What follows belongs to an exercise in optimizing a design on an open flow for small area and a short achievable clock period; a production flow would make more cautious choices.
Only simulation tests tie the RTL to the original design; equivalence was not proved.
The series may have gaps, and a smaller design here may also do less where the tests do not look.
No activity file was given, so power comes from the tool's default toggle rates.

Figure 1. M3 wires (run 1).
Cells faint in the background.
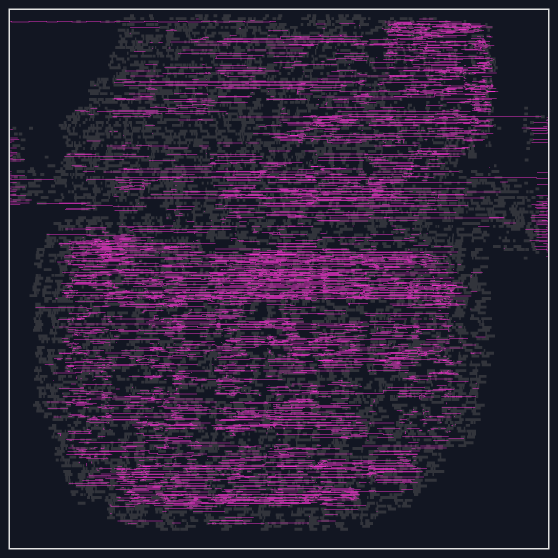
Figure 2. Sequential cells grouped by signal name (run 1).
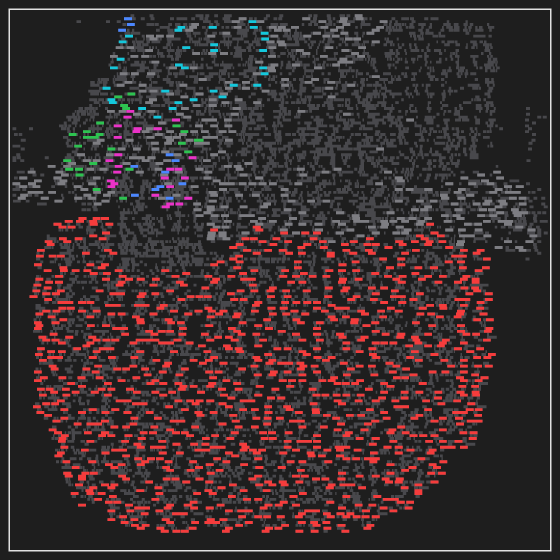
Figure 3. The routed nets (run 1).
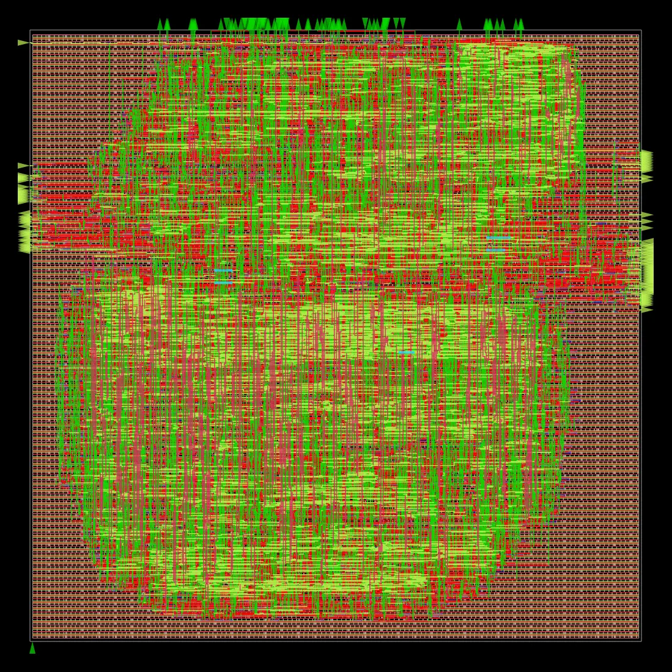
--- design/flow/config.mk ---
export PLATFORM = sky130hd
export DESIGN_NAME = Pipelined_design
export DESIGN_NICKNAME = Pipelined_design
export VERILOG_FILES = /design/flow/design.v
export SDC_FILE = /design/flow/constraint.sdc
export NUM_CORES = 4
export LEC_CHECK = 0
export CAP_MARGIN = 20
export CORE_MARGIN = 2
export CORE_UTILIZATION = 30
export PLACE_DENSITY = 0.45
export SLEW_MARGIN = 20
--- design/flow/constraint.sdc ---
create_clock -name core_clock -period 18.0 [get_ports {clk}]
set_input_delay 3.6000 -clock core_clock [delete_from_list [all_inputs] [get_ports {clk}]]
set_output_delay 3.6000 -clock core_clock [all_outputs]
set_load 0.01 [all_outputs]
--- design/flow/design.v ---
`timescale 1ns / 1ps
module HA(
    input x,
    input y,
    output cout,
    output s);
    assign cout = x & y;
    assign s = x ^ y;
endmodule
`timescale 1ns / 1ps
module FA(
    input x,
    input y,
    input ci,
    output cout,
    output s);
    wire c0, c1, s0;
    HA half_adder_1(
        .x(x),
        .y(y),
        .cout(c0),
        .s(s0));
    HA half_adder_2(
        .x(ci),
        .y(s0),
        .cout(c1),
        .s(s));
    assign cout = c0 | c1;
endmodule
`timescale 1ns / 1ps
module RCA#(parameter size = 32)(x,y,ci,cout,s);
    input  [size-1:0] x;
    input  [size-1:0] y;
    input        ci;
    output       cout;
    output [size-1:0] s;
    wire [size:0] c;
    assign c[0] = ci;
    assign cout = c[size];
    genvar i;
    generate
        for(i=0;i < size;i=i+1) begin
            FA full_adder(
                .x(x[i]),
                .y(y[i]),
                .ci(c[i]),
                .cout(c[i+1]),
                .s(s[i]));
        end  
    endgenerate
endmodule
`timescale 1ns / 1ps
module CSA#(parameter size = 32)(
    input [size-1:0] A,
    input [size-1:0] B,
    input [size-1:0] C,
    output [size-1:0] S,
    output cout,
    output v);
    wire [size-1:0] S1;
    wire [size-1:0] C1;
    wire [size-1:0] RCA_out;
    assign S[0] = S1[0];
    assign S[size-1:1] = RCA_out[size-2:0];
    assign cout = RCA_out[size-1];
    assign v = (S[size-1]^A[size-1]) & ~(A[size-1]^B[size-1]);
    genvar i;
    generate 
        for(i = 0; i < size; i = i+1)
        begin 
            FA first_stage(
                .x(A[i]),
                .y(B[i]),
                .ci(C[i]),
                .cout(C1[i]),
                .s(S1[i]));
        end
    endgenerate
    defparam final_stage.size = size;
    RCA final_stage(
        .x({1'b0,S1[size-1:1]}),
        .y(C1),
        .ci(1'b0),
        .cout(),
        .s(RCA_out));
endmodule
`timescale 1ns / 1ps
module Parametric_mux#(parameter mem_width = 16, parameter mem_depth = 16)(
    input [$clog2(mem_depth)-1 : 0] addr,
    input [mem_width*mem_depth-1 : 0] data_in,
    output [mem_width-1 : 0] data_out );
    wire [mem_width-1:0]inside_w[0:mem_depth-1] ;
    genvar i ;
    generate 
        for(i = 0; i < mem_depth; i=i+1) begin
             assign inside_w[i] = data_in[(i+1)*mem_width-1 : i*mem_width]; 
        end 
    endgenerate
    assign data_out = inside_w[addr];
endmodule
`timescale 1ns / 1ps
module Parametric_decoder#(parameter mem_depth = 8)(
    input [$clog2(mem_depth)-1 : 0] addr,
    output [mem_depth-1:0] dec_out );
    genvar i;
	generate 
	  for (i = 0; i < mem_depth; i = i + 1)  begin
		assign dec_out[i] = addr==i ? 1'b1 : 1'b0;
	  end
	endgenerate
endmodule
`timescale 1ns / 1ps
module D_FF_async_rst#(parameter mem_width = 8)(
    input clk,
    input reset,
    input [mem_width-1 : 0] Rin,
    input we,
    output reg [mem_width-1 : 0] Rout);
    always @(posedge clk) begin 
        if(!reset) begin
            Rout <= 0;
        end
        else if(we) begin
            Rout <= Rin;
        end
    end
endmodule
`timescale 1ns / 1ps
module new_DFF#(parameter mem_width = 8)(
    input clk,
    input reset,
    input [mem_width-1 : 0] Rin,
    input we,
    output reg [mem_width-1 : 0] Rout);
    always @(posedge clk) begin 
        if(!reset) begin
            Rout <= 0;
        end
        else if(we) begin
            Rout <= Rin;
        end
    end
endmodule
`timescale 1ns / 1ps
module new_DFF_block#(parameter mem_width = 16, parameter mem_depth = 16)(
    input clk,
    input reset,
    input [mem_width-1 : 0] Rin,
    input we,
    input [mem_depth-1:0] S,
    output [mem_width*mem_depth-1:0] Rout);
    genvar i;
    generate 
    for(i = 0; i < mem_depth; i = i+1) begin
        defparam DFF.mem_width = mem_width;
        new_DFF DFF(
        .clk(clk),
        .reset(reset),
        .Rin(Rin),
        .we(S[i] & we),
        .Rout(Rout[(i+1)*mem_width-1 :i*mem_width])
        );
    end
    endgenerate
endmodule
`timescale 1ns / 1ps
module RegisterFile#(parameter mem_width = 32, parameter mem_depth = 32)(
    input clk,
    input reset,
    input we,
    input [mem_width-1 : 0] Rin,
    input [$clog2(mem_depth)-1 : 0] A_select,
	input [$clog2(mem_depth)-1 : 0] B_select,
	input [$clog2(mem_depth)-1 : 0] D_addr,
    output [mem_width-1 : 0] A_out,
	output [mem_width-1 : 0] B_out);
    wire [mem_depth-1:0] S;
    wire [mem_width*mem_depth-1:0] FF_out;
    wire [mem_width-1 : 0] A_reg;
    wire [mem_width-1 : 0] B_reg;
    defparam decoder_in.mem_depth = mem_depth;
    defparam registers.mem_depth = mem_depth;
    defparam A_mux_out.mem_depth = mem_depth;
	defparam B_mux_out.mem_depth = mem_depth;
    defparam registers.mem_width = mem_width;
    defparam A_mux_out.mem_width = mem_width;
	defparam B_mux_out.mem_width = mem_width;
    Parametric_decoder decoder_in(
        .addr(D_addr),
        .dec_out(S));
    new_DFF_block registers(
        .clk(clk),
        .reset(reset),
        .Rin(Rin),
        .we(we),
        .S(S),
        .Rout(FF_out));
    Parametric_mux A_mux_out(
        .addr(A_select),
        .data_in(FF_out),
        .data_out(A_reg));
    Parametric_mux B_mux_out(
        .addr(B_select),
        .data_in(FF_out),
        .data_out(B_reg));
    assign A_out = (we & (D_addr == A_select)) ? Rin : A_reg;
    assign B_out = (we & (D_addr == B_select)) ? Rin : B_reg;
endmodule
`timescale 1ns / 1ps
module Zero_comparator#(parameter size = 32)(
    input [size-1:0] A,
    output Z);
    wire [15:0] first_stage; 
    wire [7:0] second_stage;
	wire [3:0] third_stage;
	wire [1:0] fourth_stage;
	genvar i;
	for(i=0;i<16;i = i+1) begin
		assign first_stage[i] = A[2*i] | A[2*i+1];
	end
	for(i=0;i<8;i = i+1) begin	
		assign second_stage[i] = first_stage[2*i] | first_stage[2*i+1];
	end
	for(i=0;i<4;i = i+1) begin
		assign third_stage[i] = second_stage[2*i] | second_stage[2*i+1];
	end
	assign fourth_stage[0] = third_stage[1] | third_stage[0];
	assign fourth_stage[1] = third_stage[3] | third_stage[2];
	assign Z = ~(fourth_stage[0] | fourth_stage[1]);
endmodule
`timescale 1ns / 1ps
module arithmetic_unit#(parameter size = 32)(
    input [size-1:0] A,
    input [size-1:0] B,
    input [1:0] Sel,
    output [size-1:0] S,
    output C,
    output V,
    output N,
    output Z);
    wire [size-1:0] B1;
    wire [size-1:0] add_sub_out;
    wire sub;
    wire usign;
    wire out_select;
    assign sub = (Sel[0] | Sel[1]);
    assign usign = Sel[1] & Sel[0];
    assign out_select = Sel[1];
    assign B1 = {size{sub}} ^ B;
    defparam ADD_SUB.size = size;
    defparam N_mux.mem_width = 1;
    defparam N_mux.mem_depth = 2;
    defparam zero.size = size;
    defparam out_mux.mem_width = size;
    defparam out_mux.mem_depth = 2;
    CSA ADD_SUB(
        .A(A),
        .B(B1),
        .C({{(size-1){1'b0}},sub}),
        .S(add_sub_out),
        .cout(C),
        .v(V));
    Parametric_mux N_mux(
        .addr((A[size-1] ^ B[size-1]) & usign),
        .data_in({B[size-1],add_sub_out[size-1]}),
        .data_out(N));
    Zero_comparator zero(
        .A(S),
        .Z(Z));
    Parametric_mux out_mux(
        .addr(out_select),
        .data_in({{size-1{1'b0}},N,add_sub_out}),
        .data_out(S));
endmodule
`timescale 1ns / 1ps
module logical_unit#(parameter size = 32)(
    input [size-1:0] A,
    input [size-1:0] B,
    input [1:0] Sel,
    output [size-1:0] S);
    wire [size-1:0] xor_w;
    wire [size-1:0] or_w;
    wire [size-1:0] and_w;
    assign xor_w = A ^ B;
    assign or_w  = A | B;
    assign and_w = A & B;
    defparam out_mux.mem_width = size;
    defparam out_mux.mem_depth = 4;
    Parametric_mux out_mux(
        .addr(Sel),
        .data_in({{size{1'b0}},and_w,or_w,xor_w}),
        .data_out(S));
endmodule
`timescale 1ns / 1ps
module ALU#(parameter size = 32)(
    input [size-1:0] A,
    input [size-1:0] B,
    input [2:0] Sel,
    output [size-1:0] S,
    output C,
    output V,
    output Z,
    output N);
    wire [size-1:0] arithmetic_out;
    wire [size-1:0] logical_out;
    defparam arithmetic.size = size;
    defparam logical.size = size;
    defparam out_mux.mem_width = size;
    defparam out_mux.mem_depth = 2;
    arithmetic_unit arithmetic(
        .A(A),
        .B(B),
        .Sel(Sel[1:0]),
        .S(arithmetic_out),
        .C(C),
        .V(V),
        .Z(Z),
        .N(N));
    logical_unit logical(
        .A(A),
        .B(B),
        .Sel(Sel[1:0]),
        .S(logical_out));
    Parametric_mux out_mux(
        .addr(Sel[2]),
        .data_in({logical_out, arithmetic_out}),
        .data_out(S));
endmodule
`timescale 1ns / 1ps
module shifter#(parameter size = 32)(
    input [1:0] Sel,
    input [$clog2(size)-1 : 0] shamt,
    input [size-1:0] Data_in,
    output [size-1:0] Data_out);
    wire [size-1:0] shifter_in;
    wire [size-1:0] shifter_out;
    wire arithmetic_shifter_in;
	wire left;
    genvar i;
    genvar j;
    assign arithmetic_shifter_in = Data_in[size-1]  & Sel[0];
	assign left = ~(Sel[1] | Sel[0]);
    for(j = 0; j <size; j= j+1)
    begin    
        assign shifter_in[j] = (left & Data_in[size-1-j]) | (~left & Data_in[j]);
        assign Data_out[j] = (left & shifter_out[size-1-j]) | (~left & shifter_out[j]);
    end
    generate 
        for(i = 0; i < size; i = i+1) begin
            defparam mux.mem_width = 1;
            defparam mux.mem_depth = size;
            Parametric_mux mux(
                .addr(shamt),
                .data_in({{i{arithmetic_shifter_in}},{shifter_in[(size-1):i]}}),
                .data_out(shifter_out[i]));
        end
    endgenerate
endmodule
`timescale 1ns / 1ps
module FU#(parameter size = 32)(
    input [size-1:0] A, 
    input [size-1:0] B, 
    input [3:0] Sel, 
    output [size-1:0] S,
    output C,
    output V,
    output N,
    output Z);
    wire [size-1:0] alu_out; 
    wire [size-1:0] shifter_out; 
    wire ALU_C, ALU_V, ALU_N, ALU_Z;
    assign C = ALU_C & ~Sel[3];
    assign V = ALU_V & ~Sel[3];
    assign N = ALU_N & ~Sel[3];
    assign Z = ALU_Z & ~Sel[3];
    defparam ALU.size = size;
    defparam shifter.size = size;
    defparam out_mux.mem_width = size;
    defparam out_mux.mem_depth = 2; 
    ALU ALU(
        .A(A),
        .B(B),
        .Sel(Sel[2:0]),
        .S(alu_out),
        .C(ALU_C),
        .V(ALU_V),
        .Z(ALU_Z),
        .N(ALU_N));
    shifter shifter(
        .Sel(Sel[1:0]),
        .shamt(B[$clog2(size)-1 :0]),
        .Data_in(A),
        .Data_out(shifter_out));
    Parametric_mux out_mux(
        .addr(Sel[3]),
        .data_in({shifter_out,alu_out}),
        .data_out(S));
endmodule
`timescale 1ns / 1ps
module Branch_predictor#(parameter size = 32)(
    input [size-1 : 0] instruction,
    input [size-1 : 0] IMM,
    input isValid,
    output Predicted_MPC,
	output JALR);
	wire J;
	wire B;
	assign J = instruction[6] & instruction[5] & ~instruction[4] & instruction[3] & instruction[2];
	assign B = instruction[6] & instruction[5] & ~instruction[4] & ~instruction[3] & ~instruction[2];
    assign Predicted_MPC = J | (B & 1'b1);
	assign JALR = (instruction[6] & instruction[5] & ~instruction[4] & ~instruction[3] & instruction[2]);
endmodule
`timescale 1ns / 1ps
module ES_IMM_Decoder#(parameter size = 32)(
    input [size-1 : 0] instruction,
    output [size-1 : 0 ] IMM_out);
    wire [size-1: 0] I_imm;
    wire [size-1: 0] S_imm;
    wire [size-1: 0] B_imm;
    wire [size-1: 0] U_imm;
    wire [size-1: 0] J_imm;
    wire [2:0] IMM_sel;
    wire S;
    wire B;
    wire U;
    wire J;
    assign S = ~instruction[6] & instruction[5] &  ~instruction[4] & ~instruction[3] & ~instruction[2];
    assign B = instruction[6] & instruction[5] & ~instruction[4] & ~instruction[3] & ~instruction[2];
    assign U = ~instruction[6] & instruction[4] & ~instruction[3] & instruction[2];
    assign J = instruction[6] & instruction[5] & ~instruction[4] & instruction[3] & instruction[2];
    assign IMM_sel[2] = J;
    assign IMM_sel[1] = U | B;
    assign IMM_sel[0] = U | S;
    assign I_imm = {{20{instruction[31]}},instruction[31:20]};
    assign S_imm = {{20{instruction[31]}},instruction[31:25],instruction[11:7]};
    assign B_imm = {{20{instruction[31]}},instruction[7],instruction[30:25],instruction[11:8], 1'b0};
    assign U_imm = {instruction[31:12], {12{1'b0}}};
    assign J_imm = {{12{instruction[31]}},instruction[19:12],instruction[20],instruction[30:21],1'b0};
    defparam MUX.mem_width = size;
    defparam MUX.mem_depth = 8;
    Parametric_mux MUX(
        .data_in({96'd0,J_imm,U_imm,B_imm,S_imm,I_imm}),
        .addr(IMM_sel),
        .data_out(IMM_out));
endmodule
`timescale 1ns / 1ps
module PC_new#(parameter size = 32)(
	input clk,
	input reset,
	input buble,
	input MPC,
	input JALR,
	input [size-1 : 0] IMM,
	input [size-1 : 0] Correct_PC,
	input isValid,
	output [size-1 : 0] PC_Addr,
	output [size-1 : 0] PC_save);
    wire [size-1 : 0] PC_current_val;
    wire [size-1 : 0] PC_new_val;
	wire [size-1 : 0] PC_plus_four;
   	wire [size-1 : 0] PC_plus_imm;
	wire [size-1 : 0] PC_plus;
	defparam PC_reg.mem_width = size;
	defparam Adder1.size = size;
	defparam inner_mux.mem_width = size;
	defparam inner_mux.mem_depth = 2;
	defparam out_mux.mem_width = size;
	defparam out_mux.mem_depth = 2;
	defparam correction_mux.mem_width = size;
	defparam correction_mux.mem_depth = 2;
	D_FF_async_rst PC_reg(
		.clk(clk),
        .reset(reset),
        .Rin(PC_new_val),
        .we(~buble),
        .Rout(PC_current_val));
	RCA Adder1(
		.x(PC_current_val),
		.y(32'd1),
		.ci(1'b0),
		.cout(),
		.s(PC_plus_four));
	RCA Adder2(
		.x(PC_current_val),
		.y(IMM),
		.ci(1'b0),
		.cout(),
		.s(PC_plus_imm));
	Parametric_mux inner_mux(
		.addr(MPC),
		.data_in({PC_plus_imm, PC_plus_four}),
		.data_out(PC_plus));
	Parametric_mux out_mux(
		.addr(MPC|JALR),
		.data_in({PC_plus_four, PC_plus_imm}),
		.data_out(PC_save));
	Parametric_mux correction_mux(
		.addr(isValid),
		.data_in({PC_plus,Correct_PC}),
		.data_out(PC_new_val));
	assign PC_Addr = PC_current_val;
endmodule
`timescale 1ns / 1ps
module IF#(parameter size = 32)(
    input clk,
    input reset,
    input buble,
    input [size-1 : 0] instruction_i,
    input isValid,
	input [size-1 : 0] Correct_PC,
    output [size-1 : 0] instruction_o,
    output [size-1 : 0] ins_address,
    output [size-1 : 0] IMM,
    output [size-1 : 0] PCplus,
    output Predicted_MPC);
    wire w_Predicted_MPC;
    wire [size-1 : 0] w_IMM;
	wire JALR;
    Branch_predictor branch_predictor(
        .instruction(instruction_i),
        .IMM(w_IMM),
        .isValid(isValid),
        .Predicted_MPC(w_Predicted_MPC),
		.JALR(JALR));
    ES_IMM_Decoder  ES_IMM(
        .instruction(instruction_i),
        .IMM_out(w_IMM));
    PC_new PC(
        .clk(clk),
        .reset(reset),
        .buble(buble),
        .MPC(w_Predicted_MPC),
		.JALR(JALR),
		.Correct_PC(Correct_PC),
		.isValid(isValid),
        .IMM(w_IMM),
        .PC_Addr(ins_address),
        .PC_save(PCplus));
    assign instruction_o = instruction_i;
    assign IMM = w_IMM;
    assign Predicted_MPC = w_Predicted_MPC;
endmodule
`timescale 1ns / 1ps
module IF_ID#(parameter size = 32)(
    input clk,
    input reset,
    input buble,
    input flush,
    input [size-1 : 0] instruction_i,
    input [size-1 : 0] IMM_i,
    input [size-1 : 0] PCplus_i,
    input Predicted_MPC_i,
    output [size-1 : 0] instruction_o,
    output [size-1 : 0] IMM_o,
    output [size-1 : 0] PCplus_o,
    output Predicted_MPC_o);
    defparam INS.mem_width = size;
    defparam IMM.mem_width = size;
    defparam PC.mem_width = size;
    defparam MPC.mem_width = 1;
    D_FF_async_rst INS(
        .clk(clk),
        .reset(reset & ~flush),
        .Rin(instruction_i),
        .we(~buble),              
        .Rout(instruction_o));
    D_FF_async_rst IMM(
        .clk(clk),
        .reset(reset & ~flush),
        .Rin(IMM_i),
        .we(~buble),             
        .Rout(IMM_o));
    D_FF_async_rst PC(
        .clk(clk),
        .reset(reset & ~flush),
        .Rin(PCplus_i),
        .we(~buble),             
        .Rout(PCplus_o));
    D_FF_async_rst MPC(
        .clk(clk),
        .reset(reset & ~flush),
        .Rin(Predicted_MPC_i),
        .we(~buble),              
        .Rout(Predicted_MPC_o));
endmodule
`timescale 1ns / 1ps
module Instruction_decoder#(parameter size = 32)(
    input [size-1 : 0] instruction,
    output [2:0] IMM_sel,
	output [2:0] Branch_sel,
	output [2:0] Mem_type_sel,
	output [$clog2(size)-1 : 0] A_select,
	output [$clog2(size)-1 : 0] B_select,
	output [$clog2(size)-1 : 0] D_addr,
	output we,
	output MR,
	output MD,
	output MB,
	output [3:0] FS);
    wire R;
    wire S;
    wire B;
    wire U;
    wire J;
	wire Load;
	wire I_normal;
	wire JALR;
    wire [2:0] func3;
    wire fs0_1;
    wire fs0_2;
    wire fs0_3;
    assign func3 = instruction[14:12];
    assign Load = ~(instruction[6]| instruction[5]| instruction[4]| instruction[3]|instruction[2]);
	assign JALR = (instruction[6] & instruction[5] & ~instruction[4] & ~instruction[3] & instruction[2]);
	assign I_normal = (~instruction[6] & ~instruction[5] & instruction[4] & ~instruction[3] & ~instruction[2]);
    assign R = ~instruction[6] & instruction[5] & instruction[4] & ~instruction[3] & ~instruction[2]; 
    assign S = ~instruction[6] & instruction[5] &  ~instruction[4] & ~instruction[3] & ~instruction[2];
    assign B = instruction[6] & instruction[5] & ~instruction[4] & ~instruction[3] & ~instruction[2];
    assign U = ~instruction[6] & instruction[4] & ~instruction[3] & instruction[2];
    assign J = instruction[6] & instruction[5] & ~instruction[4] & instruction[3] & instruction[2];
    assign fs0_1 = B;
    assign fs0_2 = (R | I_normal) & ((func3[2] & func3[1] & ~func3[0]) | (~func3[2] & func3[1] & func3[0]));
	assign fs0_3 = ((R | I_normal) & instruction[30] & ((func3[2] & ~func3[1] & func3[0]) | (~func3[2] & ~func3[1] & ~func3[0])));
	assign FS[3] = (R | I_normal) & (~func3[1] & func3[0]);
	assign FS[2] = (R | I_normal) & (func3[2] & (func3[1] | ~func3[0]));
	assign FS[1] = (B & func3[2] & func3[1]) | ((R | I_normal) & ((func3[2] & func3[0]) | (~func3[2] & func3[1])));
	assign FS[0] = fs0_1 | fs0_2 | fs0_3;
    assign we = ~(B|S);
	assign MR = J | JALR | (U & ~instruction[5]);
	assign MD = Load;
	assign MB = ~(B | R);
    assign A_select = {$clog2(size){(~(U|J))}} & instruction[19:15];
    assign B_select = instruction[24:20];
    assign D_addr = instruction[11:7];
    assign Mem_type_sel = func3;
    assign IMM_sel[2] = J;
    assign IMM_sel[1] = U | B;
    assign IMM_sel[0] = U | S;
	assign Branch_sel[0] = (B & func3[0]) | JALR;
    assign Branch_sel[1] = (B & ~func3[2]) | J | JALR;
    assign Branch_sel[2] = (B & func3[2]) | J | JALR;
endmodule
`timescale 1ns / 1ps
module ID#(parameter size = 32)(
    input clk,
    input reset,
    input buble,
    input [size-1 : 0] instruction_i,
    input [size-1 : 0] IMM_i,
    input [size-1 : 0] PCplus_i,
    input Predicted_MPC_i,
    input [5:0] Control_Signal_WB,
    input [size-1:0] DATA_in_WB,
    output Predicted_MPC_o,
    output [size-1 : 0] A,
    output [size-1 : 0] B,
    output [size-1 : 0] RAM_DATA,
    output [size-1 : 0] PCplus_o,
    output [25 : 0] Control_Signal,
    output [25 : 0] Control_Signal_raw,
    output [2:0] Branch_sel);
    wire [size-1 : 0] B_data;
    wire [4:0] RD, RB, RA;
    wire [3:0] FS;
    wire [2:0] Mem_Type_Sel;
    wire WE;
    wire MR;
    wire MD;
    wire MB;
    defparam ins_decoder.size = size;
    defparam RegFile.mem_width = size;
	defparam RegFile.mem_depth = size;
    defparam Mux_B.mem_width = size;
	defparam Mux_B.mem_depth = 2;
	defparam Hazard.mem_width = 26;
	defparam Hazard.mem_depth = 2;
     Instruction_decoder ins_decoder(
        .instruction(instruction_i),
        .IMM_sel(),
        .Branch_sel(Branch_sel),
		.Mem_type_sel(Mem_Type_Sel),
        .A_select(RA),
        .B_select(RB),
        .D_addr(RD),
        .we(WE),
        .MR(MR),
        .MD(MD),
        .MB(MB),
        .FS(FS));
    RegisterFile RegFile(
        .clk(clk),
        .reset(reset),
        .we(Control_Signal_WB[0]),
        .Rin(DATA_in_WB),
        .A_select(RA),
        .B_select(RB),
        .D_addr(Control_Signal_WB[5:1]),
        .A_out(A),
        .B_out(B_data));
 	Parametric_mux Mux_B(
		.addr(MB),
        .data_in({IMM_i,B_data}),
        .data_out(B));
	assign Control_Signal_raw = {RD,RB,RA,FS,WE,MR,MD,MB,Mem_Type_Sel} & {26{instruction_i[0]}};
	Parametric_mux Hazard(
	   .addr(buble),
	   .data_in({26'd0,Control_Signal_raw}),
	   .data_out(Control_Signal));
    assign Predicted_MPC_o = Predicted_MPC_i;
    assign RAM_DATA = B_data;
    assign PCplus_o = PCplus_i;
endmodule
`timescale 1ns / 1ps
module ID_EX#(parameter size = 32)(
    input clk,
    input reset,
    input flush,
    input Predicted_MPC_i,
    input [size-1 : 0] A_i,
    input [size-1 : 0] B_i,
    input [size-1 : 0] RAM_DATA_i,
    input [size-1 : 0] PCplus_i,
    input [25 : 0] Control_Signal_i,
    input [2:0] Branch_sel_i,
    output Predicted_MPC_o,          
    output [size-1 : 0] A_o,           
    output [size-1 : 0] B_o,           
    output [size-1 : 0] RAM_DATA_o,  
    output [size-1 : 0] PCplus_o,    
    output [25 : 0] Control_Signal_o,
    output [2:0] Branch_sel_o);
    defparam MPC.mem_width = 1;
    defparam A.mem_width = size;
    defparam B.mem_width = size;
    defparam RAM.mem_width = size;
    defparam PC.mem_width = size;
    defparam Control.mem_width = 26;
    defparam Branch.mem_width = 3;
    D_FF_async_rst MPC(
        .clk(clk),
        .reset(reset & ~flush),
        .Rin(Predicted_MPC_i),
        .we(1'b1),              
        .Rout(Predicted_MPC_o));
    D_FF_async_rst A(
        .clk(clk),
        .reset(reset & ~flush),
        .Rin(A_i),
        .we(1'b1),              
        .Rout(A_o));
    D_FF_async_rst B(
        .clk(clk),
        .reset(reset & ~flush),
        .Rin(B_i),
        .we(1'b1),              
        .Rout(B_o));
   D_FF_async_rst RAM(
        .clk(clk),
        .reset(reset & ~flush),
        .Rin(RAM_DATA_i),
        .we(1'b1),              
        .Rout(RAM_DATA_o));
   D_FF_async_rst PC(
        .clk(clk),
        .reset(reset & ~flush),
        .Rin(PCplus_i),
        .we(1'b1),             
        .Rout(PCplus_o));
   D_FF_async_rst Control(
        .clk(clk),
        .reset(reset & ~flush),
        .Rin(Control_Signal_i),
        .we(1'b1),              
        .Rout(Control_Signal_o));
    D_FF_async_rst Branch(
        .clk(clk),
        .reset(reset & ~flush),
        .Rin(Branch_sel_i),
        .we(1'b1),              
        .Rout(Branch_sel_o));
endmodule
`timescale 1ns / 1ps
module Branch_Controller(
    input [2:0] Branch_sel, 
	input Z,
	input N,
    output MPC,
	output JALR);
	assign JALR = Branch_sel[2] & Branch_sel[1] & Branch_sel[0];
    defparam MUX.mem_width = 1;
    defparam MUX.mem_depth = 8;
    Parametric_mux MUX(
        .data_in({1'b1, 1'b1, ~N, N, ~Z, Z,1'b0, 1'b0}),
        .addr(Branch_sel),
        .data_out(MPC));
endmodule
`timescale 1ns / 1ps
module EX#(parameter size = 32)(
    input clk,
    input reset,
    input Predicted_MPC_i,
    input [size-1 : 0] A_i,
    input [size-1 : 0] B_i,
    input [size-1 : 0] RAM_DATA_i,
    input [size-1 : 0] PCplus_i,
    input [25 : 0] Control_Signal_i,
    input [size-1 : 0] Data_MEM,
    input [size-1 : 0] Data_WB,
    input [1 : 0] A_sel,
    input [1 : 0] B_sel,
    input [2:0] Branch_sel,
    output [size-1 : 0] FU_o,
    output [size-1 : 0] RAM_DATA_o,
    output [size-1 : 0] PCplus_o,
    output [11 : 0] Control_Signal_o,
    output [4:0] RA,
    output [4:0] RB,
    output isValid,
	output [size-1 : 0] Correct_PC);
    wire [size-1:0] A;
    wire [size-1:0] B;
    wire N,Z;
    wire Real_MPC;
	wire isJALR;
    defparam A_mux.mem_width = size;
	defparam A_mux.mem_depth = 4;
	defparam B_mux.mem_width = size;
	defparam B_mux.mem_depth = 4;
	defparam correction_mux.mem_width = size;
	defparam correction_mux.mem_depth = 2;
	defparam Func_Unit.size = size;
    Parametric_mux A_mux(
        .addr(A_sel),
        .data_in({Data_MEM,Data_WB,Data_MEM,A_i}),
        .data_out(A));
   Parametric_mux B_mux(
        .addr(B_sel),
        .data_in({Data_MEM,Data_WB,Data_MEM,B_i}),
        .data_out(B)); 
   FU Func_Unit(
		.A(A), 
		.B(B), 
		.Sel(Control_Signal_i[10:7]), 
		.S(FU_o),
		.C(),
		.V(),
		.N(N),
		.Z(Z));
    Branch_Controller branch_controller(
        .Branch_sel(Branch_sel), 
        .Z(Z),
        .N(N),
        .MPC(Real_MPC),
        .JALR(isJALR));
	Parametric_mux correction_mux(
		.addr(isJALR),
		.data_in({FU_o, PCplus_i}),
		.data_out(Correct_PC));
    assign RAM_DATA_o = RAM_DATA_i;
    assign PCplus_o = PCplus_i;
    assign Control_Signal_o = {Control_Signal_i[25:21],Control_Signal_i[6:0]};
    assign RA = Control_Signal_i[15:11]; 
    assign RB = Control_Signal_i[20:16];
    assign isValid =  ~(Real_MPC ^  Predicted_MPC_i);
endmodule
`timescale 1ns / 1ps
module EX_MEM#(parameter size = 32)(
    input clk,
    input reset,
    input [size-1 : 0] FU_i,
    input [size-1 : 0] RAM_DATA_i,
    input [size-1 : 0] PCplus_i,
    input [11 : 0] Control_Signal_i,
    output [size-1 : 0] FU_o,
    output [size-1 : 0] RAM_DATA_o,
    output [size-1 : 0] PCplus_o,
    output [11 : 0] Control_Signal_o);
    defparam FU.mem_width = size;
    defparam RAM.mem_width = size;
    defparam PC.mem_width = size;
    defparam Control.mem_width = 12;
    D_FF_async_rst FU(
        .clk(clk),
        .reset(reset),
        .Rin(FU_i),
        .we(1'b1),              
        .Rout(FU_o));
    D_FF_async_rst RAM(
        .clk(clk),
        .reset(reset),
        .Rin(RAM_DATA_i),
        .we(1'b1),              
        .Rout(RAM_DATA_o));
    D_FF_async_rst PC(
        .clk(clk),
        .reset(reset),
        .Rin(PCplus_i),
        .we(1'b1),              
        .Rout(PCplus_o));
   D_FF_async_rst Control(
        .clk(clk),
        .reset(reset),
        .Rin(Control_Signal_i),
        .we(1'b1),             
        .Rout(Control_Signal_o));
endmodule
`timescale 1ns / 1ps
module MEM#(parameter size = 32)(
    input [size-1 : 0] FU_i,
    input [size-1 : 0] RAM_DATA_i,
    input [size-1 : 0] PCplus_i,
    input [size-1 : 0] MEM_result_i,
    input [11 : 0] Control_Signal_i,
    output [size-1 : 0] RAM_DATA_o,
    output [2:0] RAM_DATA_control,
    output RAM_rw,
    output [4:0] RD_MEM,
    output WE_MEM,
    output [size-1 : 0] FU_o,
    output [size-1 : 0] MEM_result_o,
    output [size-1 : 0] PCplus_o,
    output [7 : 0] Control_Signal_o);
    assign RAM_DATA_o = RAM_DATA_i;
    assign RAM_DATA_control = Control_Signal_i[2:0];
    assign RAM_rw = Control_Signal_i[3] & ~Control_Signal_i[6];
    assign FU_o = FU_i;
    assign MEM_result_o = MEM_result_i;
    assign PCplus_o = PCplus_i;
    assign Control_Signal_o = Control_Signal_i[11:4];
    assign RD_MEM = Control_Signal_i[11:7];
    assign WE_MEM = Control_Signal_i[6];
endmodule
`timescale 1ns / 1ps
module MEM_WB#(parameter size = 32)(
    input clk,
    input reset,
    input [size-1 : 0] FU_i,
    input [size-1 : 0] MEM_result_i,
    input [size-1 : 0] PCplus_i,
    input [7 : 0] Control_Signal_i,
    output [size-1 : 0] FU_o,
    output [size-1 : 0] MEM_result_o,
    output [size-1 : 0] PCplus_o,
    output [7 : 0] Control_Signal_o);
    defparam FU.mem_width = size;
    defparam MEM.mem_width = size;
    defparam PC.mem_width = size;
    defparam Control.mem_width = 8;
    D_FF_async_rst FU(
        .clk(clk),
        .reset(reset),
        .Rin(FU_i),
        .we(1'b1),              
        .Rout(FU_o));
    D_FF_async_rst MEM(
        .clk(clk),
        .reset(reset),
        .Rin(MEM_result_i),
        .we(1'b1),              
        .Rout(MEM_result_o));
    D_FF_async_rst PC(
        .clk(clk),
        .reset(reset),
        .Rin(PCplus_i),
        .we(1'b1),              
        .Rout(PCplus_o));
   D_FF_async_rst Control(
        .clk(clk),
        .reset(reset),
        .Rin(Control_Signal_i),
        .we(1'b1),              
        .Rout(Control_Signal_o));
endmodule
`timescale 1ns / 1ps
module WB#(parameter size = 32)(
    input [size-1 : 0] FU_i,
    input [size-1 : 0] MEM_result_i,
    input [size-1 : 0] PCplus_i,
    input [7 : 0] Control_Signal_i,
    output [4:0] RD_WB,
    output WE_WB,
    output [size-1 : 0] Final_Result,
    output [5 : 0] Control_Signal_o);
    defparam Final_mux.mem_width = size;
    defparam Final_mux.mem_depth = 4;
    Parametric_mux Final_mux(
        .addr(Control_Signal_i[1:0]),
        .data_in({{size{1'b0}},PCplus_i,MEM_result_i,FU_i}),
        .data_out(Final_Result));
    assign Control_Signal_o = Control_Signal_i[7:2];
    assign RD_WB = Control_Signal_i[7:3];
    assign WE_WB = Control_Signal_i[2];
endmodule
`timescale 1ns / 1ps
module Data_Forward(
    input [4:0] RA,
    input [4:0] RB,
	input MB,
    input [4:0] RD_MEM,
    input [4:0] RD_WB,
    input WE_MEM,
    input WE_WB,
    output [1:0] A_sel,
    output [1:0] B_sel);
    wire RA_RD_MEM;          
    wire RA_RD_WB;
    wire RB_RD_MEM;
    wire RB_RD_WB;
    wire [4:0] RA_RD_MEM_exor; 
    wire [4:0] RA_RD_WB_exor;
    wire [4:0] RB_RD_MEM_exor;
    wire [4:0] RB_RD_WB_exor;
    assign RA_RD_MEM_exor = RA ^ RD_MEM;
    assign RA_RD_WB_exor = RA ^ RD_WB;
    assign RB_RD_MEM_exor = RB ^ RD_MEM;
    assign RB_RD_WB_exor = RB ^ RD_WB;
    assign RA_RD_MEM = RA_RD_MEM_exor[4] | RA_RD_MEM_exor[3] | RA_RD_MEM_exor[2] | RA_RD_MEM_exor[1] | RA_RD_MEM_exor[0]; 
    assign RA_RD_WB = RA_RD_WB_exor[4] | RA_RD_WB_exor[3] | RA_RD_WB_exor[2] | RA_RD_WB_exor[1] | RA_RD_WB_exor[0];
    assign RB_RD_MEM = RB_RD_MEM_exor[4] | RB_RD_MEM_exor[3] | RB_RD_MEM_exor[2] | RB_RD_MEM_exor[1] | RB_RD_MEM_exor[0]; 
    assign RB_RD_WB = RB_RD_WB_exor[4] | RB_RD_WB_exor[3] | RB_RD_WB_exor[2] | RB_RD_WB_exor[1] | RB_RD_WB_exor[0];  
    assign A_sel[0] = WE_MEM & ~RA_RD_MEM;
    assign A_sel[1] = WE_WB & ~RA_RD_WB;
    assign B_sel[0] = WE_MEM & ~RB_RD_MEM & ~MB;
    assign B_sel[1] = WE_WB & ~RB_RD_WB & ~MB;
endmodule
`timescale 1ns / 1ps
module Hazard_Detection#(parameter size = 32)(
    input [4:0] RD_EX,
    input isLoad_EX,
    input [4:0] RA_ID, 
    input [4:0] RB_ID,
    output buble);
    wire [4:0] RD_RA;
    wire [4:0] RD_RB;
    wire isRA;
    wire isRB;
    assign RD_RA = RD_EX ^ RA_ID;
    assign RD_RB = RD_EX ^ RB_ID;
    assign isRA = ~(RD_RA[4] | RD_RA[3] | RD_RA[2] | RD_RA[1] | RD_RA[0]);
    assign isRB = ~(RD_RB[4] | RD_RB[3] | RD_RB[2] | RD_RB[1] | RD_RB[0]);
    assign buble = isLoad_EX & (isRA | isRB);
endmodule
`timescale 1ns / 1ps
module Pipelined_design#(parameter size = 32)(
    input clk,
    input reset,
    input [size-1 : 0] instruction_i,
    input [size-1 : 0] MEM_result_i,
    output [size-1 : 0] ins_address,
    output [size-1 : 0] RAM_DATA_o,
    output [size-1 : 0] RAM_Addr_o,
    output [2:0] RAM_DATA_control,
    output RAM_rw);
    wire [size-1:0] instruction_IF_o;
    wire [size-1:0] IMM_IF_o;
    wire [size-1:0] PCPlus_IF_o;
    wire Predicted_MPC_IF_o;
    wire [size-1:0] instruction_ID_i;
    wire [size-1:0] IMM_ID_i;
    wire [size-1:0] PCPlus_ID_i;
    wire Predicted_MPC_ID_i;
    wire Predicted_MPC_ID_o;
    wire [size-1 : 0] A_ID_o;
    wire [size-1 : 0] B_ID_o;
    wire [size-1 : 0] RAM_DATA_ID_o;
    wire [size-1 : 0] PCplus_ID_o;
    wire [25 : 0] Control_Signal_ID_o;
    wire [25 : 0] Control_Signal_ID_raw;
    wire [2:0] Branch_sel_ID_o;
    wire Predicted_MPC_EX_i;
    wire [size-1 : 0] A_EX_i;
    wire [size-1 : 0] B_EX_i;
    wire [size-1 : 0] RAM_DATA_EX_i;
    wire [size-1 : 0] PCplus_EX_i;
    wire [25 : 0] Control_Signal_EX_i;
    wire [2:0] Branch_sel_EX_i;
    wire [size-1 : 0] FU_EX_o;
    wire [size-1 : 0] RAM_DATA_EX_o;
    wire [size-1 : 0] PCplus_EX_o;
    wire [11 : 0] Control_Signal_EX_o;
    wire [size-1 : 0] FU_MEM_i;
    wire [size-1 : 0] RAM_DATA_MEM_i;
    wire [size-1 : 0] PCplus_MEM_i;
    wire [11 : 0] Control_Signal_MEM_i;
    wire [size-1 : 0] FU_MEM_o;
    wire [size-1 : 0] MEM_result_MEM_o;
    wire [size-1 : 0] PCplus_MEM_o;
    wire [7 : 0] Control_Signal_MEM_o;
    wire [size-1 : 0] FU_WB_i;
    wire [size-1 : 0] MEM_result_WB_i;
    wire [size-1 : 0] PCplus_WB_i;
    wire [7 : 0] Control_Signal_WB_i;
    wire [size-1 : 0] Final_Result_WB_o;
    wire [5 : 0] Control_Signal_WB_o;
    wire isValid;
    wire buble;
    wire [4:0] RA_DF, RB_DF, RD_MEM, RD_WB;
    wire WE_MEM, WE_WB, isLoadMem;
    wire [1:0] A_sel_DF;
    wire [1:0] B_sel_DF;
	wire [size-1 : 0] PC_EX_o;
    IF Ins_Fetch(
        .clk(clk),
        .reset(reset),
        .buble(buble),
        .instruction_i(instruction_i),
        .isValid(isValid),
		.Correct_PC(PC_EX_o),
        .instruction_o(instruction_IF_o),
        .ins_address(ins_address),
        .IMM(IMM_IF_o),
        .PCplus(PCPlus_IF_o),
        .Predicted_MPC(Predicted_MPC_IF_o));
    IF_ID IF_ID(
        .clk(clk),
        .reset(reset),
        .buble(buble),
		.flush(~isValid),
        .instruction_i(instruction_IF_o),
        .IMM_i(IMM_IF_o),
        .PCplus_i(PCPlus_IF_o),
        .Predicted_MPC_i(Predicted_MPC_IF_o),
        .instruction_o(instruction_ID_i),
        .IMM_o(IMM_ID_i),
        .PCplus_o(PCPlus_ID_i),
        .Predicted_MPC_o(Predicted_MPC_ID_i));
    ID ID(
        .clk(clk),
        .reset(reset),
        .buble(buble),
        .instruction_i(instruction_ID_i),
        .IMM_i(IMM_ID_i),
        .PCplus_i(PCPlus_ID_i),
        .Predicted_MPC_i(Predicted_MPC_ID_i),
        .Control_Signal_WB(Control_Signal_WB_o),
        .DATA_in_WB(Final_Result_WB_o),
        .Predicted_MPC_o(Predicted_MPC_ID_o),
        .A(A_ID_o),
        .B(B_ID_o),
        .RAM_DATA(RAM_DATA_ID_o),
        .PCplus_o(PCplus_ID_o),
        .Control_Signal(Control_Signal_ID_o),
        .Control_Signal_raw(Control_Signal_ID_raw),
        .Branch_sel(Branch_sel_ID_o));
    ID_EX ID_EX(
        .clk(clk),
        .reset(reset),
		.flush(~isValid),
        .Predicted_MPC_i(Predicted_MPC_ID_o),
        .A_i(A_ID_o),
        .B_i(B_ID_o),
        .RAM_DATA_i(RAM_DATA_ID_o),
        .PCplus_i(PCplus_ID_o),
        .Control_Signal_i(Control_Signal_ID_o),
        .Branch_sel_i(Branch_sel_ID_o),
        .Predicted_MPC_o(Predicted_MPC_EX_i),          
        .A_o(A_EX_i),
        .B_o(B_EX_i),
        .RAM_DATA_o(RAM_DATA_EX_i),
        .PCplus_o(PCplus_EX_i),
        .Control_Signal_o(Control_Signal_EX_i),
        .Branch_sel_o(Branch_sel_EX_i));    
    EX EX(
        .clk(clk),
        .reset(reset),
        .Predicted_MPC_i(Predicted_MPC_EX_i),
        .A_i(A_EX_i),
        .B_i(B_EX_i),
        .RAM_DATA_i(RAM_DATA_EX_i),
        .PCplus_i(PCplus_EX_i),
        .Control_Signal_i(Control_Signal_EX_i),
        .Branch_sel(Branch_sel_EX_i),
        .Data_MEM(FU_MEM_i),    
        .Data_WB(Final_Result_WB_o),     
        .A_sel(A_sel_DF),       
        .B_sel(B_sel_DF),       
        .FU_o(FU_EX_o),
        .RAM_DATA_o(RAM_DATA_EX_o),
        .PCplus_o(PCplus_EX_o),
        .Control_Signal_o(Control_Signal_EX_o),
        .RA(RA_DF),          
        .RB(RB_DF),          
        .isValid(isValid),
		.Correct_PC(PC_EX_o));         
    EX_MEM EX_MEM(
        .clk(clk),
        .reset(reset),
        .FU_i(FU_EX_o),
        .RAM_DATA_i(RAM_DATA_EX_o),
        .PCplus_i(PCplus_EX_o),
        .Control_Signal_i(Control_Signal_EX_o),
        .FU_o(FU_MEM_i),
        .RAM_DATA_o(RAM_DATA_MEM_i),
        .PCplus_o(PCplus_MEM_i),
        .Control_Signal_o(Control_Signal_MEM_i));
    MEM MEM(
        .FU_i(FU_MEM_i),
        .RAM_DATA_i(RAM_DATA_MEM_i),
        .PCplus_i(PCplus_MEM_i),
        .MEM_result_i(MEM_result_i),
        .Control_Signal_i(Control_Signal_MEM_i),
        .RAM_DATA_o(RAM_DATA_o),
        .RAM_DATA_control(RAM_DATA_control),
        .RAM_rw(RAM_rw),
        .RD_MEM(RD_MEM),
        .WE_MEM(WE_MEM),
        .FU_o(FU_MEM_o),
        .MEM_result_o(MEM_result_MEM_o),
        .PCplus_o(PCplus_MEM_o),
        .Control_Signal_o(Control_Signal_MEM_o));
    MEM_WB MEM_WB(
        .clk(clk),
        .reset(reset),
        .FU_i(FU_MEM_o),
        .MEM_result_i(MEM_result_MEM_o),
        .PCplus_i(PCplus_MEM_o),
        .Control_Signal_i(Control_Signal_MEM_o),
        .FU_o(FU_WB_i),
        .MEM_result_o(MEM_result_WB_i),
        .PCplus_o(PCplus_WB_i),
        .Control_Signal_o(Control_Signal_WB_i));
    WB WB(
        .FU_i(FU_WB_i),
        .MEM_result_i(MEM_result_WB_i),
        .PCplus_i(PCplus_WB_i),
        .Control_Signal_i(Control_Signal_WB_i),
        .RD_WB(RD_WB),
        .WE_WB(WE_WB),
        .Final_Result(Final_Result_WB_o),
        .Control_Signal_o(Control_Signal_WB_o));
    Data_Forward DF(
        .RA(RA_DF),
        .RB(RB_DF),
		.MB(Control_Signal_EX_i[3]),
        .RD_MEM(RD_MEM),
        .RD_WB(RD_WB),
        .WE_MEM(WE_MEM),
        .WE_WB(WE_WB),
        .A_sel(A_sel_DF),
        .B_sel(B_sel_DF));   
    Hazard_Detection HD(
        .RD_EX(Control_Signal_EX_o[11:7]),
        .isLoad_EX(Control_Signal_EX_o[4]),
        .RA_ID(Control_Signal_ID_raw[15:11]),
        .RB_ID(Control_Signal_ID_raw[20:16]),
        .buble(buble));
    assign RAM_Addr_o = FU_MEM_o;
endmodule
--- design/flow/run.sh ---
#!/bin/bash
# synth_recipe.tcl (not shown) runs the flow's synth.tcl, then flattens the netlist and writes it again
# the make line also repeats each setting of config.mk as NAME=value (left out here)
make -C /OpenROAD-flow-scripts/flow DESIGN_CONFIG=/design/flow/config.mk WORK_HOME=/design/flow/orfs CLKGATE_MAP_FILE= SYNTH_SCRIPT=/design/flow/synth_recipe.tcl finish
==> reports/summary.txt, run 1 <==
status - finished clean
largest net degree at the start of global routing - 215
Die Width - 507 um
Hold WC Path Type - reg -> reg
max FFs per register - 1024
Root Buffer - clkbuf_16
register share of the cell area - 0.345
P_seq - 0.00351 W
initial core utilization - 0.302
row count - 184
multi-input combinational area share - 0.479
maximum clock path buffer count - 3
Layout Nets - 8942
number of CTS-inserted buffers - 175
setup bufs post-CTS - 0
register name with the most flops - ID.RegFile.registers.genblk1.DFF.Rout
Peak supply drop - 94.1 uV
Sw Share - 0.290
clock buffers - 244
remaining antenna violation count - 0
final clock skew - 0.0795 ns
asr flop ratio synth - 0
final setup vio count - 0
RD Place Congestion - 0.956
num sequential - 1516
worst slew pin tran - 1.30 ns
dominant synthesized flop cell - dfxtp_1
area of the multi-input gates - 0.0422 mm2
leading area contributor after synthesis - dfxtp_1
number of inserted diodes - 23
signal buffers share of area - 0.0546
Post-Synth Adder-Cell Area - 0.0363
most frequent cell after synthesis - dfxtp_1
drt wl/cell - 37.2 um
min cycle time layout - 17.46 ns
Simple-Gate Fraction of Synth Area - 0.159
CP bufs+invs - 4
CP Class - in -> reg
Hold Fails Final Rpt - 0
largest family of logic cells by synthesized area - compound AO/OA/AOI/OAI gates
Post-Layout Cell Count - 12197
fmax - 0.0573 GHz
Signal buffers - 552
First-pass DRT Iterations - 9
hold_buf cts - 0
worst hold slack - 0.392 ns
Ports - 166
most frequent cells in the layout - dfxtp_1 (1511), nor2_1 (1417), a211oi_1 (1120)
H-tree depth - 4
dominant cells by area after synthesis - dfxtp_1 (40%), a211oi_1 (11%), nor2_1 (7.4%), clkbuf_1 (3.9%), a22oi_1 (3.9%)
Clock-cell share - 0.0670
internal power - 0.00585 W
Fillers - 25753
critical path's slowest cell - clkdlybuf4s50_1
DP HPWL - 281 mm
Pwr Total - 0.00825 W
Worst Setup Start Kind - input port
Area after DPL - 0.0819 mm2
crit path DAT - 18.24 ns
Post-Syn Instances - 8997
post-route design area - 0.0881 mm2
Post-synth top cells - dfxtp_1 (1516), nor2_1 (1498), a211oi_1 (1120)
Sink Count - 1516
Final Util - 0.350
Via-to-Cell Ratio - 6.57
vias in the first global route - 73309
DRC - 0
Top class by area - multi-input gates
P_comb - 0.000990 W
Detailed Route Iter0 Violations - 13470
Leak - 28.6 nW
Mapped Avg Cell Area - 8.45 um2
CTS clk-pin slew, worst paths - 0.06 ns
gr ovfl total - 0
slowest stage delay, CP - 0.46 ns
Worst slew margin - 0.122
CTS tree - built
antenna violations before repair - 29
cell area after synthesis - 0.0760 mm2
Setup WS pre-CTS - -1.12 ns
# placed instances - 11855
Sw Pwr - 0.00239 W
worst setup margin - 0.535 ns
CORE AREA - 0.252 mm2
first-pass GRT wire length - 616 mm
setup TNS - 0 ns
Area Overhead vs Synth - 15.9%
register area share after synthesis - 0.399
# Taps - 3348
count of different cell masters after synthesis - 104
clock power share - 0.454
top cell type's share of synthesized area - 0.399
gr usage total - 0.337
mux contribution to synthesized area - 0.0239
CP max FO - 3
Ys Warns - 15
Clk Latency, worst-skew pair - 0.88 ns
clock network power - 0.00374 W
Slew Limit Fails - 0
Top Consumer - clock
Sequential Power Share - 0.426
Seq cells post-synth - 1516
Port Buf Inserts - 164
die area - 0.257 mm2
Signal inverters - 162
register area - 0.0304 mm2
commonest non-fill, non-tap cell in the layout - dfxtp_1
Critical Path RT - 18.78 ns
most used cell along the critical path - fa_1
Multi-In Gates - 6284
cts repair resizes - 8
Synth Area in Compound Gates - 0.309
unrepaired setup endpoints after global routing - false
max-cap violations - 0
Worst Setup End Kind - flop
EDFF count, synth - 0
share of cells above drive strength 1 - 0.108
kind of cell adding the most delay to the critical path - adder cells
Power Density - 93.6 mW/mm2
final period utilization - 0.970
die height - 507 um
Synth Area in XOR/XNOR - 0.00818
combinational share of power - 0.120
Notes on Figure 1 above:
main direction: horizontal
longest straight run: 260 um
nets with wire on the layer: 1234
wire length on this layer: 56.2 mm

Notes on Figure 2 above:
| colour | signal | flops |
|---|---|---|
| cyan | `IF_ID.PC.Rout` | 32 |
| green | `IF_ID.INS.Rout` | 25 |
| red | `ID.RegFile.registers.genblk1.DFF.Rout` | 1024 |
| magenta | `ID_EX.Control.Rout` | 26 |
| blue | `EX_MEM.Control.Rout` | 12 |
not coloured: 397

Notes on Figure 3 above:
top layer in use: met5
M1 WL: 187 mm
via count: 80083
final wirelength: 454 mm
met2 wire length: 179 mm

run 1: final timing paths:
check	start	to	slack [ns]	depth (start not counted)
worst min register to register	EX_MEM.PC.Rout[2]$_SDFF_PN0_	MEM_WB.PC.Rout[2]$_SDFF_PN0_	0.39	1
worst min-delay path	EX_MEM.PC.Rout[2]$_SDFF_PN0_	MEM_WB.PC.Rout[2]$_SDFF_PN0_	0.39	1
worst max-delay path	instruction_i[4]	Ins_Fetch.PC.PC_reg.Rout[31]$_SDFFE_PN0N_	0.54	43
worst max register to register	MEM_WB.Control.Rout[5]$_SDFF_PN0_	ID_EX.B.Rout[24]$_SDFF_PN0_	0.60	48
run 1: per-layer routing:
| layer | up-vias | global-route usage | part of all wire | routed length (um) |
|---|---|---|---|---|
| li1 | 33107 | - | - | - |
| met5 | - | 0.000370 | 0.00015 | 69 |
| met1 | 39238 | 0.459 | 0.41 | 187000 |
| met4 | 10 | 0.197 | 0.069 | 31200 |
| met3 | 1546 | 0.102 | 0.12 | 56200 |
| met2 | 6182 | 0.466 | 0.40 | 179000 |
Figure 4. Wiring by layer (run 1).
Scale bar: 200 um.
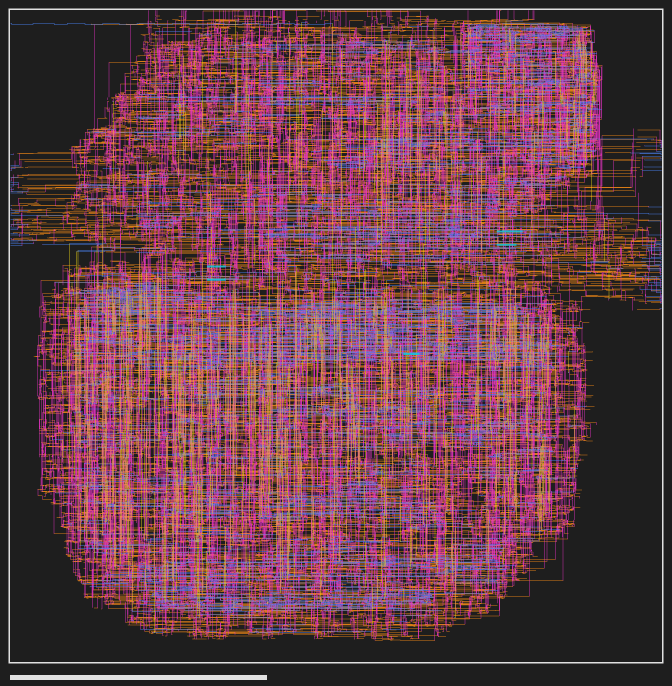

## Run 2: large edit since run 1, in outline
design/flow/design.v: 1248 -> 734 lines; modules unchanged: 0
  ks_add_19: new, 94 lines
  ks_add_33: new, 184 lines
  pfx_bn: new, 4 lines
  pfx_bp: new, 4 lines
  pfx_gn: new, 3 lines
  pfx_gp: new, 3 lines
  Pipelined_design: edited, 205 -> 305 lines
  add_c: new, 6 lines
  incdec: new, 15 lines
  inc_slice: new, 4 lines
  dec_slice: new, 4 lines
  pc_next: new, 33 lines
  hsel: new, 5 lines
  nd2: new, 3 lines
  nd3: new, 3 lines
  rf_read: new, 24 lines
  ao222n: new, 7 lines
  fwd_sel: new, 22 lines
  wb_sel: new, 10 lines
  removed: HA, FA, RCA, CSA, Parametric_mux, Parametric_decoder, D_FF_async_rst, new_DFF, new_DFF_block, RegisterFile, Zero_comparator, arithmetic_unit, logical_unit, ALU, shifter, FU, Branch_predictor, ES_IMM_Decoder, PC_new, IF, IF_ID, Instruction_decoder, ID, ID_EX, Branch_Controller, EX, EX_MEM, MEM, MEM_WB, WB and 2 more
==> module pfx_bn as of run 2 <==
module pfx_bn(input g1, input p1, input g0, input p0, output gn, output pn);
    assign gn = ~(g1 | (p1 & g0));
    assign pn = ~(p1 & p0);
endmodule
==> module nd3 as of run 2 <==
module nd3(input a, input b, input c, output y);
    assign y = ~(a & b & c);
endmodule
==> module incdec as of run 2 <==
module incdec #(parameter W = 8)(
    input  [W-1:0] x,
    output [W-1:0] p,
    output [W-1:0] m);
    wire [W:0] cp, cm;
    assign cp[0] = 1'b1;
    assign cm[0] = 1'b1;
    genvar i;
    generate
        for (i = 0; i < W; i = i + 1) begin : S
            inc_slice ui(.x(x[i]), .ci(cp[i]), .s(p[i]), .co(cp[i+1]));
            dec_slice ud(.x(x[i]), .bi(cm[i]), .s(m[i]), .bo(cm[i+1]));
        end
    endgenerate
endmodule
==> module fwd_sel as of run 2 <==
module fwd_sel(
    input        we_e,
    input  [4:0] rd_e,
    input        we_m,
    input  [4:0] rd_m,
    input  [4:0] r,
    input        off,
    output       sm,
    output       sw,
    output       sr,
    output       sm_z,
    output       sw_z);
    wire fm = we_e & (rd_e == r) & ~off;
    wire fw = we_m & (rd_m == r) & ~off;
    assign sm = fm;
    assign sw = ~fm & fw;
    assign sr = ~fm & ~fw;
    wire fm_z = we_e & (rd_e == 5'd0);
    wire fw_z = we_m & (rd_m == 5'd0);
    assign sm_z = fm_z;
    assign sw_z = ~fm_z & fw_z;
endmodule
==> module rf_read as of run 2 <==
module rf_read(
    input  [1023:0] q,
    input  [31:0]   sel,
    input           byp,
    input  [31:0]   w,
    output [31:0]   o);
    genvar j, k;
    generate
        for (j = 0; j < 32; j = j + 1) begin : BIT
            wire [10:0] t;
            for (k = 0; k < 10; k = k + 1) begin : T
                ao222n g(.a0(sel[3*k]), .b0(q[(3*k)*32+j]),
                         .a1(sel[3*k+1]), .b1(q[(3*k+1)*32+j]),
                         .a2(sel[3*k+2]), .b2(q[(3*k+2)*32+j]),
                         .y(t[k]));
            end
            ao222n g10(.a0(sel[30]), .b0(q[30*32+j]),
                       .a1(sel[31]), .b1(q[31*32+j]),
                       .a2(byp), .b2(w[j]),
                       .y(t[10]));
            assign o[j] = ~&t;
        end
    endgenerate
endmodule
==> module ao222n as of run 2 <==
module ao222n(
    input a0, input b0,
    input a1, input b1,
    input a2, input b2,
    output y);
    assign y = ~((a0 & b0) | (a1 & b1) | (a2 & b2));
endmodule
==> module pc_next as of run 2 <==
module pc_next(
    input         reset,
    input         bubble,
    input         flush,
    input         mpc,
    input         sel_j,
    input         neg,
    input  [31:0] pc,
    input  [31:0] pc_inc,
    input  [31:0] correct_pc,
    input  [19:0] b_sum,
    input  [19:0] j_sum,
    output [19:0] lo_d,
    output [11:0] h0_d,
    output        s0_d,
    output        sp_d,
    output        sm_d,
    output        take_o,
    output        c_o,
    output        neg_o);
    wire [31:0] other = !reset ? 32'd0 : bubble ? pc : flush ? correct_pc : pc_inc;
    wire take = reset & ~bubble & ~flush & mpc;
    wire [19:0] tgt_lo = {sel_j ? j_sum[18:0] : b_sum[18:0], pc[0]};
    wire c = sel_j ? j_sum[19] : b_sum[19];
    assign lo_d = take ? tgt_lo : other[19:0];
    assign h0_d = take ? pc[31:20] : other[31:20];
    assign sp_d = take & c & ~neg;
    assign sm_d = take & ~c & neg;
    assign s0_d = ~(sp_d | sm_d);
    assign take_o = take;
    assign c_o = c;
    assign neg_o = neg;
endmodule
==> module dec_slice as of run 2 <==
module dec_slice(input x, input bi, output s, output bo);
    assign s = x ^ bi;
    assign bo = ~x & bi;
endmodule
==> module pfx_gp as of run 2 <==
module pfx_gp(input gn1, input pn1, input gn0, output g);
    assign g = ~(gn1 & (pn1 | gn0));
endmodule
==> module pfx_gn as of run 2 <==
module pfx_gn(input g1, input p1, input g0, output gn);
    assign gn = ~(g1 | (p1 & g0));
endmodule
==> module nd2 as of run 2 <==
module nd2(input a, input b, output y);
    assign y = ~(a & b);
endmodule
==> module pfx_bp as of run 2 <==
module pfx_bp(input gn1, input pn1, input gn0, input pn0, output g, output p);
    assign g = ~(gn1 & (pn1 | gn0));
    assign p = ~(pn1 | pn0);
endmodule
==> module ks_add_19 as of run 2 <==
module ks_add_19(input [18:0] x, input [18:0] y, output [19:0] s);
    wire [18:0] p0 = x ^ y;
    wire [18:0] g0 = x & y;
    wire G1_1; pfx_gn c0_1(.g1(g0[1]), .p1(p0[1]), .g0(g0[0]), .gn(G1_1));
    wire G1_2, P1_2; pfx_bn c0_2(.g1(g0[2]), .p1(p0[2]), .g0(g0[1]), .p0(p0[1]), .gn(G1_2), .pn(P1_2));
    wire G1_3, P1_3; pfx_bn c0_3(.g1(g0[3]), .p1(p0[3]), .g0(g0[2]), .p0(p0[2]), .gn(G1_3), .pn(P1_3));
    wire G1_4, P1_4; pfx_bn c0_4(.g1(g0[4]), .p1(p0[4]), .g0(g0[3]), .p0(p0[3]), .gn(G1_4), .pn(P1_4));
    wire G1_5, P1_5; pfx_bn c0_5(.g1(g0[5]), .p1(p0[5]), .g0(g0[4]), .p0(p0[4]), .gn(G1_5), .pn(P1_5));
    wire G1_6, P1_6; pfx_bn c0_6(.g1(g0[6]), .p1(p0[6]), .g0(g0[5]), .p0(p0[5]), .gn(G1_6), .pn(P1_6));
    wire G1_7, P1_7; pfx_bn c0_7(.g1(g0[7]), .p1(p0[7]), .g0(g0[6]), .p0(p0[6]), .gn(G1_7), .pn(P1_7));
    wire G1_8, P1_8; pfx_bn c0_8(.g1(g0[8]), .p1(p0[8]), .g0(g0[7]), .p0(p0[7]), .gn(G1_8), .pn(P1_8));
    wire G1_9, P1_9; pfx_bn c0_9(.g1(g0[9]), .p1(p0[9]), .g0(g0[8]), .p0(p0[8]), .gn(G1_9), .pn(P1_9));
    wire G1_10, P1_10; pfx_bn c0_10(.g1(g0[10]), .p1(p0[10]), .g0(g0[9]), .p0(p0[9]), .gn(G1_10), .pn(P1_10));
    wire G1_11, P1_11; pfx_bn c0_11(.g1(g0[11]), .p1(p0[11]), .g0(g0[10]), .p0(p0[10]), .gn(G1_11), .pn(P1_11));
    wire G1_12, P1_12; pfx_bn c0_12(.g1(g0[12]), .p1(p0[12]), .g0(g0[11]), .p0(p0[11]), .gn(G1_12), .pn(P1_12));
    wire G1_13, P1_13; pfx_bn c0_13(.g1(g0[13]), .p1(p0[13]), .g0(g0[12]), .p0(p0[12]), .gn(G1_13), .pn(P1_13));
    wire G1_14, P1_14; pfx_bn c0_14(.g1(g0[14]), .p1(p0[14]), .g0(g0[13]), .p0(p0[13]), .gn(G1_14), .pn(P1_14));
    wire G1_15, P1_15; pfx_bn c0_15(.g1(g0[15]), .p1(p0[15]), .g0(g0[14]), .p0(p0[14]), .gn(G1_15), .pn(P1_15));
    wire G1_16, P1_16; pfx_bn c0_16(.g1(g0[16]), .p1(p0[16]), .g0(g0[15]), .p0(p0[15]), .gn(G1_16), .pn(P1_16));
    wire G1_17, P1_17; pfx_bn c0_17(.g1(g0[17]), .p1(p0[17]), .g0(g0[16]), .p0(p0[16]), .gn(G1_17), .pn(P1_17));
    wire G1_18, P1_18; pfx_bn c0_18(.g1(g0[18]), .p1(p0[18]), .g0(g0[17]), .p0(p0[17]), .gn(G1_18), .pn(P1_18));
    wire gi1_0 = ~g0[0];
    wire G2_2; pfx_gp c1_2(.gn1(G1_2), .pn1(P1_2), .gn0(gi1_0), .g(G2_2));
    wire G2_3; pfx_gp c1_3(.gn1(G1_3), .pn1(P1_3), .gn0(G1_1), .g(G2_3));
    wire G2_4, P2_4; pfx_bp c1_4(.gn1(G1_4), .pn1(P1_4), .gn0(G1_2), .pn0(P1_2), .g(G2_4), .p(P2_4));
    wire G2_5, P2_5; pfx_bp c1_5(.gn1(G1_5), .pn1(P1_5), .gn0(G1_3), .pn0(P1_3), .g(G2_5), .p(P2_5));
    wire G2_6, P2_6; pfx_bp c1_6(.gn1(G1_6), .pn1(P1_6), .gn0(G1_4), .pn0(P1_4), .g(G2_6), .p(P2_6));
    wire G2_7, P2_7; pfx_bp c1_7(.gn1(G1_7), .pn1(P1_7), .gn0(G1_5), .pn0(P1_5), .g(G2_7), .p(P2_7));
    wire G2_8, P2_8; pfx_bp c1_8(.gn1(G1_8), .pn1(P1_8), .gn0(G1_6), .pn0(P1_6), .g(G2_8), .p(P2_8));
    wire G2_9, P2_9; pfx_bp c1_9(.gn1(G1_9), .pn1(P1_9), .gn0(G1_7), .pn0(P1_7), .g(G2_9), .p(P2_9));
    wire G2_10, P2_10; pfx_bp c1_10(.gn1(G1_10), .pn1(P1_10), .gn0(G1_8), .pn0(P1_8), .g(G2_10), .p(P2_10));
    wire G2_11, P2_11; pfx_bp c1_11(.gn1(G1_11), .pn1(P1_11), .gn0(G1_9), .pn0(P1_9), .g(G2_11), .p(P2_11));
    wire G2_12, P2_12; pfx_bp c1_12(.gn1(G1_12), .pn1(P1_12), .gn0(G1_10), .pn0(P1_10), .g(G2_12), .p(P2_12));
    wire G2_13, P2_13; pfx_bp c1_13(.gn1(G1_13), .pn1(P1_13), .gn0(G1_11), .pn0(P1_11), .g(G2_13), .p(P2_13));
    wire G2_14, P2_14; pfx_bp c1_14(.gn1(G1_14), .pn1(P1_14), .gn0(G1_12), .pn0(P1_12), .g(G2_14), .p(P2_14));
    wire G2_15, P2_15; pfx_bp c1_15(.gn1(G1_15), .pn1(P1_15), .gn0(G1_13), .pn0(P1_13), .g(G2_15), .p(P2_15));
    wire G2_16, P2_16; pfx_bp c1_16(.gn1(G1_16), .pn1(P1_16), .gn0(G1_14), .pn0(P1_14), .g(G2_16), .p(P2_16));
    wire G2_17, P2_17; pfx_bp c1_17(.gn1(G1_17), .pn1(P1_17), .gn0(G1_15), .pn0(P1_15), .g(G2_17), .p(P2_17));
    wire G2_18, P2_18; pfx_bp c1_18(.gn1(G1_18), .pn1(P1_18), .gn0(G1_16), .pn0(P1_16), .g(G2_18), .p(P2_18));
    wire G3_4; pfx_gn c2_4(.g1(G2_4), .p1(P2_4), .g0(g0[0]), .gn(G3_4));
    wire gi2_1 = ~G1_1;
    wire G3_5; pfx_gn c2_5(.g1(G2_5), .p1(P2_5), .g0(gi2_1), .gn(G3_5));
    wire G3_6; pfx_gn c2_6(.g1(G2_6), .p1(P2_6), .g0(G2_2), .gn(G3_6));
    wire G3_7; pfx_gn c2_7(.g1(G2_7), .p1(P2_7), .g0(G2_3), .gn(G3_7));
    wire G3_8, P3_8; pfx_bn c2_8(.g1(G2_8), .p1(P2_8), .g0(G2_4), .p0(P2_4), .gn(G3_8), .pn(P3_8));
    wire G3_9, P3_9; pfx_bn c2_9(.g1(G2_9), .p1(P2_9), .g0(G2_5), .p0(P2_5), .gn(G3_9), .pn(P3_9));
    wire G3_10, P3_10; pfx_bn c2_10(.g1(G2_10), .p1(P2_10), .g0(G2_6), .p0(P2_6), .gn(G3_10), .pn(P3_10));
    wire G3_11, P3_11; pfx_bn c2_11(.g1(G2_11), .p1(P2_11), .g0(G2_7), .p0(P2_7), .gn(G3_11), .pn(P3_11));
    wire G3_12, P3_12; pfx_bn c2_12(.g1(G2_12), .p1(P2_12), .g0(G2_8), .p0(P2_8), .gn(G3_12), .pn(P3_12));
    wire G3_13, P3_13; pfx_bn c2_13(.g1(G2_13), .p1(P2_13), .g0(G2_9), .p0(P2_9), .gn(G3_13), .pn(P3_13));
    wire G3_14, P3_14; pfx_bn c2_14(.g1(G2_14), .p1(P2_14), .g0(G2_10), .p0(P2_10), .gn(G3_14), .pn(P3_14));
    wire G3_15, P3_15; pfx_bn c2_15(.g1(G2_15), .p1(P2_15), .g0(G2_11), .p0(P2_11), .gn(G3_15), .pn(P3_15));
    wire G3_16, P3_16; pfx_bn c2_16(.g1(G2_16), .p1(P2_16), .g0(G2_12), .p0(P2_12), .gn(G3_16), .pn(P3_16));
    wire G3_17, P3_17; pfx_bn c2_17(.g1(G2_17), .p1(P2_17), .g0(G2_13), .p0(P2_13), .gn(G3_17), .pn(P3_17));
    wire G3_18, P3_18; pfx_bn c2_18(.g1(G2_18), .p1(P2_18), .g0(G2_14), .p0(P2_14), .gn(G3_18), .pn(P3_18));
    wire gi3_0 = ~g0[0];
    wire G4_8; pfx_gp c3_8(.gn1(G3_8), .pn1(P3_8), .gn0(gi3_0), .g(G4_8));
    wire G4_9; pfx_gp c3_9(.gn1(G3_9), .pn1(P3_9), .gn0(G1_1), .g(G4_9));
    wire gi3_2 = ~G2_2;
    wire G4_10; pfx_gp c3_10(.gn1(G3_10), .pn1(P3_10), .gn0(gi3_2), .g(G4_10));
    wire gi3_3 = ~G2_3;
    wire G4_11; pfx_gp c3_11(.gn1(G3_11), .pn1(P3_11), .gn0(gi3_3), .g(G4_11));
    wire G4_12; pfx_gp c3_12(.gn1(G3_12), .pn1(P3_12), .gn0(G3_4), .g(G4_12));
    wire G4_13; pfx_gp c3_13(.gn1(G3_13), .pn1(P3_13), .gn0(G3_5), .g(G4_13));
    wire G4_14; pfx_gp c3_14(.gn1(G3_14), .pn1(P3_14), .gn0(G3_6), .g(G4_14));
    wire G4_15; pfx_gp c3_15(.gn1(G3_15), .pn1(P3_15), .gn0(G3_7), .g(G4_15));
    wire G4_16, P4_16; pfx_bp c3_16(.gn1(G3_16), .pn1(P3_16), .gn0(G3_8), .pn0(P3_8), .g(G4_16), .p(P4_16));
    wire G4_17, P4_17; pfx_bp c3_17(.gn1(G3_17), .pn1(P3_17), .gn0(G3_9), .pn0(P3_9), .g(G4_17), .p(P4_17));
    wire G4_18, P4_18; pfx_bp c3_18(.gn1(G3_18), .pn1(P3_18), .gn0(G3_10), .pn0(P3_10), .g(G4_18), .p(P4_18));
    wire G5_16; pfx_gn c4_16(.g1(G4_16), .p1(P4_16), .g0(g0[0]), .gn(G5_16));
    wire gi4_1 = ~G1_1;
    wire G5_17; pfx_gn c4_17(.g1(G4_17), .p1(P4_17), .g0(gi4_1), .gn(G5_17));
    wire G5_18; pfx_gn c4_18(.g1(G4_18), .p1(P4_18), .g0(G2_2), .gn(G5_18));
    assign s[0] = p0[0];
    assign s[1] = p0[1] ^ g0[0];
    assign s[2] = p0[2] ^ ~G1_1;
    assign s[3] = p0[3] ^ G2_2;
    assign s[4] = p0[4] ^ G2_3;
    assign s[5] = p0[5] ^ ~G3_4;
    assign s[6] = p0[6] ^ ~G3_5;
    assign s[7] = p0[7] ^ ~G3_6;
    assign s[8] = p0[8] ^ ~G3_7;
    assign s[9] = p0[9] ^ G4_8;
    assign s[10] = p0[10] ^ G4_9;
    assign s[11] = p0[11] ^ G4_10;
    assign s[12] = p0[12] ^ G4_11;
    assign s[13] = p0[13] ^ G4_12;
    assign s[14] = p0[14] ^ G4_13;
    assign s[15] = p0[15] ^ G4_14;
    assign s[16] = p0[16] ^ G4_15;
    assign s[17] = p0[17] ^ ~G5_16;
    assign s[18] = p0[18] ^ ~G5_17;
    assign s[19] = ~G5_18;
endmodule
==> module hsel as of run 2 <==
module hsel(input take, input c, input neg, output s0, output sp, output sm);
    assign sp = take & c & ~neg;
    assign sm = take & ~c & neg;
    assign s0 = ~(sp | sm);
endmodule
==> module add_c as of run 2 <==
module add_c #(parameter W = 8)(
    input  [W-1:0] x,
    input  [W-1:0] y,
    output [W:0]   s);
    assign s = {1'b0, x} + {1'b0, y};
endmodule
==> module inc_slice as of run 2 <==
module inc_slice(input x, input ci, output s, output co);
    assign s = x ^ ci;
    assign co = x & ci;
endmodule
==> module wb_sel as of run 2 <==
module wb_sel(
    input         sm,
    input         sx,
    input         sf,
    input  [31:0] mem,
    input  [31:0] x,
    input  [31:0] fu,
    output [31:0] o);
    assign o = ({32{sm}} & mem) | ({32{sx}} & x) | ({32{sf}} & fu);
endmodule
==> design/flow/flow/run.sh (new file) <==
#!/bin/bash
# Standard ORFS layout (standard.sh, synthesis unchanged) with the
# timing repair steps asked to aim below the 18 ns period, and plain buffers
# on the ports.
set -euo pipefail
bash standard.sh SETUP_SLACK_MARGIN=13 "BUFFER_PORTS_ARGS=-buffer_cell sky130_fd_sc_hd__buf_2" finish > orfs_make.log 2>&1
==> design/flow/standard.sh (new file) <==
#!/bin/bash
# synth_recipe.tcl (not shown) runs the flow's synth.tcl, then flattens the netlist and writes it again
# the make line also repeats each setting of config.mk as NAME=value (left out here)
make -C /OpenROAD-flow-scripts/flow DESIGN_CONFIG=/design/flow/config.mk WORK_HOME=/design/flow/orfs CLKGATE_MAP_FILE= SYNTH_SCRIPT=/design/flow/synth_recipe.tcl "${@:-finish}"
--- a/design/flow/config.mk
+++ b/design/flow/config.mk
@@ -8,5 +8,6 @@
 export CAP_MARGIN = 20
 export CORE_MARGIN = 2
-export CORE_UTILIZATION = 30
-export PLACE_DENSITY = 0.45
+export CORE_UTILIZATION = 42
+export PLACE_DENSITY = 0.55
 export SLEW_MARGIN = 20
+export SYNTH_HIERARCHICAL = 1
removed: design/flow/run.sh
Figure 5. Wiring by layer (run 2).
Scale bar: 100 um.
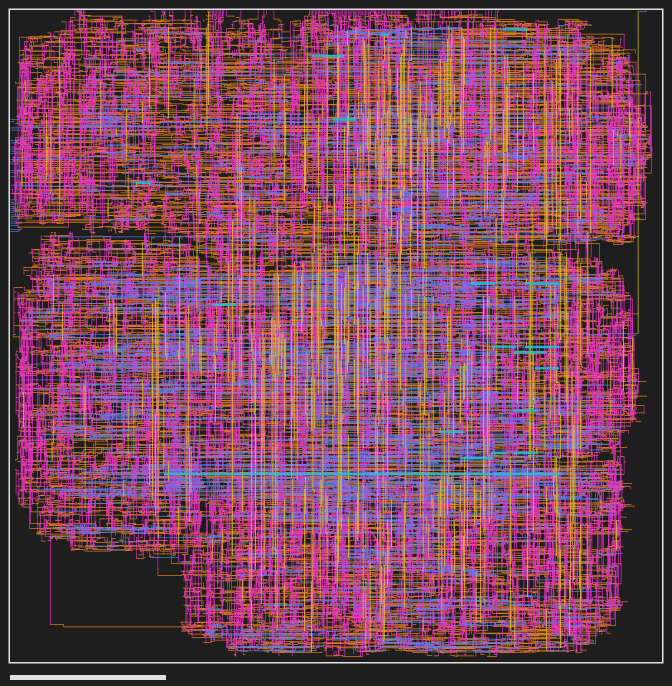
| colour | layer | wire length |
|---|---|---|
| magenta | metal 2 | 143 mm |
| yellow | metal 4 | 22.6 mm |
| cyan | metal 5 | 495 um |
| blue | metal 3 | 51.7 mm |
| orange | metal 1 | 139 mm |

Figure 6. M3 wires (run 2).
Cells faint in the background.
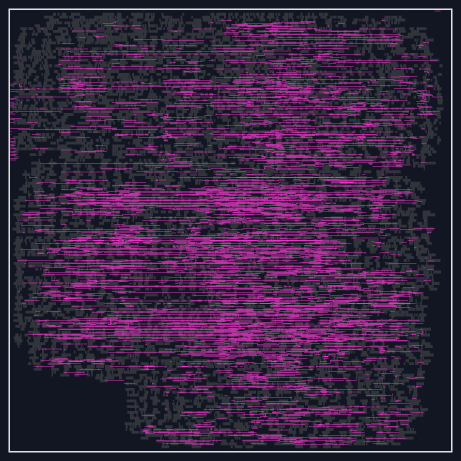
main direction: horizontal
wire length on this layer: 51.7 mm
longest straight run: 249 um
share of all routed wire: 14%
nets with wire on the layer: 1111

Figure 7. Full-chip view from the flow's report step (run 2).
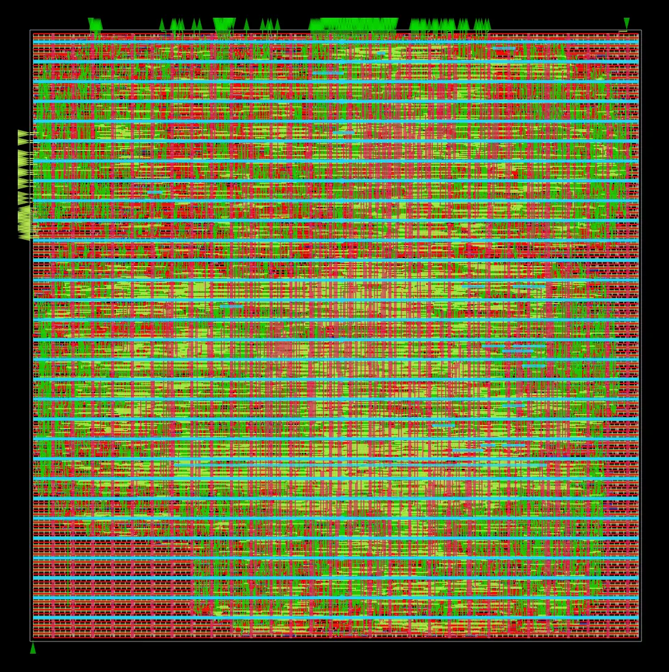
Ports: 166
die height: 419 um
Final Util: 0.488
post-route design area: 0.0837 mm2

==> run 2 against run 1 <==
  * Still clean on timing, DRC and antenna
  * Global-route usage rose by 5.0 points
  * Power fell by 11%
  * Synthesized cell count fell by 0.12%
  * Sequential power fell by 7.7%
  * Count of clock-buffer cells in the layout fell by 7
  * Via count fell by 5.7%
  * Clock skew fell by 0.038 ns
  * Flip-flop and latch count fell by 122
  * Setup slack improved by 12 ns
  * Critical path type is now reg -> out
  * Largest cell class unchanged
  * Highest routed layer unchanged
==> reports/summary.txt, run 2 <==
internal power - 0.00529 W (-9.7%)
slowest stage delay, CP - 0.41 ns (-0.05 ns)
CORE AREA - 0.171 mm2 (-32%)
Hold Fails Final Rpt - 0 (unchanged)
worst setup margin - 12.90 ns (+12.36 ns)
unrepaired setup endpoints after global routing - true
Hold Path Depth - 0 (-1)
H-tree depth - 4 (unchanged)
# placed instances - 11053 (-6.8%)
Peak supply drop - 115 uV (+23%)
CTS tree - built
gr ovfl total - 0 (unchanged)
First-pass DRT Iterations - 14 (+5)
Critical Path RT - 14.40 ns (-4.38 ns)
Power Density - 87.4 mW/mm2 (-6.6%)
P_comb - 0.000817 W (-17%)
Ys Warns - 7 (-8)
clock network power - 0.00326 W (-13%)
Area after DPL - 0.0763 mm2 (-6.7%)
CP max FO - 6 (+3)
Port Buf Inserts - 164 (unchanged)
antenna violations before repair - 34 (+17%)
RD Place Congestion - 1.02 (+6.3%)
Via-to-Cell Ratio - 6.57 (+0.13%)
row count - 152 (-17%)
setup bufs post-CTS - 116 (+116)
largest net degree at the start of global routing - 214 (-0.47%)
final period utilization - 0.284 (-0.687)
final wirelength - 357 mm (-21%)
endpoint of the worst hold path - m_x[23]$_DFF_P_
P_seq - 0.00324 W (-7.7%)
Sw Share - 0.277 (-0.0129)
first-pass GRT wire length - 494 mm (-20%)
reg2reg path depth - 15 (-69%)
remaining antenna violation count - 0 (unchanged)
share of cells above drive strength 1 - 0.159 (+0.0502)
initial core utilization - 0.422 (+0.120)
max FFs per register - 1024 (unchanged)
critical path's slowest cell - dfxtp_4
Post-Syn Instances - 8986 (-0.12%)
setup TNS - 0 ns (unchanged)
worst slew pin tran - 1.34 ns (+0.0379 ns)
DP HPWL - 224 mm (-20%)
Critical Path Source - po_s0[0]$_DFF_P_
max-cap violations - 0 (unchanged)
cell area after synthesis - 0.0723 mm2 (-4.9%)
worst reg2reg setup slack - 12.96 ns (+12.36 ns)
Top Consumer - clock
hold_buf cts - 0 (unchanged)
worst hold slack - 0.351 ns (-0.0413 ns)
R2R Path End - e_b[2]$_DFF_P_
CP bufs+invs - 1 (-3)
Worst Setup End Kind - output port
crit path DAT - 1.50 ns (-16.74 ns)
Sink Count - 1394 (-8.0%)
Worst Setup Start Kind - flop
Setup WS pre-CTS - 11.43 ns (+12.55 ns)
Sequential Power Share - 0.442 (+0.016)
most frequent cells in the layout - nand2_1 (2434), dfxtp_1 (1277), a21oi_1 (1175)
Post-Layout Cell Count - 11490 (-5.8%)
vias in the first global route - 68092 (-7.1%)
Detailed Route Iter0 Violations - 14753 (+9.5%)
hold_sp - e_x[23]$_DFF_P_
FF-to-FF Start - d_ins[21]$_SDFFE_PP0N_
number of CTS-inserted buffers - 156 (-11%)
Leak - 29.7 nW (+3.8%)
Layout Nets - 9334 (+4.4%)
Clk Latency, worst-skew pair - 0.85 ns (-0.03 ns)
Slew Limit Fails - 0 (unchanged)
min cycle time layout - 5.11 ns (-12.36 ns)
CTS clk-pin slew, worst paths - 0.06 ns (about the same)
drt wl/cell - 31.1 um (-16%)
Root Buffer - clkbuf_16
gr usage total - 0.387 (+0.0502)
cts repair resizes - 188 (+180)
CP Cell Sequence - nand2_1 > nand3_1 > buf_2
DRC - 0 (unchanged)
area of the multi-input gates - 0.0423 mm2 (+0.41%)
die area - 0.175 mm2 (-32%)
CP Class - reg -> out
status - finished clean
Hold WC Path Type - reg -> reg
Worst slew margin - 0.107 (-0.0152)
commonest non-fill, non-tap cell in the layout - nand2_1
kind of cell adding the most delay to the critical path - flip-flops
register name with the most flops - RF.r
via count - 75541 (-5.7%)
register area - 0.0285 mm2 (-6.2%)
Mapped Avg Cell Area - 8.04 um2 (-4.8%)
Die Width - 419 um (-17%)
CP endpoint - ins_address[24]
Area Overhead vs Synth - 15.8%
critical path depth - 3 (-93%)
combinational share of power - 0.112 (-0.008)
final setup vio count - 0 (unchanged)
clock power share - 0.446 (-0.008)
Sw Pwr - 0.00203 W (-15%)
Fillers - 16614 (-35%)
final clock skew - 0.0418 ns (-0.0377 ns)
maximum clock path buffer count - 3 (unchanged)
fmax - 0.196 GHz (+240%)
run 2: stage by stage:
step | util | total power (W)
after floorplan | - | 0.00373
after global placement | 0.445 | 0.00404
after detailed placement | 0.446 | 0.00404
after CTS | 0.485 | 0.00729
after global routing | 0.488 | 0.00749
final | 0.488 | 0.00732
run 2: worst reg2reg max path: stages, from the launching register on:
cell and delay (ns):
dfxtp_1 0.29, buf_4 0.21, xor2_1 0.18, nor4_1 0.32
and3_1 0.26, buf_12 0.27, nor3_1 0.26, nand2_2 0.26
buf_4 0.16, nor2_4 0.03, buf_6 0.25, a222oi_1 0.45
nand4_1 0.59, or3_4 0.62, a222oi_1 0.62, inv_1 0.13
run 2: routing by layer:
layer | part of all wire | wire [um] | global-route usage
met1 | 0.39 | 139000 | 0.517
met2 | 0.40 | 143000 | 0.546
met3 | 0.14 | 51700 | 0.133
met4 | 0.063 | 22600 | 0.206
met5 | 0.0014 | 494 | 0
run 2: final cells by class:
type	instances	share of cell area
Antenna cell	21	0.000628
Clock buffer	237	0.0556
Clock inverter	41	0.00603
Inverter	202	0.00906
Multi-Input combinational cell	6750	0.506
Sequential cell	1394	0.340
Tap cell	2310	0.0345
Timing Repair Buffer	535	0.0479
Figure 8. Sequential cells grouped by signal name (run 2).
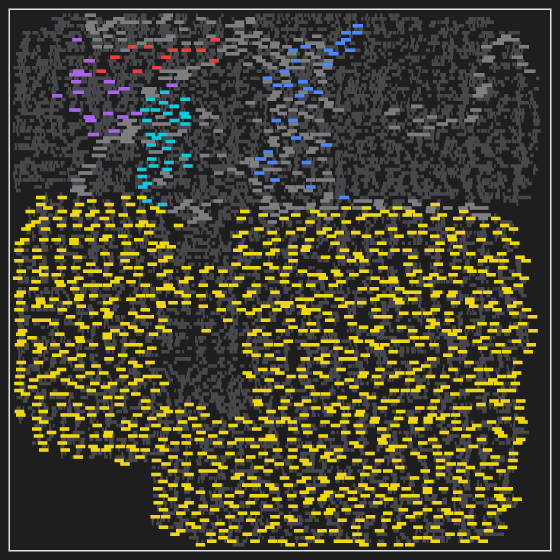

## Run 3: what changed since run 2
--- a/design/flow/design.v
+++ b/design/flow/design.v
@@ -325,4 +325,5 @@
     reg  [2:0]  m_f3;
     reg  [31:0] w_res;       
+    reg  [31:0] w_fw;        
     reg         rf_clr;      
     reg  [4:0]  w_rd;
@@ -519,7 +520,7 @@
         e_x <= d_s ? rfb : pcx;
     end
-    wire [31:0] a = ({32{e_sam}} & m_fu) | ({32{e_saw}} & w_res) | ({32{e_saa}} & e_a);
-    wire [31:0] b = ({32{e_sbm}} & m_fu) | ({32{e_sbw}} & w_res) | ({32{e_sbb}} & e_b);
-    wire [4:0] shamt = ({5{e_ssm}} & m_fu[4:0]) | ({5{e_ssw}} & w_res[4:0]) | ({5{e_ssb}} & e_b[4:0]);
+    wire [31:0] a = ({32{e_sam}} & m_fu) | ({32{e_saw}} & w_fw) | ({32{e_saa}} & e_a);
+    wire [31:0] b = ({32{e_sbm}} & m_fu) | ({32{e_sbw}} & w_fw) | ({32{e_sbb}} & e_b);
+    wire [4:0] shamt = ({5{e_ssm}} & m_fu[4:0]) | ({5{e_ssw}} & w_fw[4:0]) | ({5{e_ssb}} & e_b[4:0]);
     wire sub   = e_sub;
     wire usign = e_fs[1] & e_fs[0];
@@ -583,6 +584,7 @@
     assign RAM_DATA_control = m_f3;
     assign RAM_rw = m_rw;
-    wire [31:0] res_m;
+    wire [31:0] res_m, res_f;
     wb_sel wbs_r(.sm(m_sm), .sx(m_sx), .sf(m_sf), .mem(MEM_result_i), .x(m_x), .fu(m_fu), .o(res_m));
+    wb_sel wbs_f(.sm(m_sm), .sx(m_sx), .sf(m_sf), .mem(MEM_result_i), .x(m_x), .fu(m_fu), .o(res_f));
     always @(posedge clk) begin
         if (!reset) begin
@@ -594,4 +596,5 @@
     always @(posedge clk) begin
         w_res <= res_m;
+        w_fw <= res_f;
         rf_clr <= ~reset;
     end
--- a/design/flow/config.mk
+++ b/design/flow/config.mk
@@ -8,6 +8,6 @@
 export CAP_MARGIN = 20
 export CORE_MARGIN = 2
-export CORE_UTILIZATION = 42
-export PLACE_DENSITY = 0.55
+export CORE_UTILIZATION = 50
+export PLACE_DENSITY = 0.6
 export SLEW_MARGIN = 20
 export SYNTH_HIERARCHICAL = 1
Figure 9. Sequential cells grouped by signal name (run 3).
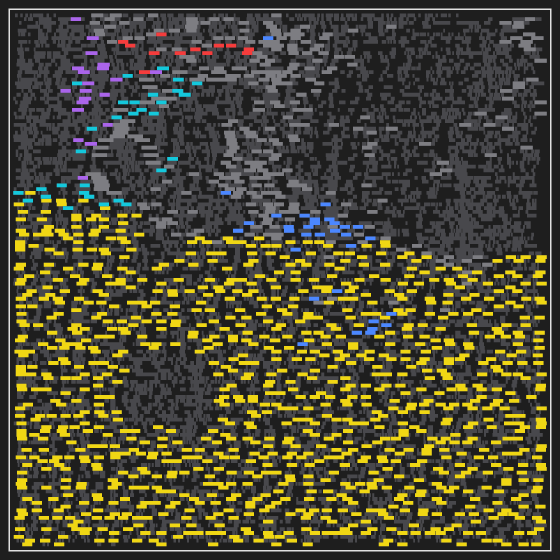
| colour | signal | flops |
|---|---|---|
| cyan | `d_ins` | 31 |
| blue | `w_res` | 32 |
| red | `pc_h0` | 12 |
| yellow | `RF.r` | 1024 |
| purple | `pc_lo` | 20 |

Figure 10. Wiring by layer (run 3).
Scale bar: 100 um.
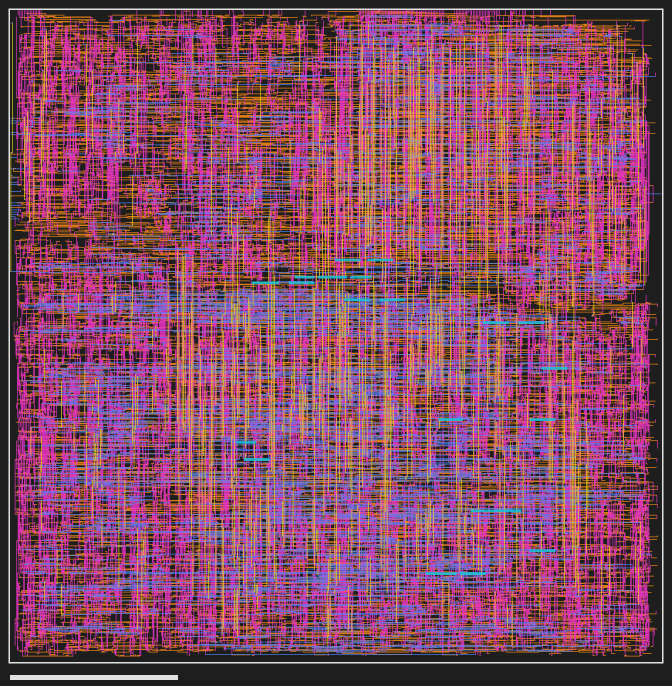
| colour | layer | wire length |
|---|---|---|
| yellow | metal 4 | 23.1 mm |
| magenta | metal 2 | 144 mm |
| cyan | metal 5 | 285 um |
| blue | metal 3 | 53.0 mm |
| orange | metal 1 | 136 mm |

==> run 3 against run 2 <==
  * Cell area up 1.4%
  * Critical path depth unchanged
  * Via count grew 2.3%
  * Non-clock buffer count is 5 lower
  * Setup slack gained 0.033 ns
  * Area after synthesis rose by 2.4%
  * Sequential share of layout area up 0.30 points
  * Hold slack worse by 0.0068 ns
  * Clock skew increased by 0.011 ns
  * Sequential power grew 2%
  * Largest cell class unchanged
  * Largest power group unchanged
  * Highest routed layer unchanged
==> reports/summary.txt, run 3 <==
status - finished clean
post-route design area - 0.0848 mm2 (+1.4%)
CP Class - reg -> out
GR Util met2 - 0.635 (+0.0887)
Ports - 166 (unchanged)
met2 wire length - 144 mm (+0.75%)
most frequent cells in the layout - nand2_1 (2400), dfxtp_1 (1309), a21oi_1 (1167)
Post-Layout Cell Count - 11225 (-2.3%)
CTS tree - built
largest net degree at the start of global routing - 223 (+4.2%)
Die Width - 389 um (-7.2%)
vias in the first global route - 69303 (+1.8%)
Power Density - 86.9 mW/mm2 (-0.57%)
Worst slew margin - 0.157 (+0.0499)
First-pass DRT Iterations - 13 (-1)
maximum clock path buffer count - 3 (unchanged)
worst slew pin tran - 1.26 ns (-0.0763 ns)
Top Consumer - clock
Peak supply drop - 104 uV (-9.9%)
final setup vio count - 0 (unchanged)
clock network power - 0.00335 W (+3%)
grt met3 use - 0.143 (+0.00987)
# placed instances - 10824 (-2.1%)
Critical Path RT - 14.40 ns (about the same)
register name with the most flops - RF.r
die height - 389 um (-7.2%)
DRC - 0 (unchanged)
final wirelength - 356 mm (-0.25%)
final clock skew - 0.0524 ns (+0.0105 ns)
Via-to-Cell Ratio - 6.89 (+4.8%)
via count - 77308 (+2.3%)
first-pass GRT wire length - 497 mm (+0.45%)
cell area after synthesis - 0.0740 mm2 (+2.4%)
M1 WL - 136 mm (-2.6%)
Hold Fails Final Rpt - 0 (unchanged)
share of cells above drive strength 1 - 0.158 (-0.000571)
Slew Limit Fails - 0 (unchanged)
Leak - 30.5 nW (+2.9%)
Setup WS pre-CTS - 11.74 ns (+0.313 ns)
Worst Setup End Kind - output port
number of CTS-inserted buffers - 154 (-1.3%)
Sink Count - 1426 (+2.3%)
metal3 WL - 53.0 mm (+2.5%)
CTS clk-pin slew, worst paths - 0.06 ns (about the same)
max-cap violations - 0 (unchanged)
crit path DAT - 1.47 ns (-0.03 ns)
antenna violations before repair - 40 (+18%)
max FFs per register - 1024 (unchanged)
Sequential Power Share - 0.447 (+0.005)
worst setup margin - 12.93 ns (+0.0326 ns)
Post-Syn Instances - 9112 (+1.4%)
Area after DPL - 0.0777 mm2 (+1.8%)
internal power - 0.00538 W (+1.7%)
commonest non-fill, non-tap cell in the layout - nand2_1
Area Overhead vs Synth - 14.6%
final period utilization - 0.282 (-0.00181)
Mapped Avg Cell Area - 8.12 um2 (+1.0%)
min cycle time layout - 5.07 ns (-0.0326 ns)
Sw Share - 0.271 (-0.00624)
RD Place Congestion - 1.04 (+2.0%)
Worst Setup Start Kind - flop
initial core utilization - 0.503 (+0.0807)
P_seq - 0.00330 W (+2%)
gr usage total - 0.448 (+0.0603)
CORE AREA - 0.147 mm2 (-14%)
Layout Nets - 9458 (+1.3%)
row count - 141 (-7.2%)
Most Crowded Layer GR - met2
remaining antenna violation count - 0 (unchanged)
P_comb - 0.000724 W (-11%)
worst hold slack - 0.344 ns (-0.00684 ns)
die area - 0.151 mm2 (-14%)
Ys Warns - 7 (unchanged)
unrepaired setup endpoints after global routing - true
met1 usage - 0.604 (+0.0864)
Detailed Route Iter0 Violations - 16298 (+10%)
Sw Pwr - 0.00200 W (-1.5%)
Hold WC Path Type - reg -> reg
setup TNS - 0 ns (unchanged)
clock power share - 0.454 (+0.008)
H-tree depth - 4 (unchanged)
DP HPWL - 232 mm (+3.4%)
combinational share of power - 0.098 (-0.014)
CP max FO - 6 (unchanged)
Clk Latency, worst-skew pair - 0.81 ns (-0.04 ns)
Final Util - 0.576 (+0.0875)
drt wl/cell - 31.7 um (+2.1%)
gr ovfl total - 0 (unchanged)
Root Buffer - clkbuf_16
Pwr Total - 0.00738 W (+0.80%)
top layer in use - met5
Port Buf Inserts - 164 (unchanged)
fmax - 0.197 GHz (+0.64%)
Figure 11. M3 wires (run 3).
Cells faint in the background.
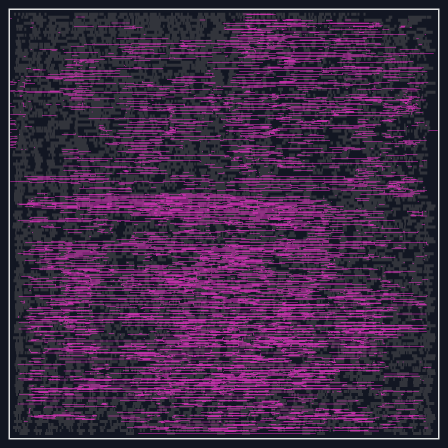
nets with wire on the layer: 1251
main direction: horizontal
longest straight run: 251 um
wire length on this layer: 53.0 mm

## run 3: area by class of cell
type                    count  area (um2)
well taps                1930        2410
fillers                 13573       62500
multi-input cells        6806       43100
flip-flops and latches   1426       29100
repair buffers            530        3860
inverters                 245         923
clock buffers             228        4510
clock inverters            52         843
diodes                      8        20.0
## run 3: timing repair
item | 4_1_cts | 5_1_grt
resized for setup | 174 | 82
cloned | 3 | 2
setup buffers | 90 | 14
pin swaps | 60 | 35
endpoints found under the setup margin | 193 | 178
hold buffers | 0 | 0
## run 3: path summary, 6_finish.rpt
kind	startpoint	endpoint	slack, ns	cells past startpoint
max	po_s0[1]$_DFF_P_	ins_address[28]	12.93	3
min	e_x[30]$_DFF_P_	m_x[30]$_DFF_P_	0.34	0
max reg2reg	w_rd[2]$_SDFF_PN0_	e_x[27]$_DFF_P_	12.97	12
min reg2reg	e_x[30]$_DFF_P_	m_x[30]$_DFF_P_	0.34	0
## run 3: worst max-delay path, cell delays in order (launching register included)
cell and delay, ns:
dfxtp_4 0.38, nand2_2 0.08, nand3_2 0.10, buf_6 0.13

[re-timing with driven ports]
How much do the figures lean on ideal ports? The routed layouts below were timed once more, with nothing changed but the port constraints. Step 1: set_driving_cell puts a clkbuf_16 on clk and a buf_2 on each other input, an assumption about the parent block. Step 2, shift: input delay + t, output delay - t, t = (earliest + latest rising clock arrival at the registers) / 2. This alone moves slack from input paths to output paths. a / b / c = no drivers / after step 1 / after step 2; a / b = the first two.
run	shift t [ns]	slack for setup (ns)	slew at the worst register clock pin (ns)
run 1	0.951	0.535 / 0.585 / -0.366	0.07 / 0.07
run 2	0.925	12.895 / 12.799 / 12.222	0.06 / 0.06
run 3	0.871	12.928 / 12.845 / 12.267	0.07 / 0.07
With both steps, setup timing fails in run 1, where it was met with ideal ports. For run 1, which loses most, drivers alone change the setup slack by +0.050 ns; drivers and shift together by -0.901 ns.
